Source: an optimization exercise on an open RTL-to-GDS flow (aim: a short achievable clock period and few clock cycles). Production flows keep margins and buffers that such runs may drop.
At most, simulation tests tie the RTL to the original design; equivalence was not proved.
Not every run is shown, and edits may drop behaviour that the tests do not exercise.
For runs 2, 3 and 7 to 9, only the layout was checked, not whether the RTL still works.
The clock cells of runs 7 to 9 come from the design's own scripts or RTL, not from TritonCTS.
No driver is modelled on the clock port, so clock power and skew are understated where the tree is cut down; a real chip needs a root buffer or a tree.

### flow/design.v
module mover(
    input MOVE_START,
    input[7:0] MOVE_NUM,
    input[31:0] SOURCE_ADDR,
    input[31:0] DEST_ADDR,
    output MOVE_DONE,
    output reg RD_START,
    output reg [31:0] RD_ADDR,
    input[127:0] RD_DATA,
    input RD_DONE,
    output reg WR_START,
    output reg [31:0] WR_ADDR,
    output reg [127:0] WR_DATA,
    input WR_DONE,
    input ACLK,
    input ARESETN
);
    localparam [2:0] IDLE       = 3'd0;
    localparam [2:0] READ_CMD   = 3'd1;
    localparam [2:0] READ_WAIT  = 3'd2;
    localparam [2:0] WRITE_CMD  = 3'd3;
    localparam [2:0] WRITE_WAIT = 3'd4;
    localparam [2:0] DONE       = 3'd5;
    reg [2:0] current_state, next_state;
    reg [7:0] move_cnt;
    reg [127:0] data_buffer;
    always @(posedge ACLK or negedge ARESETN) begin
        if (!ARESETN) begin
            current_state <= IDLE;
        end else begin
            current_state <= next_state;
        end
    end
    always @(*) begin
        case (current_state)
            IDLE: begin
                if (MOVE_START)
                    next_state = READ_CMD;
                else
                    next_state = IDLE;
            end
            READ_CMD: begin
                next_state = READ_WAIT;
            end
            READ_WAIT: begin
                if (RD_DONE)
                    next_state = WRITE_CMD;
                else
                    next_state = READ_WAIT;
            end
            WRITE_CMD: begin
                next_state = WRITE_WAIT;
            end
            WRITE_WAIT: begin
                if (WR_DONE) begin
                    if (move_cnt == MOVE_NUM - 1)
                        next_state = DONE;
                    else
                        next_state = READ_CMD;
                end else begin
                    next_state = WRITE_WAIT;
                end
            end
            DONE: begin
                next_state = IDLE;
            end
            default: next_state = IDLE;
        endcase
    end
    always @(posedge ACLK or negedge ARESETN) begin
        if (!ARESETN) begin
            RD_START    <= 1'b0;
            RD_ADDR     <= 32'd0;
            WR_START    <= 1'b0;
            WR_ADDR     <= 32'd0;
            WR_DATA     <= 128'd0;
            move_cnt    <= 8'd0;
            data_buffer <= 128'd0;
        end else begin
            RD_START <= 1'b0;
            WR_START <= 1'b0;
            case (current_state)
                IDLE: begin
                    move_cnt <= 8'd0;
                    if (MOVE_START) begin
                        RD_ADDR <= SOURCE_ADDR;
                        WR_ADDR <= DEST_ADDR;
                    end
                end
                READ_CMD: begin
                    RD_START <= 1'b1;
                end
                READ_WAIT: begin
                    if (RD_DONE) begin
                        data_buffer <= RD_DATA;  
                    end
                end
                WRITE_CMD: begin
                    WR_START <= 1'b1;
                    WR_DATA  <= data_buffer;
                end
                WRITE_WAIT: begin
                    if (WR_DONE) begin
                        if (move_cnt < MOVE_NUM - 1) begin
                            move_cnt <= move_cnt + 1'b1;
                            RD_ADDR  <= RD_ADDR + 32'd16;
                            WR_ADDR  <= WR_ADDR + 32'd16;
                        end
                    end
                end
                DONE: begin
                end
            endcase
        end
    end
    assign MOVE_DONE = (current_state == DONE);
endmodule
### flow/config.mk
export PLATFORM = sky130hd
export DESIGN_NAME = mover
export DESIGN_NICKNAME = mover
export VERILOG_FILES = /design/flow/design.v
export SDC_FILE = /design/flow/constraint.sdc
export NUM_CORES = 4
export LEC_CHECK = 0
export CAP_MARGIN = 20
export CORE_AREA = 6 6 234 234
export DIE_AREA = 0 0 240 240
export SLEW_MARGIN = 20
### flow/constraint.sdc
create_clock -name core_clock -period 5.0 [get_ports {ACLK}]
set_input_delay 1.0000 -clock core_clock [delete_from_list [all_inputs] [get_ports {ACLK}]]
set_output_delay 1.0000 -clock core_clock [all_outputs]
set_load 0.01 [all_outputs]
### flow/run.sh
#!/bin/bash
# synth_recipe.tcl (not shown) runs the flow's synth.tcl, then flattens the netlist and writes it again
# the make line also repeats each setting of config.mk as NAME=value (left out here)
make -C /OpenROAD-flow-scripts/flow DESIGN_CONFIG=/design/flow/config.mk WORK_HOME=/design/flow/orfs CLKGATE_MAP_FILE= SYNTH_SCRIPT=/design/flow/synth_recipe.tcl finish
Run 1, pin map:
Pins as bars across the die edge, other pins in gray.
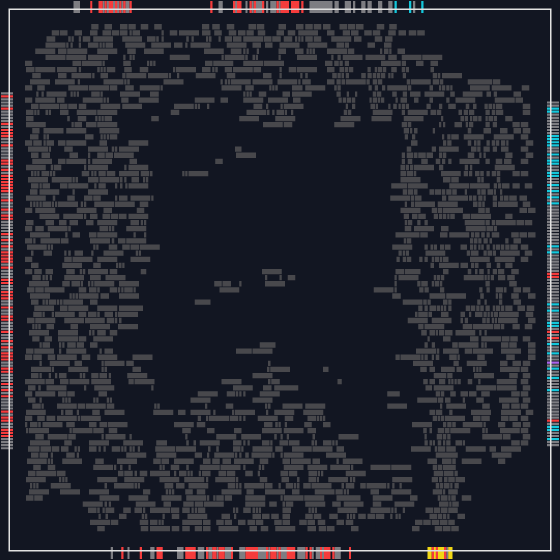
MOVE_NUM -> yellow  # pins 8, direction input, edge south
RD_ADDR -> cyan  # pins 32, direction output, edge 29 east, 3 north
WR_DATA -> red  # pins 128, direction output, edge 53 west, 43 south, 27 north, 5 east
RD_START -> purple  # pins 1, direction output, edge east
all pins by edge = 117 west, 113 east, 91 south, 79 north

Run 1, cells by drive strength:
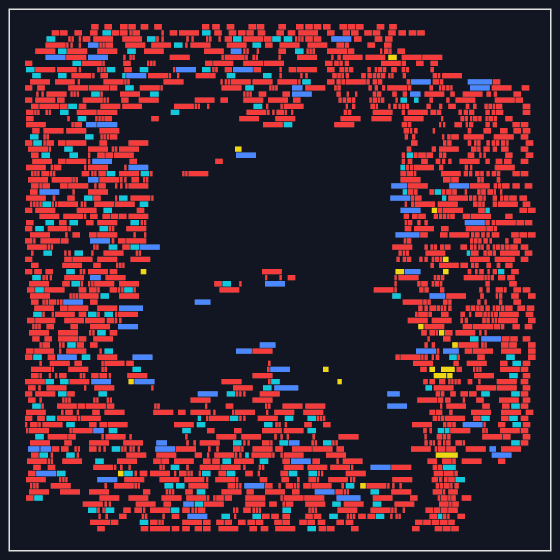
drive 2 -> cyan  # cells 156, most used mux2_2
drive 6 and up -> blue  # cells 69, most used clkbuf_16
drive 3 to 4 -> yellow  # cells 20, most used buf_4
drive 1 or less -> red  # cells 1553, most used nand2_1

==> flow_metrics.tcl, run 1 <==
set metrics [dict create \
    status "finished clean" \
    grt_max_degree 119 \
    wl_met1_um 18400 \
    rsz0062_at_grt "false" \
    syn_area_um2 14300 \
    drtAntennaViolNets 0 \
    area_growth_syn_to_layout_pct 43.5 \
    fin_crit_sh_pct 76.6 \
    die_y_um 240 \
    fin_crit_ns 3.83 \
    tightest_slew_ns 0.920 \
    synthXorXnorAreaFrac_pct 0.491 \
    hold_buffers 0 \
    synth_edf_count 0 \
    setup_viol 0 \
    cts.root.buffer_cell "clkbuf_16" \
    end_kind "flop" \
    grt_pass1_vias 12200 \
    crit_arrival_ns 4.26 \
    final.fill_count 4983 \
    drive_gt1_share_pct 13.6 \
    final.setup.tns_ns 0 \
    critical_path.startpoint "MOVE_NUM[0]" \
    wl_met3_um 4910 \
    drt_iter0_drc 724 \
    grtUsageMet2_pct 25.5 \
    synth_top_area_share_pct 58.4 \
    worst-setup-path-type "in -> reg" \
    maxCapViolCount 0 \
    postCtsSetupBuffers 0 \
    dpl.hpwl_um 32400 \
    fin_area_um2 20500 \
    overflow 0 \
    htree_levels 2 \
    synth_top_family_by_area "simple AND/OR/NAND/NOR gates" \
    wl_met2_um 22000 \
    hold_violations 0 \
    antenna_found_initial 8 \
    syn_area_per_cell_um2 10.3 \
    synth_cells 1384 \
    synth_nets 1601 \
    synth_cell_type_count 54 \
    cts_buffers 41 \
    rr_endpoint "WR_ADDR[23]$_DFFE_PN0P_" \
    crit_required_ns 5.43 \
    grt_use_met1_pct 18.6 \
    grt.busiest_layer "met2" \
    finalNetCount 1983 \
    grt_util_all_layers_pct 15.4 \
    die-area_um2 57600 \
    place_area_um2 19000 \
    vias_per_cell 4.77 \
    synth-main-ff-cell "dfrtp_1" \
    route.detailed.drc 0 \
    die_width_um 240 \
    hold_class "reg -> reg" \
    synthAdderAreaFrac_pct 1.05 \
    wl_per_cell_um 18.7 \
    hold_path_depth 2 \
    ctsResizeCount 0 \
    ys_ff_latch 333 \
    slew_headroom_pct 38.7 \
    top_level_ports 400 \
    worstSetupStartpointType "input pin" \
    place_congestion 0.822 \
    coreArea_um2 51300 \
    tritoncts "done" \
    r2r-start "move_cnt[5]$_DFFE_PN0P_" \
    min_to "WR_DATA[83]$_DFFE_PN0P_" \
    yosys.area_share.simple_pct 16.7 \
    synth_mux_area_share_pct 10.7 \
    slew_viol_final 0 \
    initial_core_util_pct 27.8 \
    worstRegToRegCells 8 \
    cp_max_fo 24 \
    fmax_mhz 261 \
    most-common-layout-cells "nand2_1, clkdlybuf4s50_1, dfrtp_1" \
    synth_largest_area_cell "dfrtp_1" \
    min_from "data_buffer[83]$_DFFE_PN0P_" \
    cts_buffer_depth 3 \
    synth_compound_area_share_pct 9.82 \
    path_clk_slew_ns 0.06 \
    r2r_slack_ns 2.14 \
    ys_async_sr_fraction_pct 100 \
    final_common_cell "nand2_1" \
    top_layer "met5" \
    dr.pass1.iters 8 \
    synth_top_cells_by_area "dfrtp_1, nand2_1, mux2_2" \
    core.rowCount 83 \
    yosysSeqAreaShare_pct 58.4 \
    grt_pass1_wl_um 71100 \
    io_buffers 399 \
    yosysWarningCount 1 \
]
Testbench counts for the RTL of run 1, summed over its fixed seeds: cycles 200,146.
Run 1, clock wiring as the flow saved it:
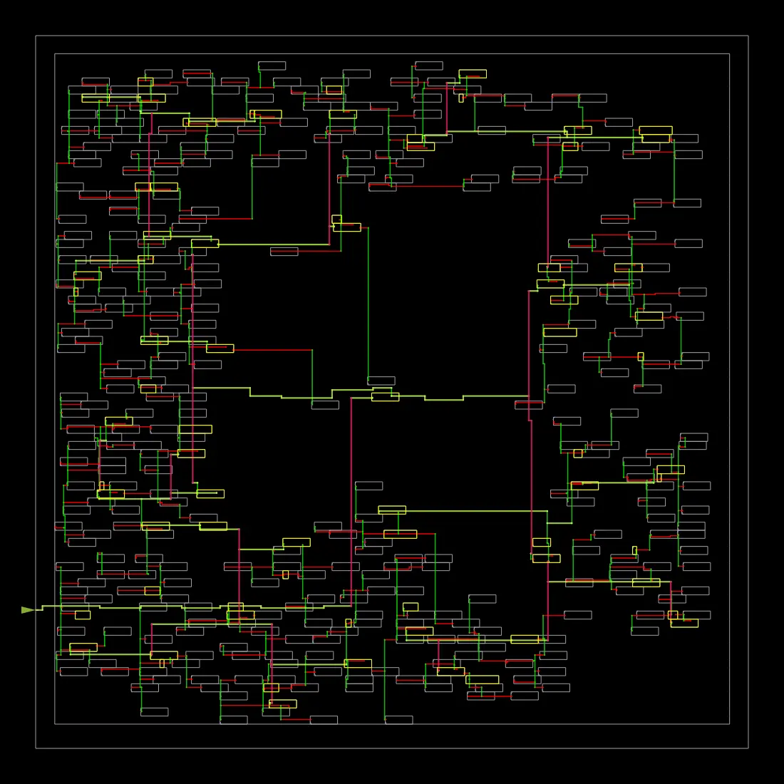
number of sequential cells: 333
clk sinks: 333
Clock Skew: 0.0203 ns
latest clock arrival within the worst-skew pair: 0.56 ns

Run 1, metal 3:
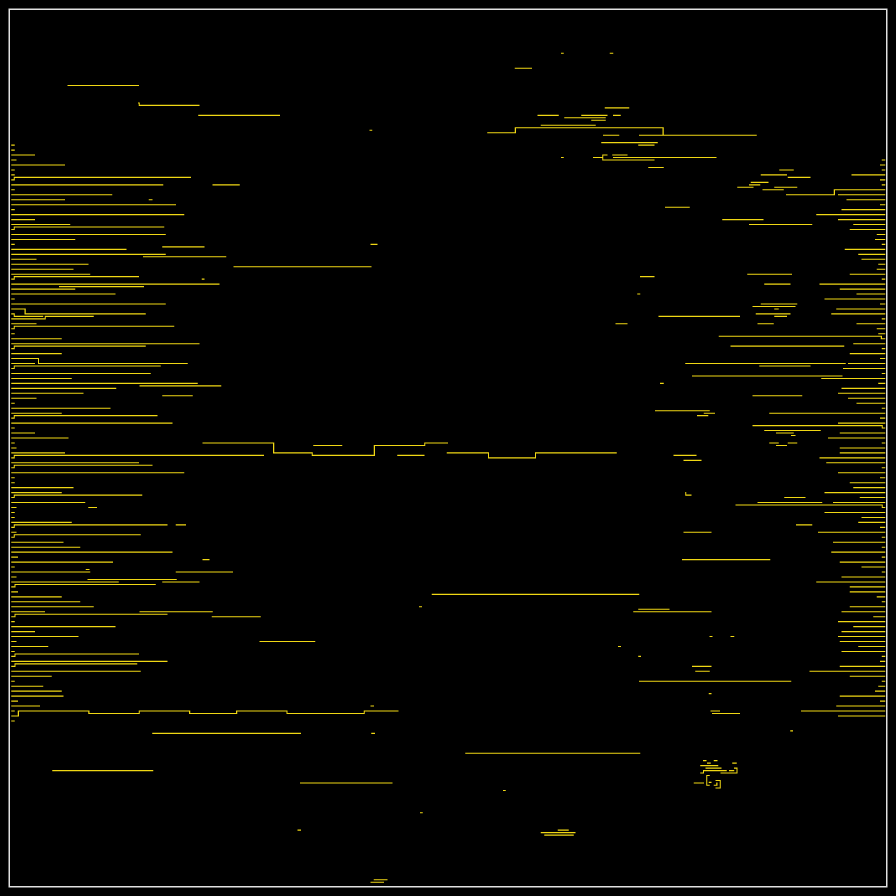
longest straight run = 68.3 um
main direction = horizontal
share of all routed wire = 11%
wire length on this layer = 4910 um
Routed WL: 46300 um
routed vias: 11800
met3 Resource Use GR: 6.50%

## run 1: sequential cells by signal (all words and copies together) (netlist names)
name           count
RD_ADDR           32
RD_START           1
WR_ADDR           32
WR_DATA          128
WR_START           1
current_state      3
data_buffer      128
move_cnt           8
## run 1: worst max path at each step
stage / slack, ns / endpoint / depth (start not counted)
detailed placement: 0.68 / WR_ADDR[23]$_DFFE_PN0P_ / 13
CTS: 1.25 / WR_ADDR[23]$_DFFE_PN0P_ / 13
global placement: 0.74 / WR_ADDR[23]$_DFFE_PN0P_ / 13
global route: 0.98 / WR_ADDR[23]$_DFFE_PN0P_ / 13
floorplan: 1.78 / RD_ADDR[19]$_DFFE_PN0P_ / 13
finish: 1.17 / WR_ADDR[23]$_DFFE_PN0P_ / 13
## run 1: cell usage after synthesis, drive strengths merged (5+ instances only)
cell    number
a211oi       5
a21oi       76
a31oi       35
and4         9
buf         41
clkbuf      37
dfrtp      333
ha          12
inv         15
mux2       136
nand2      444
nand3       33
nand4       14
nor2        30
nor3         7
o21ai       58
o22ai       21
o31ai        8
or2          5
or3          6
xnor2        5
## run 1: final cells by class
class | count | area (um2) | area share (%)
inverter | 15 | 58.8 | 0.287
tap | 680 | 851 | 4.15
timing repair buffer | 417 | 4210 | 20.5
multi-input combinational | 958 | 5570 | 27.2
antenna | 2 | 5.00 | 0.0244
clock buffer | 61 | 1240 | 6.06
clock inverter | 14 | 231 | 1.13
sequential | 333 | 8330 | 40.7
## run 1: worst max-delay path, cell delays in order
cell and delay (ns):
clkdlybuf4s50_1 0.49, inv_1 0.08, ha_1 0.24, nand3_1 0.16, xor2_1 0.18, ha_1 0.27, o21ai_1 0.20, o21ai_1 0.13
a2111oi_4 0.40, or2_1 0.20, buf_4 0.29, nand2_2 0.21, o41ai_1 0.41
## run 1: stage by stage
stage               setup WS (ns)  cells  hold WS [ns]  utilization [%]
finish                       1.17   2480         0.457             40.0
global route                0.984   2479         0.474             39.9
CTS                          1.25   2478         0.462             39.9
detailed placement          0.679   2403         0.450             37.1
global placement            0.738   2403         0.440             37.1
floorplan                    1.78   1384         0.435                -
Run 1, a small window of the routed layout:
Region (165, 165) to (195, 195) um. Cells in gray, sequential cells in the stronger gray; small squares are vias.
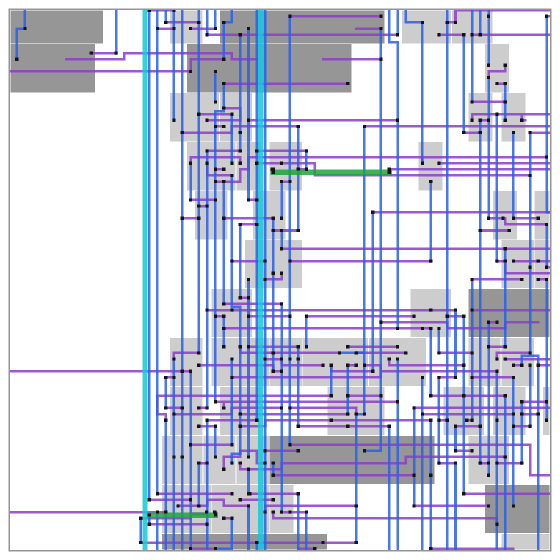

==> inputs of run 2 (changes only) <==
==> flow/design.v (replaced) <==
module mover(
    input MOVE_START,
    input[7:0] MOVE_NUM,
    input[31:0] SOURCE_ADDR,
    input[31:0] DEST_ADDR,
    output MOVE_DONE,
    output reg RD_START,
    output reg [31:0] RD_ADDR,
    input[127:0] RD_DATA,
    input RD_DONE,
    output reg WR_START,
    output reg [31:0] WR_ADDR,
    output reg [127:0] WR_DATA,
    input WR_DONE,
    input ACLK,
    input ARESETN
);
    localparam integer CAP = 4;
    localparam integer N   = CAP + 1;
    reg [127:0] mem [0:N-1];
    reg [N-1:0] wsel;           
    reg [N-1:0] rsel;           
    reg         nonempty;       
    reg [7:0]   occ;            
    reg [7:0]   rd_left;        
    reg         rd_wait;        
    reg         wr_wait;        
    reg [7:0]   wr_left;        
    reg         wr_last;        
    reg         done_r;
    assign MOVE_DONE = done_r;
    reg [127:0] head;
    integer i;
    always @(*) begin
        head = 128'd0;
        for (i = 0; i < N; i = i + 1)
            head = head | (mem[i] & {128{rsel[i]}});
    end
    wire rd_free  = ~RD_START & (~rd_wait | RD_DONE);
    wire wr_free  = ~WR_START & (~wr_wait | WR_DONE);
    wire [7:0] rd_left_now = rd_left - {7'd0, RD_START};
    wire [7:0] occ_now     = occ + {7'd0, RD_START} - {7'd0, WR_START};
    wire rd_go = MOVE_START | (rd_free & (rd_left_now != 8'd0) & (occ_now < CAP));
    wire wr_go = wr_free & (nonempty | RD_DONE);
    always @(posedge ACLK) begin
        for (i = 0; i < N; i = i + 1)
            if (wsel[i]) mem[i] <= RD_DATA;
        WR_DATA <= nonempty ? head : RD_DATA;
    end
    always @(posedge ACLK or negedge ARESETN) begin
        if (!ARESETN) begin
            RD_START <= 1'b0;
            WR_START <= 1'b0;
            done_r   <= 1'b0;
            wsel     <= {{(N-1){1'b0}}, 1'b1};
            rsel     <= {{(N-1){1'b0}}, 1'b1};
            nonempty <= 1'b0;
            occ      <= 8'd0;
            rd_left  <= 8'd0;
            rd_wait  <= 1'b0;
            wr_wait  <= 1'b0;
            wr_left  <= 8'd0;
            wr_last  <= 1'b0;
        end else begin
            RD_START <= rd_go;
            WR_START <= wr_go;
            done_r   <= WR_DONE & wr_last;
            rd_wait  <= RD_START | (rd_wait & ~RD_DONE);
            wr_wait  <= WR_START | (wr_wait & ~WR_DONE);
            occ      <= occ_now;
            rd_left  <= MOVE_START ? MOVE_NUM : rd_left_now;
            if (MOVE_START) begin
                wr_left <= MOVE_NUM;
                wr_last <= (MOVE_NUM == 8'd1);
            end else if (WR_DONE) begin
                wr_left <= wr_left - 8'd1;
                wr_last <= (wr_left == 8'd2);
            end
            if (RD_DONE) wsel <= {wsel[N-2:0], wsel[N-1]};
            if (wr_go)   rsel <= {rsel[N-2:0], rsel[N-1]};
            if (RD_DONE & ~wr_go)
                nonempty <= 1'b1;
            else if (wr_go & ~RD_DONE)
                nonempty <= (wsel != {rsel[N-2:0], rsel[N-1]});
        end
    end
    always @(posedge ACLK) begin
        if (MOVE_START) begin
            RD_ADDR <= SOURCE_ADDR;
            WR_ADDR <= DEST_ADDR;
        end else begin
            if (RD_START) RD_ADDR[31:4] <= RD_ADDR[31:4] + 28'd1;
            if (WR_START) WR_ADDR[31:4] <= WR_ADDR[31:4] + 28'd1;
        end
    end
endmodule
--- a/flow/config.mk
+++ b/flow/config.mk
@@ -8,4 +8,5 @@
 export CAP_MARGIN = 20
 export CORE_AREA = 6 6 234 234
 export DIE_AREA = 0 0 240 240
+export SETUP_SLACK_MARGIN = 3.2
 export SLEW_MARGIN = 20
Run 2, a small window of the routed layout:
Region (165, 165) to (195, 195) um. Cells in gray, sequential cells in the stronger gray; small squares are vias.
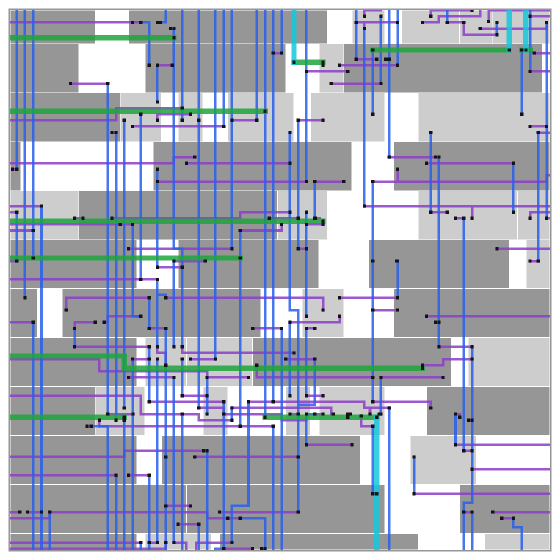
met4 -> cyan
met1 -> purple
met2 -> blue
met3 -> green
sequential cells in the window = 19
most frequent = edfxtp_1 (16)
cells with their middle in the window = 39
netlist names of flops here include = mem (12), RD_ADDR (4), WR_DATA (3)

Run 2, clock wiring as the flow saved it:
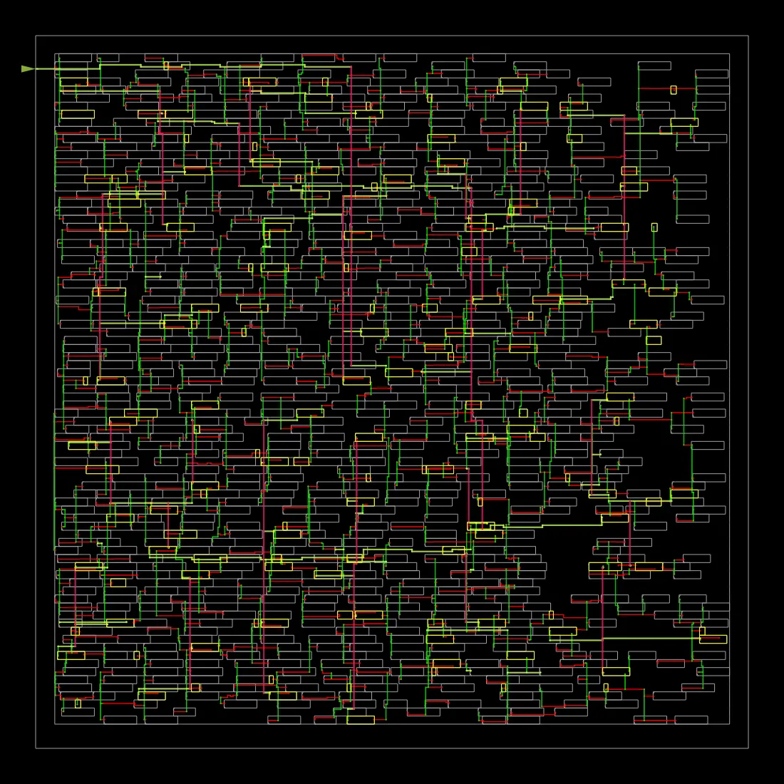
clk sinks: 873
Clock Skew: 0.0239 ns

==> flow_metrics.tcl, run 2 <==
set metrics [dict create \
    drt_iter0_drc 2275 \
    worstRegToRegCells 11 \
    tightest_slew_ns 0.947 \
    r2r_slack_ns 2.34 \
    syn_area_per_cell_um2 16.1 \
    routed-via-count 20300 \
    end_kind "flop" \
    synth_compound_area_share_pct 11.4 \
    ys_ff_latch 873 \
    worstSetupStartpointType "flop" \
    io_buffers 399 \
    coreArea_um2 51300 \
    final_common_cell "edfxtp_1" \
    finalNetCount 2696 \
    synth_top_cells_by_area "edfxtp_1, dfxtp_1, a222oi_1" \
    fmax_mhz 376 \
    htree_levels 3 \
    fin_crit_ns 2.66 \
    die_y_um 240 \
    synth_mux_area_share_pct 0.457 \
    synth_cell_type_count 62 \
    wl_met3_um 8370 \
    die_width_um 240 \
    slew_headroom_pct 36.8 \
    fin_crit_sh_pct 53.1 \
    max_stage_delay_ns 0.41 \
    whs_ns 0.492 \
    slew_viol_final 0 \
    final.setup.tns_ns 0 \
    path_clk_slew_ns 0.06 \
    synth_top_family_by_area "compound AO/OA/AOI/OAI gates" \
    maxCapViolCount 0 \
    clk_latency_ns 0.64 \
    fin_area_um2 41200 \
    top_register "mem" \
    syn_area_um2 31500 \
    dp_worst_setup_slack_ns 1.75 \
    fin_util_pct 80.2 \
    worst_slack_ns 2.34 \
    min_to "done_r$_DFF_PN0_" \
    yosys.area_share.simple_pct 4.96 \
    grt_pass1_vias 20200 \
    synth_edf_count 704 \
    path_depth 11 \
    cpLargestDelayFamily "adder cells" \
    cts_buffer_depth 3 \
    tritoncts "done" \
    hold_class "reg -> reg" \
    synthXorXnorAreaFrac_pct 2.00 \
    top_level_ports 400 \
    place_area_um2 36300 \
    reg_top3 "mem (640), WR_DATA (128)" \
    initial_core_util_pct 61.4 \
    cts_buffers 85 \
    crit_arrival_ns 3.17 \
    vias_per_cell 6.27 \
    area_growth_syn_to_layout_pct 30.6 \
    antenna_found_initial 15 \
    yosysWarningCount 2 \
    grt_max_degree 103 \
    synth-main-ff-cell "edfxtp_1" \
    status "finished clean" \
    path_cells "inv_2 -> ha_4 -> inv_4 -> ha_4 -> inv_2 -> fa_2 -> xnor2_2 -> or3b_4 -> nor4b_4 -> o2111ai_2 -> o41ai_2" \
    yosysMostFrequentCell "edfxtp_1" \
    grt_util_all_layers_pct 28.0 \
    rsz0062_at_grt "true" \
    synthAdderAreaFrac_pct 0.659 \
    largest_reg_flops 640 \
    crit_required_ns 5.51 \
    worst-setup-path-type "reg -> reg" \
    place_congestion 0.829 \
    synth_nets 2178 \
    synth_largest_area_cell "edfxtp_1" \
    synth_top_area_share_pct 67.1 \
    cp_max_fo 2 \
    synth_cells 1957 \
    slowest_stage "or3b_4" \
    grt_pass1_wl_um 123000 \
]
Run 2, pin map:
Pins as bars across the die edge, other pins in gray.
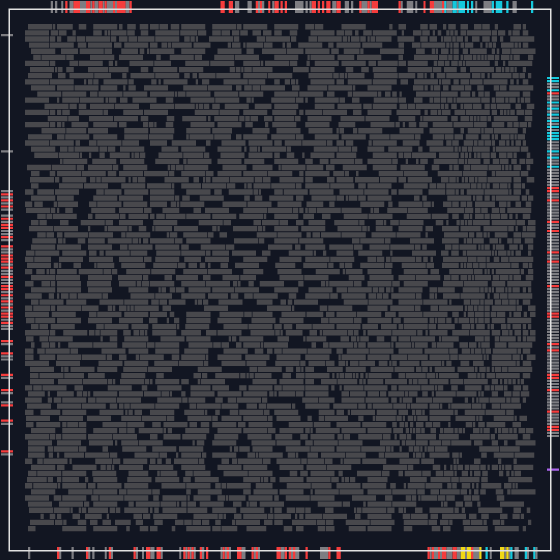
MOVE_NUM -> yellow  # pins 8, direction input, edge south
WR_DATA -> red  # pins 128, direction output, edge 45 north, 36 south, 28 west, 19 east
RD_ADDR -> cyan  # pins 32, direction output, edge 14 north, 14 east, 4 south
RD_START -> purple  # pins 1, direction output, edge east
all pins by edge = 119 east, 119 north, 101 south, 61 west

-- run 2: changes by cell type in the layout (fill, tap and decap cells not counted), moves of 82 or more --
cell / delta
nor2_1: +125
a222oi_1: +129
nand2_1: -358
clkdlybuf4s50_1: -198
edfxtp_1: +704
a31oi_1: +93
mux2_2: -127
dfxtp_2: +117
buf_6: +160
dfrtp_1: -304
a22oi_1: +128
buf_4: +82
-- run 2: repair_timing --
| item | CTS | global route |
|---|---|---|
| pin swaps | 18 | 47 |
| cloned | 1 | 3 |
| setup endpoints to repair | 854 | 331 |
| hold buffers | 0 | 0 |
| resized for setup | 1081 | 146 |
| setup buffers | 96 | 43 |
-- run 2: worst register-to-register path, cell delays in order (launching register included) --
cell       delay [ns]
dfrtp_1          0.39
inv_2            0.08
ha_4             0.21
inv_4            0.05
ha_4             0.13
inv_2            0.04
fa_2             0.37
xnor2_2          0.16
or3b_4           0.41
nor4b_4          0.27
o2111ai_2        0.14
o41ai_2          0.32
-- run 2: area by class of cell --
cell class	instances	area [um2]	area share [%]
antenna	6	15.0	0.0365
inverter	36	138	0.334
clock buffer	121	2420	5.89
multi-input combinational	924	6840	16.6
tap	680	851	2.07
sequential	873	24900	60.6
timing repair buffer	555	5550	13.5
clock inverter	37	415	1.01
-- run 2: kinds of logic after synthesis --
family / count (synthesis)
xor+xnor: 72
mux: 13
buf+inv: 162
flops: 873
fa+ha+maj: 16
compound gates: 481
simple gates: 340
-- run 2: stage by stage --
step,std cells
detailed placement,2925
global route,3230
finish,3232
floorplan,1957
global placement,2925
CTS,3180
-- run 2: how the worst max path moves through the flow --
stage and to:
2_1_floorplan RD_START$_DFF_PN0_, 4_1_cts RD_START$_DFF_PN0_, 5_1_grt RD_START$_DFF_PN0_, 3_3_place_gp nonempty$_DFFE_PN0P_, 3_5_place_dp nonempty$_DFFE_PN0P_, 6_report RD_START$_DFF_PN0_
-- run 2: per-layer routing --
layer,vias up,global-route usage [%]
li1,8902,-
met1,10200,37.2
met2,1028,47.0
met3,147,6.83
met4,18,7.42
met5,-,0
Run 2, cells by drive strength:
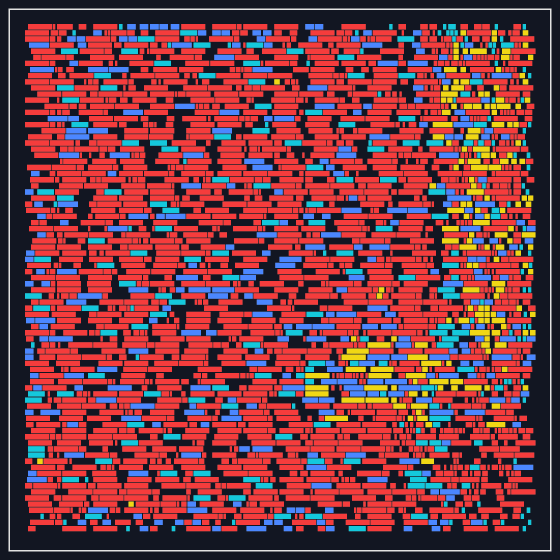

==> inputs of run 3 (changes only) <==
==> flow/design.v (replaced) <==
module mover(
    input MOVE_START,
    input[7:0] MOVE_NUM,
    input[31:0] SOURCE_ADDR,
    input[31:0] DEST_ADDR,
    output MOVE_DONE,
    output reg RD_START,
    output reg [31:0] RD_ADDR,
    input[127:0] RD_DATA,
    input RD_DONE,
    output reg WR_START,
    output reg [31:0] WR_ADDR,
    output reg [127:0] WR_DATA,
    input WR_DONE,
    input ACLK,
    input ARESETN
);
    localparam integer CAP = 4;
    localparam integer N   = CAP;
    reg [127:0] mem [0:N-1];
    reg [N-1:0] wsel;           
    reg [N-1:0] rsel;           
    reg [2:0]   cnt;            
    reg         nonempty;       
    reg [2:0]   occ;            
    reg [7:0]   rd_left;        
    reg         rd_left_nz;     
    reg         rd_ok;          
    reg         rd_busy;        
    reg         wr_busy;        
    reg [7:0]   wr_left;        
    reg         wr_last;        
    reg         wr_first;       
    reg         done_r;
    reg [31:4]  rd_addr_q;      
    reg [31:4]  wr_addr_q;      
    assign MOVE_DONE = done_r;
    reg [127:0] head;
    integer i;
    always @(*) begin
        head = 128'd0;
        for (i = 0; i < N; i = i + 1)
            head = head | (mem[i] & {128{rsel[i]}});
    end
    wire rd_go = MOVE_START | (rd_ok & (~rd_busy | RD_DONE));
    wire wr_go = (~wr_busy | WR_DONE) & (nonempty | RD_DONE);
    wire [2:0] occ_nx = occ + {2'd0, rd_go} - {2'd0, wr_go};
    wire [2:0] cnt_nx = cnt + {2'd0, RD_DONE} - {2'd0, wr_go};
    wire [7:0] rd_left_nx = MOVE_START ? MOVE_NUM - 8'd1 : rd_left - {7'd0, rd_go};
    always @(posedge ACLK) begin
        for (i = 0; i < N; i = i + 1)
            if (wsel[i] & RD_DONE) mem[i] <= RD_DATA;
        WR_DATA <= nonempty ? head : RD_DATA;
    end
    always @(posedge ACLK or negedge ARESETN) begin
        if (!ARESETN) begin
            RD_START   <= 1'b0;
            WR_START   <= 1'b0;
            done_r     <= 1'b0;
            wsel       <= {{(N-1){1'b0}}, 1'b1};
            rsel       <= {{(N-1){1'b0}}, 1'b1};
            cnt        <= 3'd0;
            nonempty   <= 1'b0;
            occ        <= 3'd0;
            rd_left    <= 8'd0;
            rd_left_nz <= 1'b0;
            rd_ok      <= 1'b0;
            rd_busy    <= 1'b0;
            wr_busy    <= 1'b0;
            wr_left    <= 8'd0;
            wr_last    <= 1'b0;
            wr_first   <= 1'b0;
            rd_addr_q  <= 28'd0;
            wr_addr_q  <= 28'd0;
        end else begin
            RD_START   <= rd_go;
            WR_START   <= wr_go;
            done_r     <= WR_DONE & wr_last;
            rd_busy    <= rd_go | (rd_busy & ~RD_DONE);
            wr_busy    <= wr_go | (wr_busy & ~WR_DONE);
            occ        <= occ_nx;
            cnt        <= cnt_nx;
            nonempty   <= (cnt_nx != 3'd0);
            rd_left    <= rd_left_nx;
            rd_left_nz <= (rd_left_nx != 8'd0);
            rd_ok      <= rd_left_nz & ((occ < CAP) | wr_go);
            if (MOVE_START) begin
                wr_left <= MOVE_NUM;
                wr_last <= (MOVE_NUM == 8'd1);
            end else if (WR_DONE) begin
                wr_left <= wr_left - 8'd1;
                wr_last <= (wr_left == 8'd2);
            end
            if (RD_DONE) wsel <= {wsel[N-2:0], wsel[N-1]};
            if (wr_go)   rsel <= {rsel[N-2:0], rsel[N-1]};
            if (MOVE_START)
                rd_addr_q <= SOURCE_ADDR[31:4];
            else if (rd_go)
                rd_addr_q <= rd_addr_q + 28'd1;
            if (MOVE_START)
                wr_first <= 1'b1;
            else if (wr_go)
                wr_first <= 1'b0;
            if (MOVE_START)
                wr_addr_q <= DEST_ADDR[31:4];
            else if (wr_go & ~wr_first)
                wr_addr_q <= wr_addr_q + 28'd1;
        end
    end
    always @(posedge ACLK) begin
        if (MOVE_START) begin
            RD_ADDR <= SOURCE_ADDR;
            WR_ADDR <= DEST_ADDR;
        end else begin
            if (rd_go) RD_ADDR[31:4] <= rd_addr_q + 28'd1;
            if (wr_go & ~wr_first) WR_ADDR[31:4] <= wr_addr_q + 28'd1;
        end
    end
endmodule
--- a/flow/config.mk
+++ b/flow/config.mk
@@ -8,5 +8,5 @@
 export CAP_MARGIN = 20
 export CORE_AREA = 6 6 234 234
 export DIE_AREA = 0 0 240 240
-export SETUP_SLACK_MARGIN = 3.2
+export SETUP_SLACK_MARGIN = 3.3
 export SLEW_MARGIN = 20
Run 3, cells by drive strength:
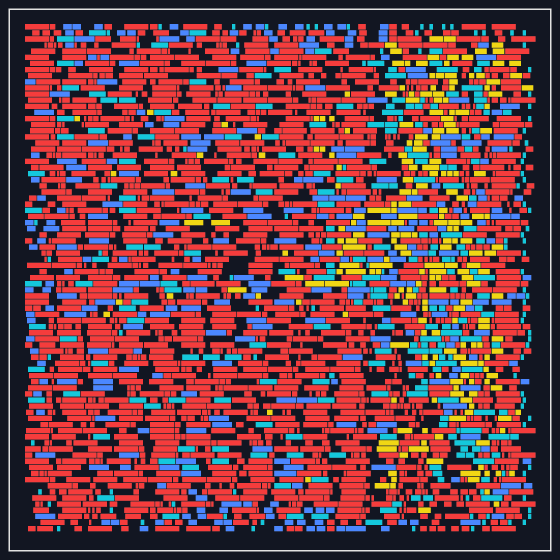
Signal buffers: 582
P&R area growth vs syn: 35.3%
post-route cell area: 40300 um2
Final WS setup: 2.45 ns

Run 3, a small window of the routed layout:
Region (165, 165) to (195, 195) um. Cells in gray, sequential cells in the stronger gray; small squares are vias.
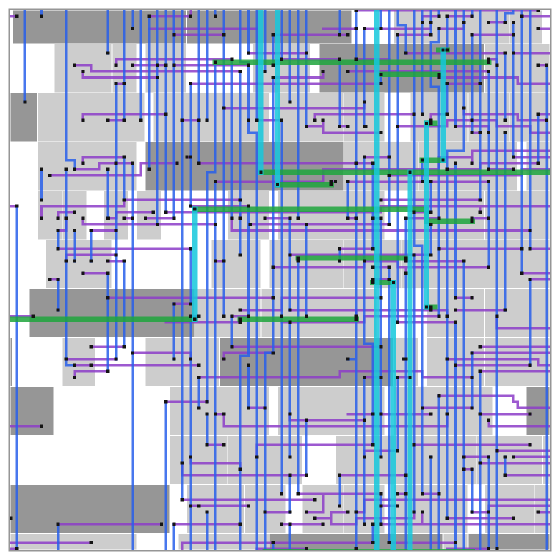
met3 -> green
met2 -> blue
met1 -> purple
met4 -> cyan
netlist names of flops here include = wr_addr_q (5)
sequential cells in the window = 7
most frequent = xnor2_1 (8), nand4_1 (4)
cells with their middle in the window = 55

Run 3, clock wiring as the flow saved it:
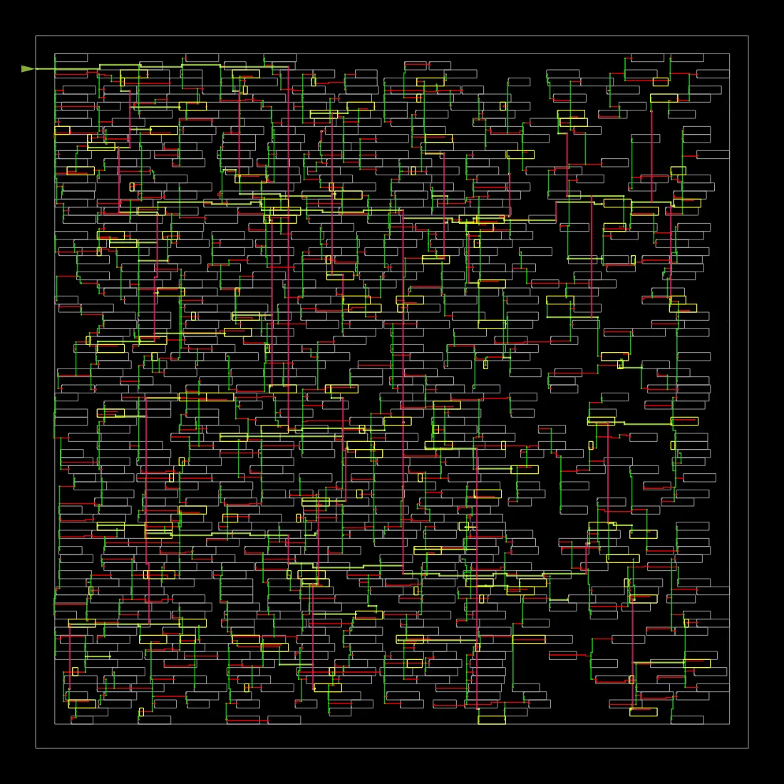
Clock Skew: 0.0249 ns
TritonCTS Buffers: 80
CLK BUF: 116
number of sequential cells: 800

==> flow_metrics.tcl, run 3 <==
set metrics [dict create \
    status "finished clean" \
    cts_sinks 800 \
    rsz0062_at_grt "true" \
    worstSetupStartpointType "input pin" \
    dpl.hpwl_um 43200 \
    cp_max_fo 3 \
    synth_edf_count 576 \
    wirelength_um 84400 \
    hold_class "in -> async" \
    overflow 0 \
    route.detailed.drc 0 \
    synth_top_family_by_area "compound AO/OA/AOI/OAI gates" \
    reg_top3 "mem (512), WR_DATA (128)" \
    top_level_ports 400 \
    slew_headroom_pct 60.5 \
    grt_max_degree 94 \
    hold_buffers 0 \
    drtAntennaViolNets 0 \
    finalNetCount 2731 \
    vias_per_cell 6.07 \
    yosys.area_share.simple_pct 5.73 \
    synthAdderAreaFrac_pct 0.681 \
    initial_core_util_pct 58.0 \
    yosysWarningCount 2 \
    clk_latency_ns 0.63 \
    fin_crit_ns 2.55 \
    antenna_found_initial 15 \
    tightest_slew_ns 0.593 \
    synth_top_cells_by_area "edfxtp_1, dfxtp_1, dfrtp_1" \
    grt_pass1_wl_um 114000 \
    drive_gt1_share_pct 33.4 \
    whs_ns 0.347 \
    final_common_cell "edfxtp_1" \
    synth_nets 2173 \
    synthXorXnorAreaFrac_pct 3.06 \
    dp_worst_setup_slack_ns 0.894 \
    slew_viol_final 0 \
    largest_reg_flops 512 \
    syn_area_per_cell_um2 15.2 \
    maxCapViolCount 0 \
    cts_buffer_depth 3 \
    top_register "mem" \
    final.setup.tns_ns 0 \
    placed_cells 2936 \
    place_congestion 0.810 \
    tritoncts "done" \
    setup_viol 0 \
    syn_area_um2 29800 \
    htree_levels 3 \
    drt_iter0_drc 1982 \
    ys_async_sr_fraction_pct 12.0 \
    synth_cell_type_count 56 \
    synth-main-ff-cell "edfxtp_1" \
    wl_per_cell_um 25.9 \
    coreArea_um2 51300 \
    end_kind "flop" \
    dr.pass1.iters 7 \
    io_buffers 399 \
    core.rowCount 83 \
    die_y_um 240 \
    synth_commonest_cells "edfxtp_1, a22oi_1, nor2_1, a31oi_1, dfxtp_1" \
    synth_compound_area_share_pct 10.3 \
    synth_cells 1953 \
    worst-setup-path-type "in -> reg" \
    instances_no_fill 3263 \
    most-common-layout-cells "edfxtp_1, a22oi_1, clkdlybuf4s50_1" \
    yosysMostFrequentCell "edfxtp_1" \
    routed-via-count 19800 \
    synth_largest_area_cell "edfxtp_1" \
    path_clk_slew_ns 0.06 \
    grt_util_all_layers_pct 25.7 \
    fin_crit_sh_pct 50.9 \
    cts.root.buffer_cell "clkbuf_16" \
    die_width_um 240 \
    ys_ff_latch 800 \
    fmax_mhz 393 \
    fin_util_pct 78.5 \
    crit_required_ns 5.49 \
    synth_top_area_share_pct 58.1 \
    yosysSeqAreaShare_pct 74.8 \
    crit_arrival_ns 3.04 \
    hold_violations 0 \
    grt_pass1_vias 19100 \
    synth_mux_area_share_pct 3.49 \
    die-area_um2 57600 \
]
[run 3: changes by cell type in the layout (fill, tap and decap cells not counted), moves of 28 or more]
cell	delta
a22oi_1	+128
edfxtp_1	-128
o21ai_0	-28
dfrtp_1	+38
a222oi_1	-129
mux2_4	+51
nand2_1	-38
[run 3: kinds of logic after synthesis]
kind of cell,Yosys count
flip-flops,800
AO/OA/AOI/OAI,441
AND/OR/NAND/NOR,355
buffers and inverters,145
XOR/XNOR,104
multiplexers,93
adder cells (fa/ha/maj),15
[run 3: worst max-delay path, stage by stage]
cell,delay (ns)
buf_6,0.10
buf_6,0.11
buf_4,0.13
buf_12,0.12
o21ai_4,0.14
inv_2,0.07
ha_4,0.21
inv_2,0.06
ha_4,0.11
inv_2,0.03
fa_2,0.34
xnor2_2,0.16
xnor2_2,0.14
or3_1,0.31
[run 3: layer usage]
metal / global-route usage [%] / routed length (um) / vias to the layer above
met4: 9.00 / 2880 / 12
met3: 6.01 / 6880 / 178
met2: 42.4 / 42200 / 900
met1: 33.8 / 32300 / 10000
li1: - / - / 8699
met5: 0 / 82 / -
[run 3: final timing paths]
check,from,end,slack (ns),cells past startpoint
max,RD_DONE,nonempty$_DFF_PN0_,2.45,14
min,ARESETN,rd_addr_q[6]$_DFFE_PN0P_,0.35,1
max reg2reg,rd_busy$_DFF_PN0_,rd_left_nz$_DFF_PN0_,2.66,10
min reg2reg,occ[0]$_DFF_PN0_,occ[0]$_DFF_PN0_,0.49,1
max in group asynchronous,ARESETN,rsel[1]$_DFFE_PN0P_,3.63,2
min in group core_clock,occ[0]$_DFF_PN0_,occ[0]$_DFF_PN0_,0.49,1
[run 3: timing repair]
action,4_1_cts,5_1_grt
setup endpoints to repair,1021,855
buffers inserted,62,70
gates cloned,7,34
resized for setup,1123,182
pin swaps,54,60
[run 3: per-stage QoR]
stage | area (um2)
detailed placement | 34800
CTS | 38400
finish | 40300
floorplan | 30400
global route | 40300
global placement | 34800
[run 3: area by class of cell]
type	instances	area (um2)
Antenna cell	9	22.5
Timing Repair inverter	1	8.76
Fill cell	2873	11000
Multi-Input combinational cell	1022	8220
Timing Repair Buffer	582	6090
Clock buffer	116	2300
Tap cell	680	851
Clock inverter	29	238
Sequential cell	800	22500
Inverter	24	103
Run 3, pin map:
Pins as bars across the die edge, other pins in gray.
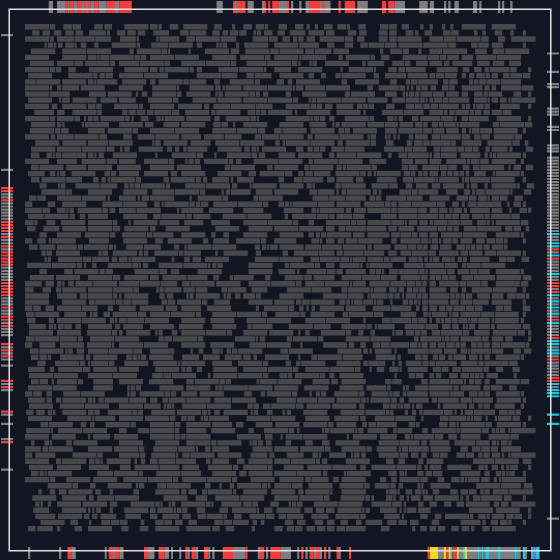

==> inputs of run 4 (changes only) <==
--- a/flow/design.v
+++ b/flow/design.v
@@ -23,6 +23,7 @@
     reg [2:0]   cnt;            
     reg         nonempty;       
     reg [2:0]   occ;            
+    reg         occ_lt_cap;     
     reg [7:0]   rd_left;        
     reg         rd_left_nz;     
     reg         rd_ok;          
@@ -44,9 +45,28 @@
     end
     wire rd_go = MOVE_START | (rd_ok & (~rd_busy | RD_DONE));
     wire wr_go = (~wr_busy | WR_DONE) & (nonempty | RD_DONE);
-    wire [2:0] occ_nx = occ + {2'd0, rd_go} - {2'd0, wr_go};
-    wire [2:0] cnt_nx = cnt + {2'd0, RD_DONE} - {2'd0, wr_go};
-    wire [7:0] rd_left_nx = MOVE_START ? MOVE_NUM - 8'd1 : rd_left - {7'd0, rd_go};
+    reg [2:0] occ_nx;
+    reg       occ_lt_cap_nx;
+    always @(*) begin
+        case ({rd_go, wr_go})
+            2'b10:   begin occ_nx = occ + 3'd1; occ_lt_cap_nx = (occ < CAP - 1); end
+            2'b01:   begin occ_nx = occ - 3'd1; occ_lt_cap_nx = 1'b1; end
+            default: begin occ_nx = occ;        occ_lt_cap_nx = occ_lt_cap; end
+        endcase
+    end
+    reg [2:0] cnt_nx;
+    reg       nonempty_nx;
+    always @(*) begin
+        case ({RD_DONE, wr_go})
+            2'b10:   begin cnt_nx = cnt + 3'd1; nonempty_nx = 1'b1; end
+            2'b01:   begin cnt_nx = cnt - 3'd1; nonempty_nx = (cnt != 3'd1); end
+            default: begin cnt_nx = cnt;        nonempty_nx = nonempty; end
+        endcase
+    end
+    wire [7:0]  rd_left_m1 = rd_left - 8'd1;
+    wire [7:0]  wr_left_m1 = wr_left - 8'd1;
+    wire [31:4] rd_addr_p1 = rd_addr_q + 28'd1;
+    wire [31:4] wr_addr_p1 = wr_addr_q + 28'd1;
     always @(posedge ACLK) begin
         for (i = 0; i < N; i = i + 1)
             if (wsel[i] & RD_DONE) mem[i] <= RD_DATA;
@@ -62,6 +82,7 @@
             cnt        <= 3'd0;
             nonempty   <= 1'b0;
             occ        <= 3'd0;
+            occ_lt_cap <= 1'b1;
             rd_left    <= 8'd0;
             rd_left_nz <= 1'b0;
             rd_ok      <= 1'b0;
@@ -79,16 +100,22 @@
             rd_busy    <= rd_go | (rd_busy & ~RD_DONE);
             wr_busy    <= wr_go | (wr_busy & ~WR_DONE);
             occ        <= occ_nx;
+            occ_lt_cap <= occ_lt_cap_nx;
             cnt        <= cnt_nx;
-            nonempty   <= (cnt_nx != 3'd0);
-            rd_left    <= rd_left_nx;
-            rd_left_nz <= (rd_left_nx != 8'd0);
-            rd_ok      <= rd_left_nz & ((occ < CAP) | wr_go);
+            nonempty   <= nonempty_nx;
+            if (MOVE_START) begin
+                rd_left    <= MOVE_NUM - 8'd1;
+                rd_left_nz <= (MOVE_NUM != 8'd1);
+            end else if (rd_go) begin
+                rd_left    <= rd_left_m1;
+                rd_left_nz <= (rd_left != 8'd1);
+            end
+            rd_ok      <= rd_left_nz & (occ_lt_cap | wr_go);
             if (MOVE_START) begin
                 wr_left <= MOVE_NUM;
                 wr_last <= (MOVE_NUM == 8'd1);
             end else if (WR_DONE) begin
-                wr_left <= wr_left - 8'd1;
+                wr_left <= wr_left_m1;
                 wr_last <= (wr_left == 8'd2);
             end
             if (RD_DONE) wsel <= {wsel[N-2:0], wsel[N-1]};
@@ -96,7 +123,7 @@
             if (MOVE_START)
                 rd_addr_q <= SOURCE_ADDR[31:4];
             else if (rd_go)
-                rd_addr_q <= rd_addr_q + 28'd1;
+                rd_addr_q <= rd_addr_p1;
             if (MOVE_START)
                 wr_first <= 1'b1;
             else if (wr_go)
@@ -104,7 +131,7 @@
             if (MOVE_START)
                 wr_addr_q <= DEST_ADDR[31:4];
             else if (wr_go & ~wr_first)
-                wr_addr_q <= wr_addr_q + 28'd1;
+                wr_addr_q <= wr_addr_p1;
         end
     end
     always @(posedge ACLK) begin
@@ -112,8 +139,8 @@
             RD_ADDR <= SOURCE_ADDR;
             WR_ADDR <= DEST_ADDR;
         end else begin
-            if (rd_go) RD_ADDR[31:4] <= rd_addr_q + 28'd1;
-            if (wr_go & ~wr_first) WR_ADDR[31:4] <= wr_addr_q + 28'd1;
+            if (rd_go) RD_ADDR[31:4] <= rd_addr_p1;
+            if (wr_go & ~wr_first) WR_ADDR[31:4] <= wr_addr_p1;
         end
     end
 endmodule
--- a/flow/config.mk
+++ b/flow/config.mk
@@ -8,5 +8,4 @@
 export CAP_MARGIN = 20
 export CORE_AREA = 6 6 234 234
 export DIE_AREA = 0 0 240 240
-export SETUP_SLACK_MARGIN = 3.3
 export SLEW_MARGIN = 20
Run 4, pin map:
Pins as bars across the die edge, other pins in gray.
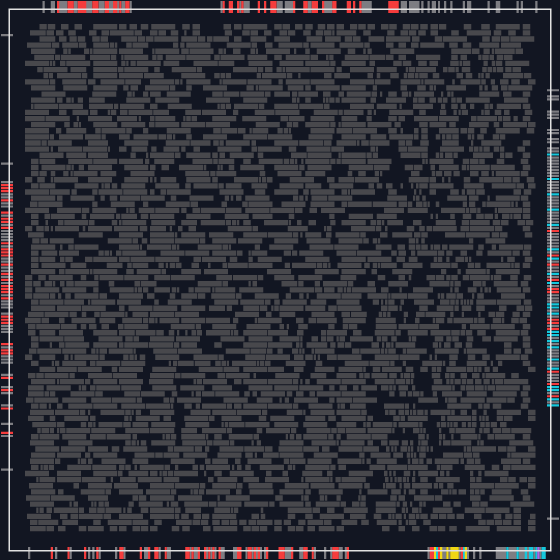
Die W: 240 um
IO buf count: 399
die height: 240 um

Run 4, cells by drive strength:
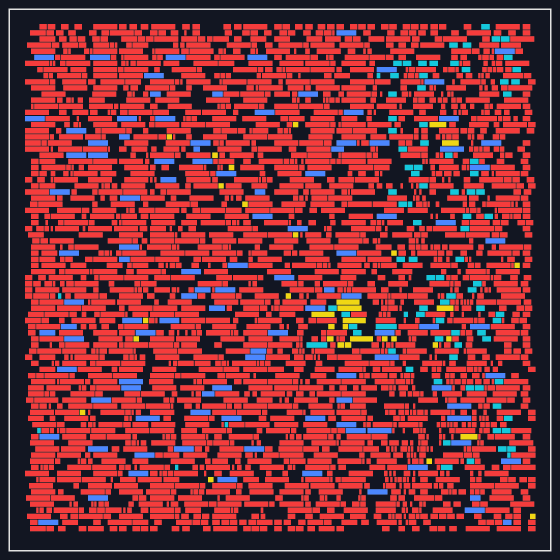
drive 2 -> cyan  # cells 91, most used mux2_2
drive 6 and up -> blue  # cells 108, most used clkbuf_16
drive 1 or less -> red  # cells 2215, most used edfxtp_1
drive 3 to 4 -> yellow  # cells 34, most used buf_4
Final WS setup: 1.59 ns
post-route cell area: 37300 um2

==> flow_metrics.tcl, run 4 <==
set metrics [dict create \
    top_level_ports 400 \
    reg_top3 "mem (512), WR_DATA (128)" \
    final.setup.tns_ns 0 \
    r2r_slack_ns 1.91 \
    slew_viol_final 0 \
    synth_largest_area_cell "edfxtp_1" \
    grt_util_all_layers_pct 24.4 \
    instances_no_fill 3144 \
    end_kind "flop" \
    dr.pass1.iters 5 \
    maxCapViolCount 0 \
    place_congestion 0.857 \
    cts.root.buffer_cell "clkbuf_16" \
    regArea_um2 22300 \
    wirelength_um 71600 \
    synth_cells 1995 \
    path_cells "clkdlybuf4s50_1 -> nand2b_1 -> and2_1 -> nor2_2 -> ha_1 -> inv_1 -> fa_1 -> xor2_1 -> nor2_1 -> xor2_1" \
    crit_arrival_ns 3.95 \
    placed_cells 2979 \
    path_clk_slew_ns 0.06 \
    drtAntennaViolNets 0 \
    synth_nets 2214 \
    fin_crit_sh_pct 68.2 \
    fin_crit_ns 3.41 \
    initial_core_util_pct 58.4 \
    synth-main-ff-cell "edfxtp_1" \
    dp_worst_setup_slack_ns 0.999 \
    synth_cell_type_count 54 \
    hold_buffers 0 \
    slew_headroom_pct 26.0 \
    most-common-layout-cells "edfxtp_1, clkdlybuf4s50_1, a22oi_1" \
    status "finished clean" \
    final.fill_count 3353 \
    largest_reg_flops 512 \
    cp_num_buf_inv 2 \
    route.detailed.drc 0 \
    cp_max_fo 24 \
    grt_pass1_vias 19000 \
    final_common_cell "edfxtp_1" \
    ctsResizeCount 0 \
    dpl.hpwl_um 43500 \
    worstSetupStartpointType "input pin" \
    min_from "cnt[2]$_DFFE_PN0P_" \
    drt_iter0_drc 1449 \
    place_area_um2 34700 \
    syn_area_per_cell_um2 15.0 \
    wl_per_cell_um 22.8 \
    area_growth_syn_to_layout_pct 24.5 \
    top_register "mem" \
    finalNetCount 2601 \
    multi_input_area_um2 7160 \
    synth_edf_count 576 \
    grt_max_degree 101 \
    synth_top_cells_by_area "edfxtp_1, dfxtp_1, dfrtp_1" \
    yosysWarningCount 2 \
    cts_sinks 801 \
    worst-setup-path-type "in -> reg" \
    synth_top_area_share_pct 57.7 \
    cts_buffers 81 \
    tritoncts "done" \
    antenna_found_initial 22 \
    fmax_mhz 293 \
    htree_levels 3 \
    cts_buffer_depth 3 \
    routed-via-count 18500 \
    ys_ff_latch 801 \
    setup_viol 0 \
    hold_class "reg -> reg" \
    yosysSeqAreaShare_pct 74.3 \
    fin_util_pct 72.8 \
    overflow 0 \
    coreArea_um2 51300 \
    slowest_stage "clkdlybuf4s50_1" \
    syn_area_um2 30000 \
    tightest_slew_ns 1.11 \
]
Testbench counts for the RTL of run 4, summed over its fixed seeds: cycles 78,189.
Run 4, clock wiring as the flow saved it:
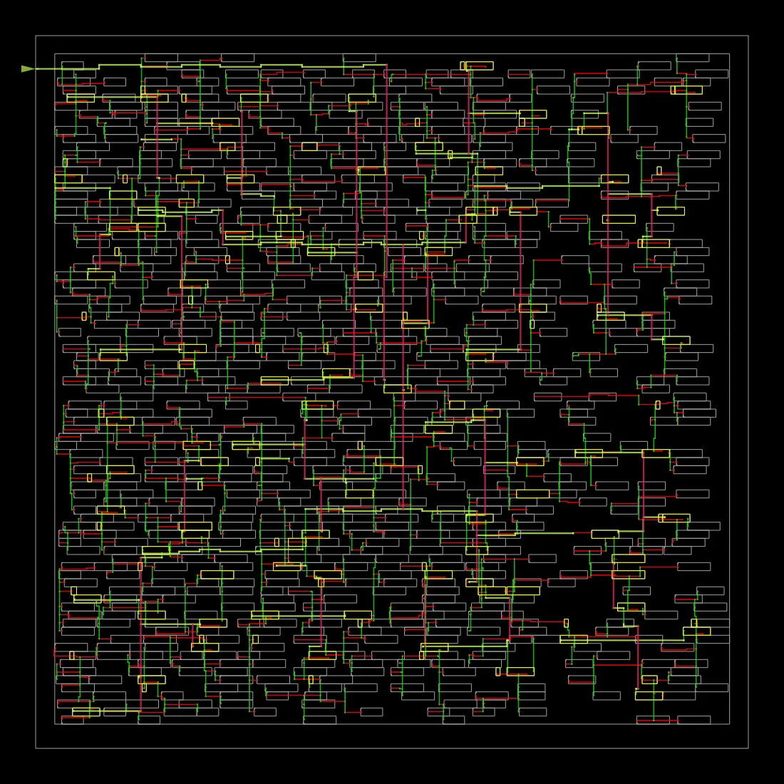
CLK BUF: 122
latest clock arrival within the worst-skew pair: 0.62 ns
Clock Skew: 0.0212 ns

## run 4: cell count changes in the layout (fill, tap and decap cells not counted), sizes merged, moves of 7 or more
cell / change
nor2: +11
or3: -9
buf: -336
nor2b: +10
diode: +7
and2: -11
nor4: +7
mux2: -12
clkdlybuf4s50: +200
clkbuf: -11
o21a: +17
nand2: +14
## run 4: cells by family after synthesis
| family | Yosys count | share of synthesized area (%) |
|---|---|---|
| xor gates and xnor gates | 107 | 3.13 |
| muxes | 81 | 3.02 |
| buffers and inverters | 144 | 1.86 |
| adders and majority gates | 14 | 0.609 |
| AOI/OAI and AO/OA | 454 | 10.6 |
| DFF | 801 | 74.3 |
| and+or+nand+nor | 394 | 6.46 |
## run 4: final timing paths
check / end / cells past startpoint
hold / removal: cnt[2]$_DFFE_PN0P_ / 1
hold reg to reg: cnt[2]$_DFFE_PN0P_ / 1
min in group asynchronous: RD_START$_DFF_PN0_ / 1
setup / recovery: occ[2]$_DFFE_PN0P_ / 10
max in group asynchronous: wr_addr_q[19]$_DFFE_PN0P_ / 2
setup reg to reg: wr_addr_q[6]$_DFFE_PN0P_ / 5
## run 4: area by class of cell
| class | instances | area share (%) |
|---|---|---|
| Timing Repair Buffer | 426 | 11.5 |
| Clock buffer | 122 | 6.09 |
| Multi-Input combinational cell | 1050 | 19.2 |
| Tap cell | 680 | 2.28 |
| Antenna cell | 16 | 0.107 |
| Clock inverter | 27 | 0.908 |
| Inverter | 22 | 0.221 |
| Sequential cell | 801 | 59.8 |
## run 4: per-layer routing
| layer | track usage (%) | routed length [um] | part of all wire, % |
|---|---|---|---|
| met3 | 6.38 | 5220 | 7.3 |
| met4 | 8.55 | 2030 | 2.8 |
| met2 | 39.7 | 35500 | 50 |
| met5 | 0 | 82 | 0.11 |
| met1 | 32.3 | 28800 | 40 |
Run 4, metal 3:
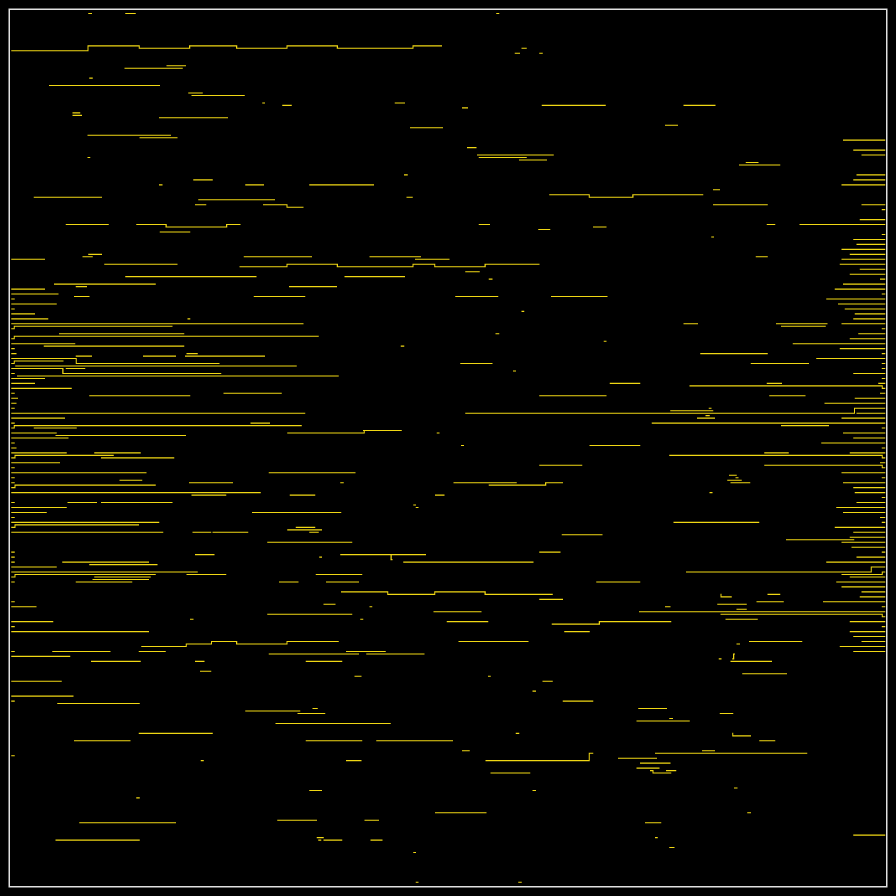

==> inputs of run 5 (changes only) <==
--- a/flow/config.mk
+++ b/flow/config.mk
@@ -8,4 +8,5 @@
 export CAP_MARGIN = 20
 export CORE_AREA = 6 6 234 234
 export DIE_AREA = 0 0 240 240
+export SETUP_SLACK_MARGIN = 3.3
 export SLEW_MARGIN = 20
Run 5, metal 3:
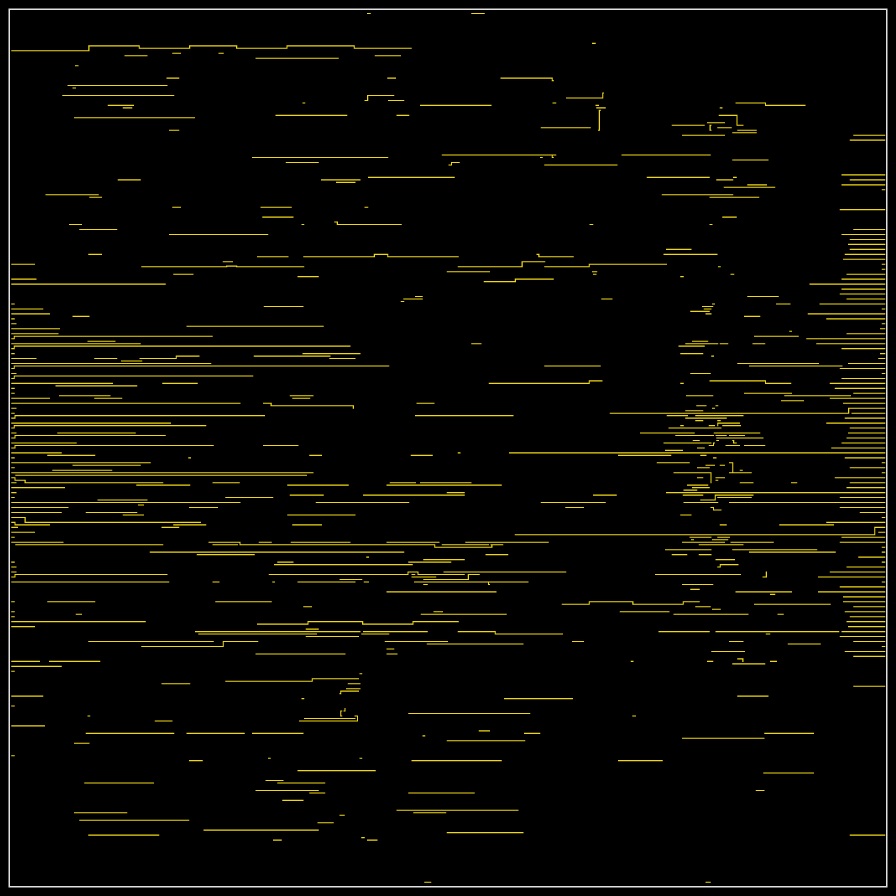
longest straight run = 103 um
nets with wire on the layer = 358

Run 5, pin map:
Pins as bars across the die edge, other pins in gray.
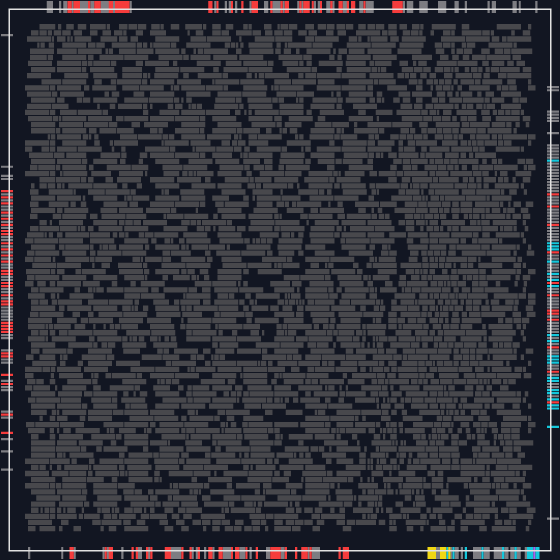

==> flow_metrics.tcl, run 5 <==
set metrics [dict create \
    status "finished clean" \
    hold_violations 0 \
    yosysWarningCount 2 \
    route.detailed.drc 0 \
    worstSetupStartpointType "flop" \
    vias_per_cell 6.01 \
    ys_async_sr_fraction_pct 12.1 \
    cpLargestDelayFamily "flip-flops" \
    core.rowCount 83 \
    slew_headroom_pct 48.5 \
    routed-via-count 19700 \
    synth_compound_area_share_pct 10.6 \
    die_y_um 240 \
    largest_reg_flops 512 \
    top_register "mem" \
    synthXorXnorAreaFrac_pct 3.13 \
    slowest_stage "edfxtp_1" \
    rsz0062_at_grt "true" \
    io_buffers 399 \
    die-area_um2 57600 \
    fin_crit_sh_pct 43.7 \
    synth_mux_area_share_pct 3.02 \
    syn_area_um2 30000 \
    fmax_mhz 457 \
    synth-main-ff-cell "edfxtp_1" \
    final.fill_count 2955 \
    ys_ff_latch 801 \
    die_width_um 240 \
    multi_input_area_um2 8230 \
    dr.pass1.iters 5 \
    rr_endpoint "rd_addr_q[22]$_DFFE_PN0P_" \
    wirelength_um 81100 \
    maxCapViolCount 0 \
    synthAdderAreaFrac_pct 0.609 \
    antenna_found_initial 20 \
    path_depth 1 \
    grt_util_all_layers_pct 26.8 \
    synth_nets 2214 \
    regArea_um2 22500 \
    cp_max_fo 1 \
    top_level_ports 400 \
    tritoncts "done" \
    cts_buffer_depth 3 \
    r2r_slack_ns 2.90 \
    crit_arrival_ns 1.19 \
    slew_viol_final 0 \
    worst-setup-path-type "reg -> out" \
    hold_buffers 0 \
    end_kind "primary output" \
    placed_cells 2980 \
    finalNetCount 2745 \
    synth_top_family_by_area "compound AO/OA/AOI/OAI gates" \
    initial_core_util_pct 58.4 \
    most-common-layout-cells "edfxtp_1, a22oi_1, clkdlybuf4s50_1" \
    r2r-start "rd_addr_q[5]$_DFFE_PN0P_" \
    tightest_slew_ns 0.772 \
    area_growth_syn_to_layout_pct 33.3 \
    max_stage_delay_ns 0.41 \
    coreArea_um2 51300 \
    yosys.area_share.simple_pct 6.46 \
    grt_pass1_wl_um 118000 \
    fin_crit_ns 2.19 \
    critical_path.startpoint "WR_ADDR[13]$_DFFE_PP_" \
    worstRegToRegCells 10 \
    setup_viol 0 \
    reg_top3 "mem (512), WR_DATA (128)" \
    synth_cells 1995 \
    cts_buffers 80 \
    yosysSeqAreaShare_pct 74.3 \
    drtAntennaViolNets 0 \
    htree_levels 3 \
    yosysMostFrequentCell "edfxtp_1" \
    synth_edf_count 576 \
    path_cells "buf_2" \
    final_common_cell "edfxtp_1" \
    dpl.hpwl_um 43400 \
    final.setup.tns_ns 0 \
    clk_latency_ns 0.62 \
    cts.root.buffer_cell "clkbuf_16" \
    wl_per_cell_um 24.7 \
    crit_required_ns 4.00 \
    synth_largest_area_cell "edfxtp_1" \
    grt_pass1_vias 19800 \
    whs_ns 0.376 \
    instances_no_fill 3285 \
    path_clk_slew_ns 0.06 \
    hold_class "in -> async" \
    synth_commonest_cells "edfxtp_1, a22oi_1, nor2_1, a31oi_1, dfxtp_1" \
    overflow 0 \
    synth_top_cells_by_area "edfxtp_1, dfxtp_1, dfrtp_1" \
    drive_gt1_share_pct 33.5 \
    synth_cell_type_count 54 \
    place_congestion 0.848 \
    grt_max_degree 228 \
    synth_top_area_share_pct 57.7 \
    cp_num_buf_inv 1 \
    drt_iter0_drc 1821 \
    syn_area_per_cell_um2 15.0 \
]
Run 5, clock wiring as the flow saved it:
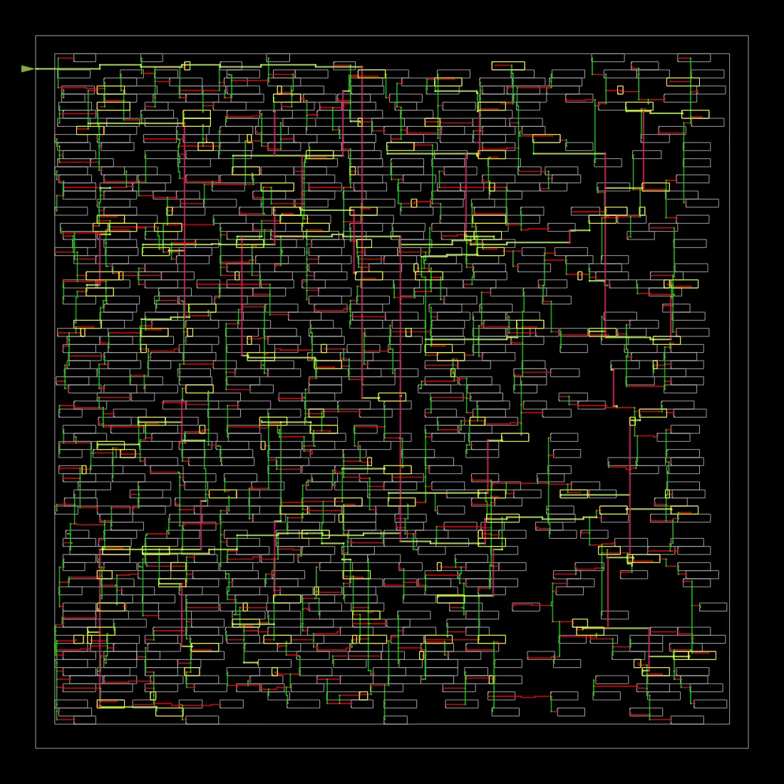
clk sinks: 801
Clock Skew: 0.0247 ns
CLK BUF: 111

==> run 5: cell count changes in the layout (fill, tap and decap cells not counted), moves of 22 or more <==
cell,delta
clkdlybuf4s50_1,-203
nand3_1,-26
dfxtp_2,+108
buf_4,+57
buf_6,+167
dfrtp_2,+22
dfxtp_1,-113
nand2_2,+22
buf_2,+79
dfrtp_1,-22
nand2_1,-28
==> run 5: cell type report <==
class                           count  share of cell area (%)
Sequential cell                   801                    56.3
Multi-Input combinational cell   1062                    20.6
Timing Repair Buffer              559                    14.0
Clock buffer                      111                    5.71
Tap cell                          680                    2.13
Clock inverter                     37                   0.983
Inverter                           22                   0.216
Antenna cell                       13                  0.0814
==> run 5: timing repair <==
| action | CTS | global route |
|---|---|---|
| gates cloned | 14 | 4 |
| setup endpoints to repair | 1034 | 423 |
| pin swaps | 87 | 64 |
| setup buffers | 101 | 25 |
| resized for setup | 1192 | 137 |
==> run 5: metrics by stage <==
stage | util (%) | setup WS (ns) | area, um2
CTS | 76.2 | 2.78 | 39100
global route | 77.9 | 2.76 | 39900
global placement | 68.2 | 1.53 | 35000
finish | 77.9 | 2.81 | 40000
floorplan | - | 2.40 | 30600
detailed placement | 68.2 | 1.44 | 35000
==> run 5: layer usage <==
layer | global-route usage, % | part of all wire [%]
met1 | 34.8 | 39
met2 | 44.3 | 50
met3 | 7.29 | 8.6
met4 | 8.58 | 2.6
met5 | 0 | 0.13
==> run 5: worst max path at each step <==
| stage | slack [ns] | to |
|---|---|---|
| after floorplan | 2.40 | occ[2]$_DFFE_PN0P_ |
| after global placement | 1.53 | RD_ADDR[26]$_DFFE_PP_ |
| after detailed placement | 1.44 | RD_ADDR[25]$_DFFE_PP_ |
| after CTS | 2.78 | WR_ADDR[13] |
| after global routing | 2.76 | WR_ADDR[13] |
| final | 2.81 | WR_ADDR[13] |
==> inputs of run 6 (changes only) <==
==> flow/flow/run.sh (new file) <==
#!/bin/bash
# Layout: the standard flow (standard.sh), except that the clock tree is
# built by flow/clocktree.tcl, which ORFS's CTS step sources before its own
# clock_tree_synthesis call (PRE_CTS_TCL) and which stands in for it.
set -euo pipefail
export PRE_CTS_TCL="$PWD/flow/clocktree.tcl"
bash standard.sh finish > standard.log 2>&1
==> flow/flow/clocktree.tcl (new file) <==
# Clock tree for this design, built here in place of TritonCTS: the clock
# port drives a few inverters, each of which drives a group of leaf
# inverters, each of which drives the clock pins of a group of nearby
# registers. Two inverting levels, so the registers see the clock's own
# polarity; groups are made by recursive bisection of the register
# positions, so every register sits behind the same two cells.
if {![info exists ::ctree_l1]} { set ::ctree_l1 4 }
if {![info exists ::ctree_l2]} { set ::ctree_l2 32 }
if {![info exists ::ctree_l1_cell]} { set ::ctree_l1_cell sky130_fd_sc_hd__clkinv_16 }
if {![info exists ::ctree_l2_cell]} { set ::ctree_l2_cell sky130_fd_sc_hd__clkinv_8 }

proc ctree_split {items n} {
  # items: list of {x y iterm}; returns n groups (n a power of two)
  if {$n <= 1} { return [list $items] }
  set xs {}; set ys {}
  foreach it $items { lappend xs [lindex $it 0]; lappend ys [lindex $it 1] }
  set xs [lsort -integer $xs]; set ys [lsort -integer $ys]
  set dx [expr {[lindex $xs end] - [lindex $xs 0]}]
  set dy [expr {[lindex $ys end] - [lindex $ys 0]}]
  set k [expr {$dx >= $dy ? 0 : 1}]
  set sorted [lsort -integer -index $k $items]
  set h [expr {[llength $sorted] / 2}]
  set a [lrange $sorted 0 [expr {$h - 1}]]
  set b [lrange $sorted $h end]
  return [concat [ctree_split $a [expr {$n / 2}]] [ctree_split $b [expr {$n / 2}]]]
}

proc ctree_center {items} {
  set sx 0; set sy 0
  foreach it $items { set sx [expr {$sx + [lindex $it 0]}]; set sy [expr {$sy + [lindex $it 1]}] }
  set n [llength $items]
  return [list [expr {$sx / $n}] [expr {$sy / $n}]]
}

proc ctree_place {inst xy} {
  set m [$inst getMaster]
  set x [expr {[lindex $xy 0] - [$m getWidth] / 2}]
  set y [expr {[lindex $xy 1] - [$m getHeight] / 2}]
  $inst setLocation $x $y
  $inst setPlacementStatus PLACED
}

proc ctree_build {} {
  set db [ord::get_db]
  set block [ord::get_db_block]
  set clk_port [$block findBTerm ACLK]
  set clk_net [$clk_port getNet]
  set items {}
  foreach it [$clk_net getITerms] {
    set bb [[$it getInst] getBBox]
    lappend items [list [expr {([$bb xMin] + [$bb xMax]) / 2}] [expr {([$bb yMin] + [$bb yMax]) / 2}] $it]
  }
  puts "ctree: [llength $items] clock pins, $::ctree_l1 x [expr {$::ctree_l2 / $::ctree_l1}] leaf groups"
  set m1 [$db findMaster $::ctree_l1_cell]
  set m2 [$db findMaster $::ctree_l2_cell]
  set per [expr {$::ctree_l2 / $::ctree_l1}]
  set top [ctree_split $items $::ctree_l1]
  set j 0
  foreach g1 $top {
    set i1 [odb::dbInst_create $block $m1 "ctree_l1_$j"]
    set n1 [odb::dbNet_create $block "ctree_n1_$j"]
    $n1 setSigType CLOCK
    [$i1 findITerm A] connect $clk_net
    [$i1 findITerm Y] connect $n1
    set leaves [ctree_split $g1 $per]
    set centers {}
    set i 0
    foreach g2 $leaves {
      set name "${j}_$i"
      set i2 [odb::dbInst_create $block $m2 "ctree_l2_$name"]
      set n2 [odb::dbNet_create $block "ctree_n2_$name"]
      $n2 setSigType CLOCK
      [$i2 findITerm A] connect $n1
      [$i2 findITerm Y] connect $n2
      foreach it $g2 {
        set t [lindex $it 2]
        $t disconnect
        $t connect $n2
      }
      set c [ctree_center $g2]
      ctree_place $i2 $c
      lappend centers [list [lindex $c 0] [lindex $c 1] {}]
      incr i
    }
    ctree_place $i1 [ctree_center $centers]
    incr j
  }
}

ctree_build
set_propagated_clock [all_clocks]
# the tree above stands in for TritonCTS
proc clock_tree_synthesis {args} { puts "clock_tree_synthesis skipped: tree built by PRE_CTS_TCL" }
==> flow/standard.sh (new file) <==
#!/bin/bash
# synth_recipe.tcl (not shown) runs the flow's synth.tcl, then flattens the netlist and writes it again
# the make line also repeats each setting of config.mk as NAME=value (left out here)
make -C /OpenROAD-flow-scripts/flow DESIGN_CONFIG=/design/flow/config.mk WORK_HOME=/design/flow/orfs CLKGATE_MAP_FILE= SYNTH_SCRIPT=/design/flow/synth_recipe.tcl "${@:-finish}"
removed: flow/run.sh
==> flow_metrics.tcl, run 6 <==
set metrics [dict create \
    status "did not finish" \
    flow.stopped_at "clock tree synthesis (4_1_cts)" \
    first-error "[ERROR DPL-0038] Utilization greater than 100%, impossible to legalize" \
    top_level_ports 400 \
    dpl.hpwl_um 43400 \
    placed_cells 2980 \
    ys_ff_latch 801 \
    yosysSeqAreaShare_pct 74.3 \
    die_width_um 240 \
    synth_cells 1995 \
    core.rowCount 83 \
    hold_buffers 0 \
    synth_cell_type_count 54 \
    synth_commonest_cells "edfxtp_1, a22oi_1, nor2_1, a31oi_1, dfxtp_1" \
    syn_area_um2 30000 \
    io_buffers 399 \
    synth-main-ff-cell "edfxtp_1" \
    synth_nets 2214 \
    synth_top_cells_by_area "edfxtp_1, dfxtp_1, dfrtp_1" \
    yosysMostFrequentCell "edfxtp_1" \
    place_congestion 0.848 \
    syn_area_per_cell_um2 15.0 \
    ys_async_sr_fraction_pct 12.1 \
    die_y_um 240 \
    postCtsSetupBuffers 202 \
    synth_top_area_share_pct 57.7 \
    synth_largest_area_cell "edfxtp_1" \
    initial_core_util_pct 58.4 \
    synth_edf_count 576 \
    ctsResizeCount 1585 \
    yosysWarningCount 2 \
]
==> run 6: cell counts after synthesis <==
No cell type changed its count.
==> run 6: logic make-up after synthesis <==
| family | Yosys count | share of synthesized area, % |
|---|---|---|
| simple gates | 394 | 6.46 |
| buf+inv | 144 | 1.86 |
| mux | 81 | 3.02 |
| xor+xnor | 107 | 3.13 |
| fa+ha+maj | 14 | 0.609 |
| compound gates | 454 | 10.6 |
| flops | 801 | 74.3 |
==> run 6: worst max path at each step <==
stage               startpoint  slack (ns)               endpoint
detailed placement     RD_DONE        1.44  RD_ADDR[25]$_DFFE_PP_
floorplan              RD_DONE        2.40     occ[2]$_DFFE_PN0P_
global placement       RD_DONE        1.53  RD_ADDR[26]$_DFFE_PP_
==> run 6: metrics by stage <==
stage	util [%]	worst slack, ns	area (um2)	hold slack (ns)
floorplan	-	2.40	30600	0.439
detailed placement	68.2	1.44	35000	0.457
global placement	68.2	1.53	35000	0.457
==> inputs of run 7 (changes only) <==
==> flow/design.v (replaced) <==
module mover(
    input MOVE_START,
    input[7:0] MOVE_NUM,
    input[31:0] SOURCE_ADDR,
    input[31:0] DEST_ADDR,
    output MOVE_DONE,
    output reg RD_START,
    output reg [31:0] RD_ADDR,
    input[127:0] RD_DATA,
    input RD_DONE,
    output reg WR_START,
    output reg [31:0] WR_ADDR,
    output reg [127:0] WR_DATA,
    input WR_DONE,
    input ACLK,
    input ARESETN
);
    localparam integer CAP = 4;
    reg [127:0]   mem [0:CAP-1];
    reg [CAP-1:0] wsel;         
    reg [CAP-1:0] rsel;         
    reg [CAP-1:0] cnt;          
    reg [CAP-1:0] occ;          
    reg [7:0]     rd_left;      
    reg           rd_left_nz;   
    reg           rd_ok;        
    reg           rd_busy;      
    reg           wr_busy;      
    reg [7:0]     wr_left;      
    reg           wr_last;      
    reg           wr_done_d;    
    reg           rd_req;       
    reg           wr_req;       
    reg           done_r;
    reg [31:4]    rd_addr_q;    
    reg [31:4]    wr_addr_q;    
    assign MOVE_DONE = done_r;
    reg [127:0] head;
    integer i;
    always @(*) begin
        head = 128'd0;
        for (i = 0; i < CAP; i = i + 1)
            head = head | (mem[i] & {128{rsel[i]}});
    end
    wire nonempty = cnt[0];
    wire full     = cnt[CAP-1];
    wire rd_go = MOVE_START | (rd_ok & (~rd_busy | RD_DONE));
    wire wr_go = (~wr_busy | WR_DONE) & (nonempty | RD_DONE);
    wire [7:0]  wr_left_m1 = wr_left - 8'd1;
    wire [31:4] rd_addr_p1 = rd_addr_q + 28'd1;
    wire [31:4] wr_addr_p1 = wr_addr_q + 28'd1;
    always @(posedge ACLK) begin
        for (i = 0; i < CAP; i = i + 1)
            if (wsel[i] & ~full) mem[i] <= RD_DATA;
        WR_DATA <= nonempty ? head : RD_DATA;
    end
    always @(posedge ACLK or negedge ARESETN) begin
        if (!ARESETN) begin
            RD_START   <= 1'b0;
            WR_START   <= 1'b0;
            done_r     <= 1'b0;
            wsel       <= {{(CAP-1){1'b0}}, 1'b1};
            rsel       <= {{(CAP-1){1'b0}}, 1'b1};
            cnt        <= {CAP{1'b0}};
            occ        <= {CAP{1'b0}};
            rd_left    <= 8'd0;
            rd_left_nz <= 1'b0;
            rd_ok      <= 1'b0;
            rd_busy    <= 1'b0;
            wr_busy    <= 1'b0;
            wr_left    <= 8'd0;
            wr_last    <= 1'b0;
            wr_done_d  <= 1'b0;
            rd_addr_q  <= 28'd0;
            wr_addr_q  <= 28'd0;
        end else begin
            RD_START   <= rd_go;
            WR_START   <= wr_go;
            done_r     <= WR_DONE & wr_last;
            rd_busy    <= rd_go | (rd_busy & ~RD_DONE);
            wr_busy    <= wr_go | (wr_busy & ~WR_DONE);
            if (rd_go & ~wr_go)
                occ <= {occ[CAP-2:0], 1'b1};
            else if (wr_go & ~rd_go)
                occ <= {1'b0, occ[CAP-1:1]};
            if (RD_DONE & ~wr_go)
                cnt <= {cnt[CAP-2:0], 1'b1};
            else if (wr_go & ~RD_DONE)
                cnt <= {1'b0, cnt[CAP-1:1]};
            if (RD_DONE) wsel <= {wsel[CAP-2:0], wsel[CAP-1]};
            if (wr_go)   rsel <= {rsel[CAP-2:0], rsel[CAP-1]};
            if (MOVE_START) begin
                rd_left    <= MOVE_NUM - 8'd1;
                rd_left_nz <= (MOVE_NUM != 8'd1);
            end else if (rd_go) begin
                rd_left    <= rd_left - 8'd1;
                rd_left_nz <= (rd_left != 8'd1);
            end
            rd_ok      <= rd_left_nz & (~occ[CAP-1] | wr_go);
            wr_done_d  <= WR_DONE;
            if (MOVE_START) begin
                wr_left <= MOVE_NUM;
                wr_last <= (MOVE_NUM == 8'd1);
            end else if (wr_done_d) begin
                wr_left <= wr_left_m1;
                wr_last <= (wr_left == 8'd2);
            end
            if (MOVE_START)
                rd_addr_q <= SOURCE_ADDR[31:4];
            else if (rd_req)
                rd_addr_q <= rd_addr_p1;
            if (MOVE_START)
                wr_addr_q <= DEST_ADDR[31:4];
            else if (wr_req)
                wr_addr_q <= wr_addr_p1;
        end
    end
    always @(posedge ACLK) begin
        rd_req <= rd_go;
        wr_req <= wr_go;
    end
    always @(posedge ACLK) begin
        if (MOVE_START) begin
            RD_ADDR <= SOURCE_ADDR;
            WR_ADDR <= DEST_ADDR;
        end else begin
            if (rd_req) RD_ADDR[31:4] <= rd_addr_p1;
            if (wr_req) WR_ADDR[31:4] <= wr_addr_p1;
        end
    end
endmodule
--- a/flow/flow/clocktree.tcl
+++ b/flow/flow/clocktree.tcl
@@ -50,6 +50,7 @@
     set bb [[$it getInst] getBBox]
     lappend items [list [expr {([$bb xMin] + [$bb xMax]) / 2}] [expr {([$bb yMin] + [$bb yMax]) / 2}] $it]
   }
+  $clk_net setSigType CLOCK
   puts "ctree: [llength $items] clock pins, $::ctree_l1 x [expr {$::ctree_l2 / $::ctree_l1}] leaf groups"
   set m1 [$db findMaster $::ctree_l1_cell]
   set m2 [$db findMaster $::ctree_l2_cell]
@@ -88,6 +89,14 @@
 }
 
 ctree_build
+# the resizer must leave the tree as built
+foreach inst [[ord::get_db_block] getInsts] {
+  if {[string match ctree_* [$inst getName]]} { $inst setDoNotTouch 1 }
+}
+foreach net [[ord::get_db_block] getNets] {
+  if {[string match ctree_* [$net getName]]} { $net setDoNotTouch 1 }
+}
+[[[ord::get_db_block] findBTerm ACLK] getNet] setDoNotTouch 1
 set_propagated_clock [all_clocks]
 # the tree above stands in for TritonCTS
 proc clock_tree_synthesis {args} { puts "clock_tree_synthesis skipped: tree built by PRE_CTS_TCL" }
--- a/flow/config.mk
+++ b/flow/config.mk
@@ -6,7 +6,7 @@
 export NUM_CORES = 4
 export LEC_CHECK = 0
 export CAP_MARGIN = 20
-export CORE_AREA = 6 6 234 234
-export DIE_AREA = 0 0 240 240
+export CORE_AREA = 6 6 254 254
+export DIE_AREA = 0 0 260 260
 export SETUP_SLACK_MARGIN = 3.3
 export SLEW_MARGIN = 20
Run 7, a small window of the routed layout:
Region (180, 180) to (210, 210) um. Cells in gray, sequential cells in the stronger gray; small squares are vias.
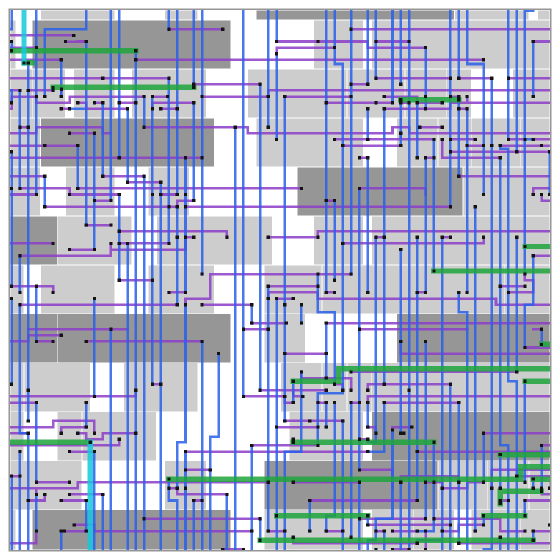
met4 -> cyan
met3 -> green
met2 -> blue
met1 -> purple
cells with their middle in the window = 55
sequential cells in the window = 8
netlist names of flops here include = wr_addr_q (5), WR_ADDR (3)
most frequent = buf_4 (10), dfrtp_2 (4)

Run 7, metal 3:
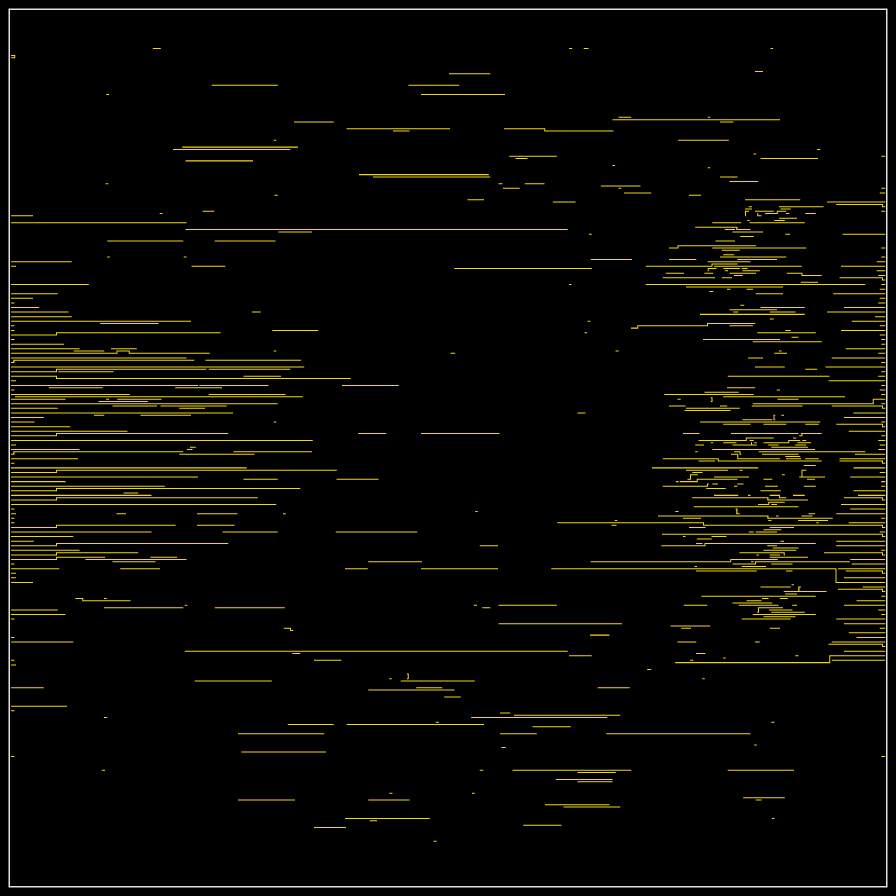
met3 Resource Use GR: 5.75%
Routed WL: 89600 um
routed vias: 20500

Run 7, clock wiring as the flow saved it:
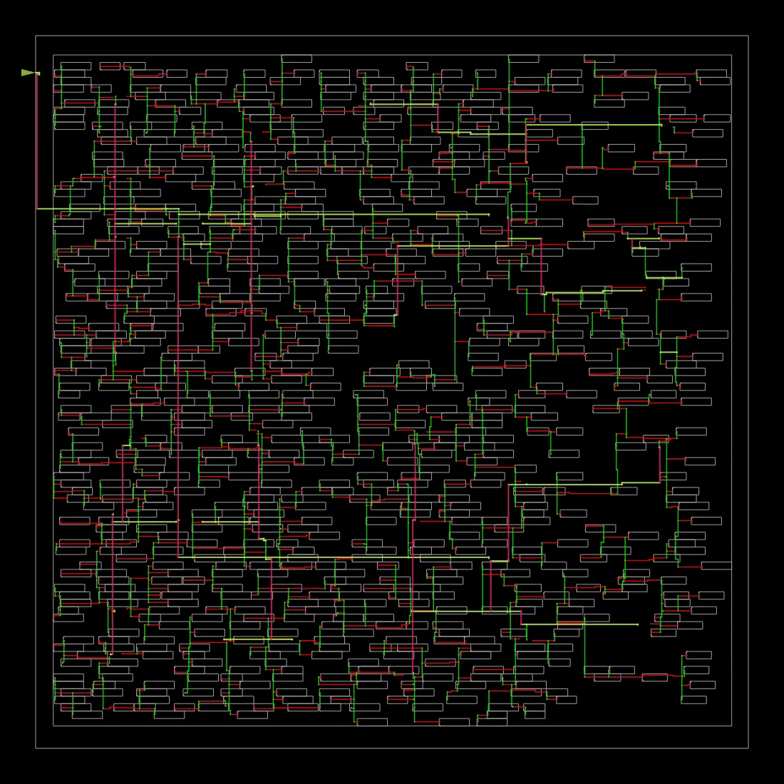
number of sequential cells: 803
latest clock arrival within the worst-skew pair: 0.26 ns

==> flow_metrics.tcl, run 7 <==
set metrics [dict create \
    cp_common_cell "or4_4" \
    hold_class "reg -> reg" \
    end_kind "flop" \
    route.detailed.drc 0 \
    maxCapViolCount 0 \
    grt_max_degree 89 \
    synth_nets 2266 \
    hold_violations 0 \
    synth_cell_type_count 53 \
    coreArea_um2 60600 \
    syn_area_um2 30100 \
    yosysSeqAreaShare_pct 74.2 \
    synth-main-ff-cell "edfxtp_1" \
    place_area_um2 35000 \
    reg_top3 "mem (512), WR_DATA (128)" \
    top_register "mem" \
    fin_util_pct 65.2 \
    place_congestion 0.879 \
    syn_area_per_cell_um2 14.7 \
    final.setup.tns_ns 0 \
    tightest_slew_ns 0.576 \
    slowest_stage "or4_4" \
    initial_core_util_pct 49.7 \
    synth_cells 2051 \
    fin_area_um2 39500 \
    synth_top_cells_by_area "edfxtp_1, dfxtp_1, dfrtp_1" \
    worstSetupStartpointType "input pin" \
    synth_largest_area_cell "edfxtp_1" \
    ys_ff_latch 803 \
    path_cells "buf_8 -> or4_4 -> or4_4 -> xor2_1 -> o211ai_1" \
    final.fill_count 4289 \
    antenna_found_initial 20 \
    cp_num_buf_inv 1 \
    drive_gt1_share_pct 34.1 \
    yosysMostFrequentCell "edfxtp_1" \
    drtAntennaViolNets 0 \
    grt_pass1_vias 20100 \
    area_growth_syn_to_layout_pct 31.2 \
    placed_cells 3112 \
    most-common-layout-cells "edfxtp_1, a22oi_1, clkdlybuf4s50_1" \
    crit_arrival_ns 2.41 \
    cp_max_fo 2 \
    slew_viol_final 0 \
    crit_required_ns 5.19 \
    skew_ns 0.0281 \
    ys_async_sr_fraction_pct 12.1 \
    io_buffers 399 \
    dp_worst_setup_slack_ns 1.91 \
    core.rowCount 90 \
    hold_buffers 0 \
    drt_iter0_drc 1567 \
    overflow 0 \
    dr.pass1.iters 5 \
    wl_per_cell_um 26.5 \
    setup_viol 0 \
    grt_util_all_layers_pct 24.3 \
    cpLargestDelayFamily "simple AND/OR/NAND/NOR gates" \
    rsz0062_at_grt "true" \
    top_level_ports 400 \
    fin_crit_sh_pct 44.3 \
    dpl.hpwl_um 45100 \
    die_y_um 260 \
    largest_reg_flops 512 \
    max_stage_delay_ns 0.54 \
    die-area_um2 67600 \
    vias_per_cell 6.07 \
    synth_commonest_cells "edfxtp_1, a22oi_1, nor2_1, a31oi_1, dfxtp_1" \
    yosysWarningCount 2 \
    synth_edf_count 576 \
    instances_no_fill 3378 \
    whs_ns 0.507 \
    finalNetCount 2803 \
    status "finished clean" \
    synth_top_area_share_pct 57.5 \
    worst_slack_ns 2.78 \
    final_common_cell "edfxtp_1" \
    worst-setup-path-type "in -> reg" \
    slew_headroom_pct 61.6 \
    grt_pass1_wl_um 127000 \
    fin_crit_ns 2.22 \
    fmax_mhz 451 \
    die_width_um 260 \
    path_clk_slew_ns 0.10 \
]
-- run 7: changes by cell type after synthesis, sizes merged, moves of 12 or more --
cell,delta
a31oi,+12
a211oi,+22
xnor2,-30
a311oi,+13
mux2,-19
o21a,-15
nor4,+15
nor2,+17
nor3,+17
-- run 7: what timing repair did --
action / 4_1_cts / 5_1_grt
buffers inserted: 123 / 72
resized for setup: 1327 / 201
endpoints found under the setup margin: 1072 / 425
cloned: 23 / 2
pin swaps: 88 / 87
-- run 7: cell type report --
class / count / area [um2] / area share, %
flip-flops and latches: 803 / 22600 / 57.1
multi-input cells: 1096 / 8740 / 22.1
repair buffers: 627 / 6360 / 16.1
well taps: 782 / 978 / 2.48
inverters: 53 / 721 / 1.83
repair inverters: 7 / 109 / 0.276
diodes: 10 / 25.0 / 0.0634
-- run 7: logic make-up after synthesis --
family | synth area share [%]
adders and majority gates | 0.416
AOI/OAI and AO/OA | 11.7
buffers and inverters | 2.05
xor gates and xnor gates | 1.95
and+or+nand+nor | 7.31
DFF | 74.2
muxes | 2.39
-- run 7: worst paths after layout --
| check | cells past startpoint | slack, ns | end | start |
|---|---|---|---|---|
| min in group asynchronous | 1 | 0.68 | rd_addr_q[26]$_DFFE_PN0P_ | ARESETN |
| max reg2reg | 4 | 3.03 | RD_ADDR[31]$_DFFE_PP_ | rd_addr_q[23]$_DFFE_PN0P_ |
| max | 5 | 2.78 | rd_left[7]$_DFFE_PN0P_ | MOVE_NUM[4] |
| min reg2reg | 1 | 0.51 | rd_ok$_DFF_PN0_ | occ[3]$_DFFE_PN0P_ |
| max in group asynchronous | 2 | 3.58 | rd_addr_q[5]$_DFFE_PN0P_ | ARESETN |
| min | 1 | 0.51 | rd_ok$_DFF_PN0_ | occ[3]$_DFFE_PN0P_ |
-- run 7: metal layers --
layer / share of wire, % / vias up / track usage, %
met5: 0.15 / - / 0
met4: 2.7 / 20 / 4.94
met3: 8.3 / 191 / 5.75
met2: 50 / 841 / 41.2
met1: 39 / 10400 / 32.3
li1: - / 9064 / -
Run 7, cells by drive strength:
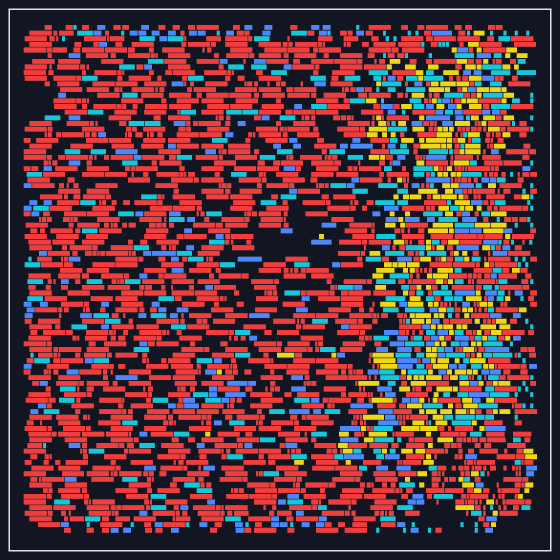

==> inputs of run 8 (changes only) <==
--- a/flow/config.mk
+++ b/flow/config.mk
@@ -6,7 +6,8 @@
 export NUM_CORES = 4
 export LEC_CHECK = 0
 export CAP_MARGIN = 20
-export CORE_AREA = 6 6 254 254
-export DIE_AREA = 0 0 260 260
+export CORE_AREA = 6 6 234 234
+export DIE_AREA = 0 0 240 240
 export SETUP_SLACK_MARGIN = 3.3
 export SLEW_MARGIN = 20
+export TNS_END_PERCENT = 10
Run 8, cells by drive strength:
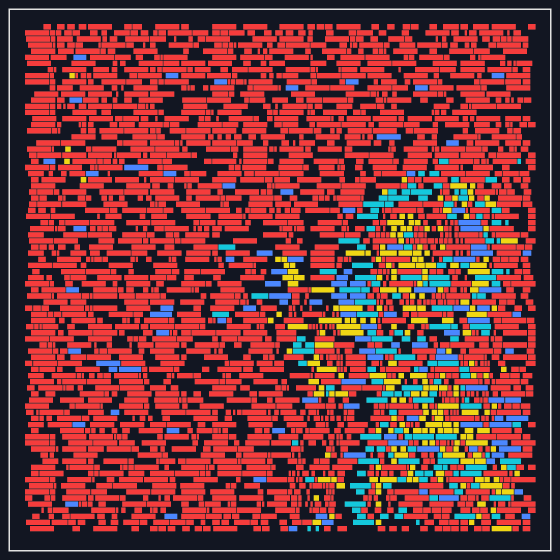
drive 6 and up -> blue  # cells 105, most used clkinv_8
drive 3 to 4 -> yellow  # cells 209, most used buf_4
drive 1 or less -> red  # cells 2068, most used edfxtp_1
drive 2 -> cyan  # cells 150, most used mux2_2

Run 8, a small window of the routed layout:
Region (165, 165) to (195, 195) um. Cells in gray, sequential cells in the stronger gray; small squares are vias.
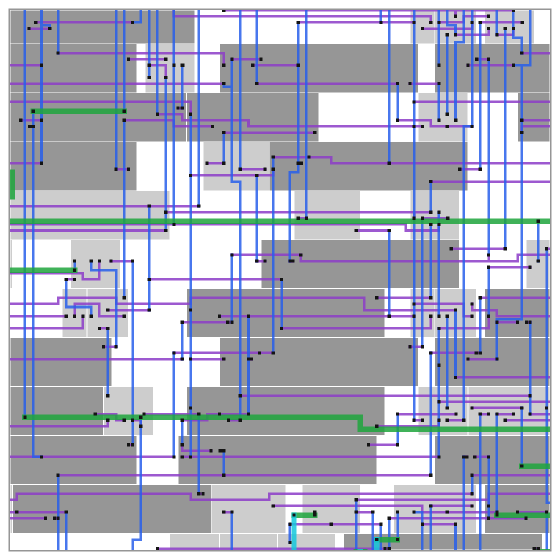
met1 -> purple
met3 -> green
met2 -> blue
met4 -> cyan
netlist names of flops here include = mem (16)
most frequent = edfxtp_1 (17), a22oi_1 (7)
sequential cells in the window = 18
cells with their middle in the window = 38

Run 8, pin map:
Pins as bars across the die edge, other pins in gray.
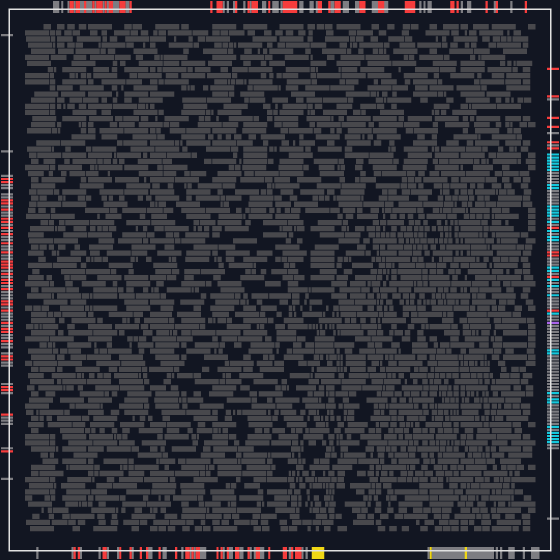
WR_DATA -> red  # pins 128, direction output, edge 56 north, 31 west, 30 south, 11 east
RD_ADDR -> cyan  # pins 32, direction output, edge east
RD_START -> purple  # pins 1, direction output, edge east
MOVE_NUM -> yellow  # pins 8, direction input, edge south
all pins by edge = 112 north, 107 east, 107 south, 74 west

==> flow_metrics.tcl, run 8 <==
set metrics [dict create \
    synth_cell_type_count 53 \
    cpLargestDelayFamily "simple AND/OR/NAND/NOR gates" \
    yosysWarningCount 2 \
    cp_num_buf_inv 1 \
    r2r_slack_ns 2.91 \
    die_width_um 240 \
    place_congestion 0.854 \
    initial_core_util_pct 58.7 \
    dpl.hpwl_um 45000 \
    synth_top_cells_by_area "edfxtp_1, dfxtp_1, dfrtp_1" \
    rsz0062_at_grt "true" \
    cp_max_fo 2 \
    synthAdderAreaFrac_pct 0.416 \
    worstSetupStartpointType "input pin" \
    maxCapViolCount 0 \
    most-common-layout-cells "edfxtp_1, clkdlybuf4s50_1, a22oi_1" \
    synth-main-ff-cell "edfxtp_1" \
    synth_top_area_share_pct 57.5 \
    skew_ns 0.0303 \
    setup_viol 0 \
    yosysMostFrequentCell "edfxtp_1" \
    status "finished clean" \
    yosysSeqAreaShare_pct 74.2 \
    vias_per_cell 6.32 \
    synth_commonest_cells "edfxtp_1, a22oi_1, nor2_1, a31oi_1, dfxtp_1" \
    crit_required_ns 5.18 \
    fin_crit_sh_pct 43.8 \
    fmax_mhz 457 \
    syn_area_per_cell_um2 14.7 \
    min_from "occ[3]$_DFFE_PN0P_" \
    syn_area_um2 30100 \
    die_y_um 240 \
    coreArea_um2 51300 \
    synth_nets 2266 \
    grt_max_degree 98 \
    grt_pass1_wl_um 117000 \
    drive_gt1_share_pct 18.3 \
    worst-setup-path-type "in -> reg" \
    synth_cells 2051 \
    slew_viol_final 0 \
    worstRegToRegCells 4 \
    whs_ns 0.507 \
    top_register "mem" \
    final.setup.tns_ns 0 \
    tightest_slew_ns 0.783 \
    yosys.area_share.simple_pct 7.31 \
    path_clk_slew_ns 0.10 \
    slew_headroom_pct 47.8 \
    final.fill_count 3204 \
    area_growth_syn_to_layout_pct 26.9 \
    max_stage_delay_ns 0.53 \
    path_cells "buf_8 -> or4_4 -> or4_4 -> xor2_1 -> o211ai_1" \
    synth_compound_area_share_pct 11.7 \
    grt_util_all_layers_pct 25.8 \
    top_level_ports 400 \
    reg_top3 "mem (512), WR_DATA (128)" \
    r2r-start "rd_addr_q[26]$_DFFE_PN0P_" \
    antenna_found_initial 14 \
    die-area_um2 57600 \
    drt_iter0_drc 2092 \
    finalNetCount 2749 \
    slowest_stage "or4_4" \
    wirelength_um 83800 \
    dr.pass1.iters 6 \
    largest_reg_flops 512 \
    fin_crit_ns 2.19 \
    wl_per_cell_um 26.0 \
    clk_latency_ns 0.26 \
    route.detailed.drc 0 \
    synthXorXnorAreaFrac_pct 1.95 \
    core.rowCount 83 \
]
[run 8: cell counts after synthesis]
No cell type changed its count.
[run 8: cell families (layout without fill, tap and decap cells)]
kind of cell               count (synthesis)  in the layout
xor gates and xnor gates                  67             67
other                                      0              9
AOI/OAI and AO/OA                        502            502
adders and majority gates                 10             10
buffers and inverters                    156            634
muxes                                     65             65
DFF                                      803            803
and+or+nand+nor                          448            451
[run 8: layout make-up]
| class | instances | area, um2 | share of cell area (%) |
|---|---|---|---|
| Antenna cell | 9 | 22.5 | 0.0590 |
| Inverter | 53 | 721 | 1.89 |
| Multi-Input combinational cell | 1095 | 7990 | 20.9 |
| Sequential cell | 803 | 22400 | 58.7 |
| Tap cell | 680 | 851 | 2.23 |
| Timing Repair Buffer | 581 | 6200 | 16.2 |
[run 8: layer usage]
layer	up-vias	global-route usage [%]	routed length, um
met5	-	0	92
met4	14	5.20	2500
met3	180	6.27	7740
met2	952	42.9	41000
met1	10200	35.3	32400
li1	8957	-	-
[run 8: worst max path at each step]
stage | to | slack [ns] | cells after the start
final | rd_left[7]$_DFFE_PN0P_ | 2.81 | 5
after global placement | occ[2]$_DFFE_PN0P_ | 2.08 | 7
after CTS | rd_left[7]$_DFFE_PN0P_ | 2.74 | 5
after global routing | rd_left[7]$_DFFE_PN0P_ | 2.79 | 5
after detailed placement | occ[0]$_DFFE_PN0P_ | 2.04 | 7
after floorplan | mem[0][0]$_DFFE_PP_ | 2.12 | 1
[run 8: metrics by stage]
step           std cells  setup slack, ns  instance area, um2  util, %
5_1_grt             3217             2.79               38200     74.4
3_5_place_dp        3016             2.04               34700     67.6
6_report            3221             2.81               38200     74.4
3_3_place_gp        3016             2.08               34700     67.6
2_1_floorplan       2051             2.12               30100        -
4_1_cts             3112             2.74               36500     71.2
[run 8: what timing repair did]
item                                   in CTS  in global routing
cloned                                     13                  4
hold buffers                                0                  0
pin swaps                                  20                 57
buffers inserted                           47                 96
endpoints found under the hold margin       0                  0
gates resized for setup                   144                287
setup endpoints to repair                 519                842
Run 8, metal 3:
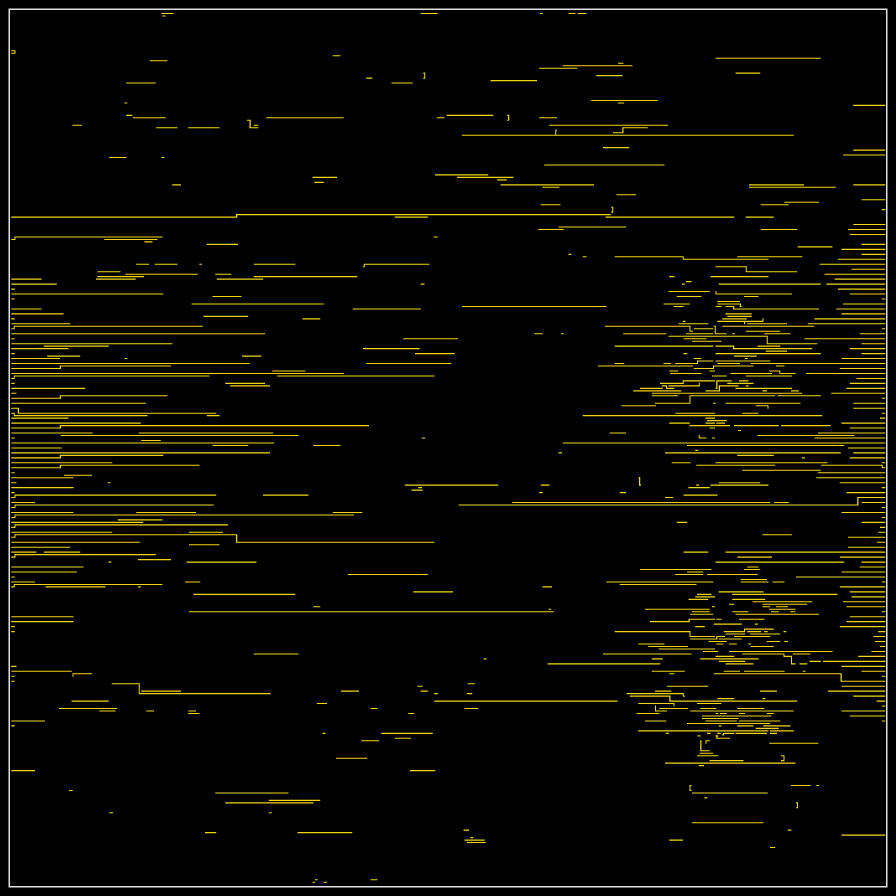

==> inputs of run 9 (changes only) <==
--- a/flow/design.v
+++ b/flow/design.v
@@ -22,12 +22,11 @@
     reg [CAP-1:0] cnt;          
     reg [CAP-1:0] occ;          
     reg [7:0]     rd_left;      
-    reg           rd_left_nz;   
+    reg           rd_first;     
     reg           rd_ok;        
     reg           rd_busy;      
     reg           wr_busy;      
     reg [7:0]     wr_left;      
-    reg           wr_last;      
     reg           wr_done_d;    
     reg           rd_req;       
     reg           wr_req;       
@@ -46,9 +45,21 @@
     wire full     = cnt[CAP-1];
     wire rd_go = MOVE_START | (rd_ok & (~rd_busy | RD_DONE));
     wire wr_go = (~wr_busy | WR_DONE) & (nonempty | RD_DONE);
-    wire [7:0]  wr_left_m1 = wr_left - 8'd1;
-    wire [31:4] rd_addr_p1 = rd_addr_q + 28'd1;
-    wire [31:4] wr_addr_p1 = wr_addr_q + 28'd1;
+    function [27:0] inc28(input [27:0] a);
+        integer k;
+        reg c;
+        begin
+            c = 1'b1;
+            for (k = 0; k < 28; k = k + 1) begin
+                inc28[k] = a[k] ^ c;
+                c = c & a[k];
+            end
+        end
+    endfunction
+    wire [31:4] rd_addr_p1 = inc28(rd_addr_q);
+    wire [31:4] wr_addr_p1 = inc28(wr_addr_q);
+    wire rd_more = rd_first ? (rd_left[7:1] != 7'd0) : (rd_left != 8'd0);
+    wire wr_last = (wr_left == 8'd1);
     always @(posedge ACLK) begin
         for (i = 0; i < CAP; i = i + 1)
             if (wsel[i] & ~full) mem[i] <= RD_DATA;
@@ -64,12 +75,11 @@
             cnt        <= {CAP{1'b0}};
             occ        <= {CAP{1'b0}};
             rd_left    <= 8'd0;
-            rd_left_nz <= 1'b0;
+            rd_first   <= 1'b0;
             rd_ok      <= 1'b0;
             rd_busy    <= 1'b0;
             wr_busy    <= 1'b0;
             wr_left    <= 8'd0;
-            wr_last    <= 1'b0;
             wr_done_d  <= 1'b0;
             rd_addr_q  <= 28'd0;
             wr_addr_q  <= 28'd0;
@@ -89,22 +99,17 @@
                 cnt <= {1'b0, cnt[CAP-1:1]};
             if (RD_DONE) wsel <= {wsel[CAP-2:0], wsel[CAP-1]};
             if (wr_go)   rsel <= {rsel[CAP-2:0], rsel[CAP-1]};
-            if (MOVE_START) begin
-                rd_left    <= MOVE_NUM - 8'd1;
-                rd_left_nz <= (MOVE_NUM != 8'd1);
-            end else if (rd_go) begin
-                rd_left    <= rd_left - 8'd1;
-                rd_left_nz <= (rd_left != 8'd1);
-            end
-            rd_ok      <= rd_left_nz & (~occ[CAP-1] | wr_go);
+            rd_first   <= MOVE_START;
+            if (MOVE_START)
+                rd_left <= MOVE_NUM;
+            else if (rd_go | rd_first)
+                rd_left <= rd_left - 8'd1;
+            rd_ok      <= rd_more & (~occ[CAP-1] | wr_go);
             wr_done_d  <= WR_DONE;
-            if (MOVE_START) begin
+            if (MOVE_START)
                 wr_left <= MOVE_NUM;
-                wr_last <= (MOVE_NUM == 8'd1);
-            end else if (wr_done_d) begin
-                wr_left <= wr_left_m1;
-                wr_last <= (wr_left == 8'd2);
-            end
+            else if (wr_done_d)
+                wr_left <= wr_left - 8'd1;
             if (MOVE_START)
                 rd_addr_q <= SOURCE_ADDR[31:4];
             else if (rd_req)
--- a/flow/config.mk
+++ b/flow/config.mk
@@ -10,4 +10,3 @@
 export DIE_AREA = 0 0 240 240
 export SETUP_SLACK_MARGIN = 3.3
 export SLEW_MARGIN = 20
-export TNS_END_PERCENT = 10
Run 9, metal 3:
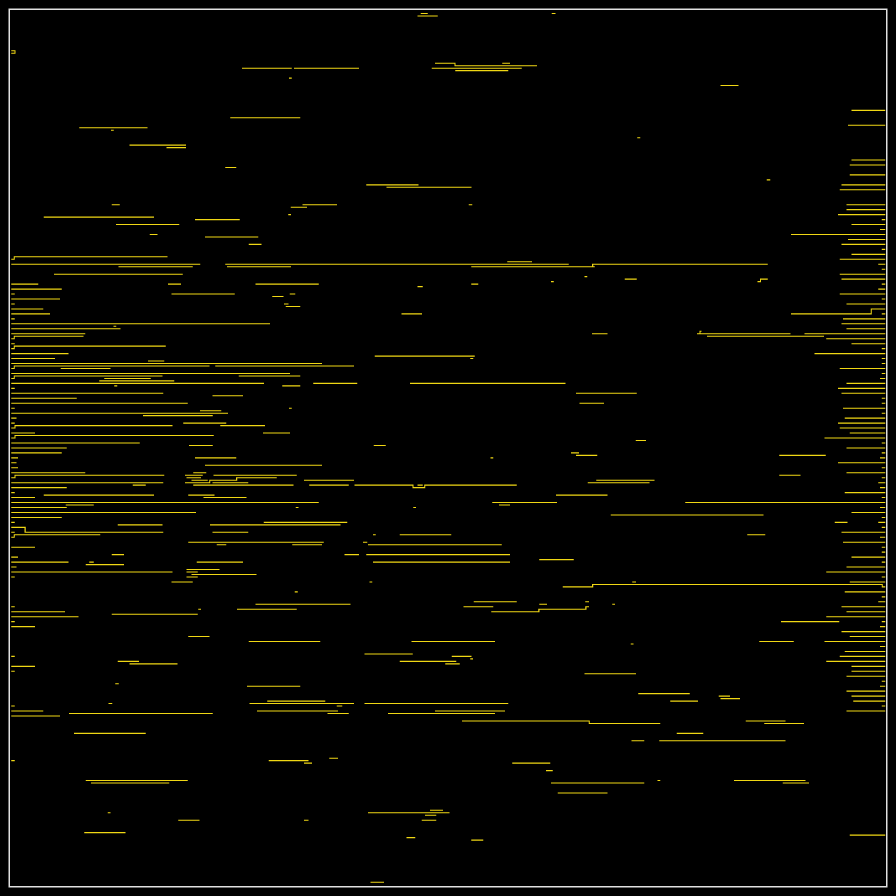
main direction = horizontal
wire length on this layer = 5060 um
longest straight run = 93.8 um
share of all routed wire = 7.0%
nets with wire on the layer = 283

Run 9, pin map:
Pins as bars across the die edge, other pins in gray.
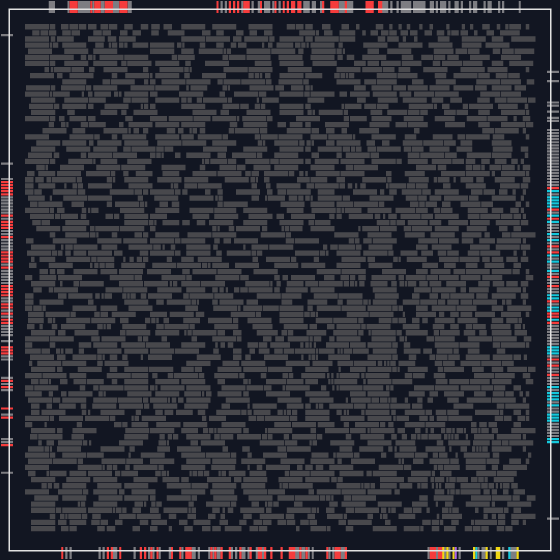
MOVE_NUM -> yellow  # pins 8, direction input, edge south
RD_START -> purple  # pins 1, direction output, edge south
WR_DATA -> red  # pins 128, direction output, edge 43 north, 39 south, 32 west, 14 east
RD_ADDR -> cyan  # pins 32, direction output, edge 30 east, 2 south

Run 9, cells by drive strength:
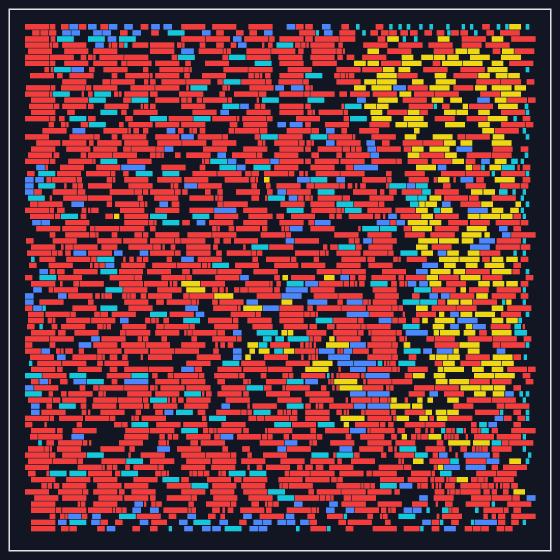
Final WS setup: -0.163 ns
post-route cell area: 36100 um2
P&R area growth vs syn: 25.0%

==> flow_metrics.tcl, run 9 <==
set metrics [dict create \
    setup_viol 6 \
    ys_async_sr_fraction_pct 12.0 \
    cp_max_fo 2 \
    synth_cells 1726 \
    syn_area_per_cell_um2 16.7 \
    die_width_um 240 \
    tightest_slew_ns 0.673 \
    yosysWarningCount 2 \
    path_clk_slew_ns 0.10 \
    yosysMostFrequentCell "edfxtp_1" \
    worstSetupStartpointType "flop" \
    grt_max_degree 114 \
    min_from "wr_left[7]$_DFFE_PN0P_" \
    synth_edf_count 576 \
    place_congestion 0.771 \
    status "failed layout checks" \
    io_buffers 399 \
    finalNetCount 2392 \
    max_stage_delay_ns 0.40 \
    slowest_stage "dfrtp_1" \
    r2r-start "rd_addr_q[4]$_DFFE_PN0P_" \
    place_area_um2 34300 \
    grt_util_all_layers_pct 23.3 \
    drt_iter0_drc 1162 \
    worst_slack_ns -0.163 \
    synth_top_area_share_pct 59.9 \
    die-area_um2 57600 \
    fin_crit_ns 5.16 \
    slew_headroom_pct 55.1 \
    coreArea_um2 51300 \
    grt_pass1_vias 16800 \
    final_common_cell "edfxtp_1" \
    synth_top_cells_by_area "edfxtp_1, dfxtp_1, dfrtp_1" \
    reg_top3 "mem (512), WR_DATA (128)" \
    hold_class "reg -> reg" \
    crit_required_ns 5.15 \
    fin_crit_sh_pct 103 \
    slew_viol_final 0 \
    routed-via-count 16800 \
    synth_commonest_cells "edfxtp_1, a22oi_1, nor2_1, dfxtp_1, a31oi_1" \
    fin_util_pct 70.4 \
    wirelength_um 72200 \
    critical_path.startpoint "rd_addr_q[4]$_DFFE_PN0P_" \
    most-common-layout-cells "edfxtp_1, a22oi_1, clkdlybuf4s50_1" \
    cp_common_cell "ha_4" \
    final.setup.tns_ns -0.431 \
    synth_largest_area_cell "edfxtp_1" \
    dr.pass1.iters 5 \
    hold_buffers 0 \
    yosysSeqAreaShare_pct 77.3 \
    maxCapViolCount 0 \
    worst-setup-path-type "reg -> reg" \
    route.detailed.drc 0 \
    worstRegToRegCells 28 \
    grt_pass1_wl_um 104000 \
    dp_worst_setup_slack_ns -0.225 \
    synth_cell_type_count 46 \
    ys_ff_latch 802 \
    crit_arrival_ns 5.32 \
    drtAntennaViolNets 0 \
    overflow 0 \
    synth_nets 1988 \
    fmax_mhz 194 \
    end_kind "flop" \
    dpl.hpwl_um 38700 \
    clk_latency_ns 0.26 \
    so_faults "negative setup slack" \
    wl_per_cell_um 25.7 \
    syn_area_um2 28900 \
]
run 9: cell types whose count changed after synthesis, sizes merged, moves of 30 or more:
cell,previous run,this run
ha,10,57
clkbuf,112,51
nor3,38,5
nand2,72,41
mux2,56,116
xnor2,46,6
nor2,179,135
nand4,30,0
run 9: per-layer routing:
| layer | global-route usage, % | wire (um) | vias up |
|---|---|---|---|
| met3 | 3.87 | 5060 | 85 |
| met4 | 4.54 | 1410 | 12 |
| met2 | 38.4 | 35600 | 571 |
| li1 | - | - | 7550 |
| met5 | 0 | 82 | - |
| met1 | 33.3 | 30100 | 8626 |
run 9: logic make-up (layout without fill, tap and decap cells):
logic type / Yosys count / count (layout) / synth area share (%)
AOI/OAI and AO/OA: 418 / 418 / 10.2
xor gates and xnor gates: 12 / 12 / 0.364
adders and majority gates: 57 / 57 / 2.47
buffers and inverters: 109 / 508 / 1.69
DFF: 802 / 802 / 77.3
muxes: 120 / 120 / 4.90
other: 0 / 8 / 0
and+or+nand+nor: 208 / 211 / 3.07
run 9: layout make-up:
class | instances | area (um2)
multi-input cells | 818 | 7250
repair buffers | 466 | 4830
diodes | 8 | 20.0
fillers | 3368 | 15200
well taps | 680 | 851
inverters | 42 | 663
flip-flops and latches | 802 | 22500
run 9: stage by stage:
step | std cells
floorplan | 1726
global placement | 2722
detailed placement | 2722
CTS | 2784
global route | 2812
finish | 2816
run 9: critical path, delay by kind of cell, from the launching register on:
kind	cells	cell delay, ns
adder cells (fa/ha/maj)	26	4.11
multiplexers	2	0.52
flip-flops	1	0.40
run 9: repair_timing:
action                                  CTS  global route
gates resized for setup                 373           651
pin swaps                                58             7
gates cloned                              5             8
buffers inserted                         21            16
endpoints found under the setup margin  939           664
run 9: final timing paths:
check,endpoint,slack [ns]
setup / recovery,rd_addr_q[30]$_DFFE_PN0P_,-0.16
hold / removal,done_r$_DFF_PN0_,0.46
setup reg to reg,rd_addr_q[30]$_DFFE_PN0P_,-0.16
hold reg to reg,done_r$_DFF_PN0_,0.46
max in group asynchronous,wsel[0]$_DFFE_PN1P_,3.48
min in group asynchronous,wr_left[3]$_DFFE_PN0P_,0.71

## re-timing with driven ports
How much do the figures lean on ideal ports? The routed layouts below were timed once more, with nothing changed but the port constraints. Step 1 (the two cells are an assumption about what drives the block):
set clk [get_ports {ACLK}]
set_driving_cell -lib_cell sky130_fd_sc_hd__clkbuf_16 $clk
set_driving_cell -lib_cell sky130_fd_sc_hd__buf_2 [delete_from_list [all_inputs] $clk]
Step 2, shift: input delay + t, output delay - t, t = (earliest + latest rising clock arrival at the registers) / 2. This alone moves slack from input paths to output paths. a / b / c = ideal ports / drivers / drivers and shift; a / b = the first two.
run	shift t [ns]	setup slack, ns	clock arrival spread, ns	worst slew at a driven data input, ns
run 1	0.599	1.169 / 1.191 / 0.592	0.021 / 0.021	0.09
run 2	0.692	2.343 / 2.343 / 2.173	0.030 / 0.029	0.14
run 3	0.681	2.455 / 2.449 / 1.768	0.025 / 0.025	0.14
run 4	0.675	1.590 / 1.589 / 0.913	0.026 / 0.027	0.11
run 5	0.669	2.814 / 2.754 / 2.329	0.027 / 0.027	0.14
run 7	0.510	2.783 / 2.852 / 2.481	0.051 / 0.052	0.23
run 8	0.502	2.812 / 2.571 / 2.518	0.037 / 0.038	0.11
run 9	0.497	-0.163 / -0.164 / -0.164	0.023 / 0.024	0.15
For run 3, which loses most, drivers alone change the setup slack by -0.006 ns; drivers and shift together by -0.687 ns.
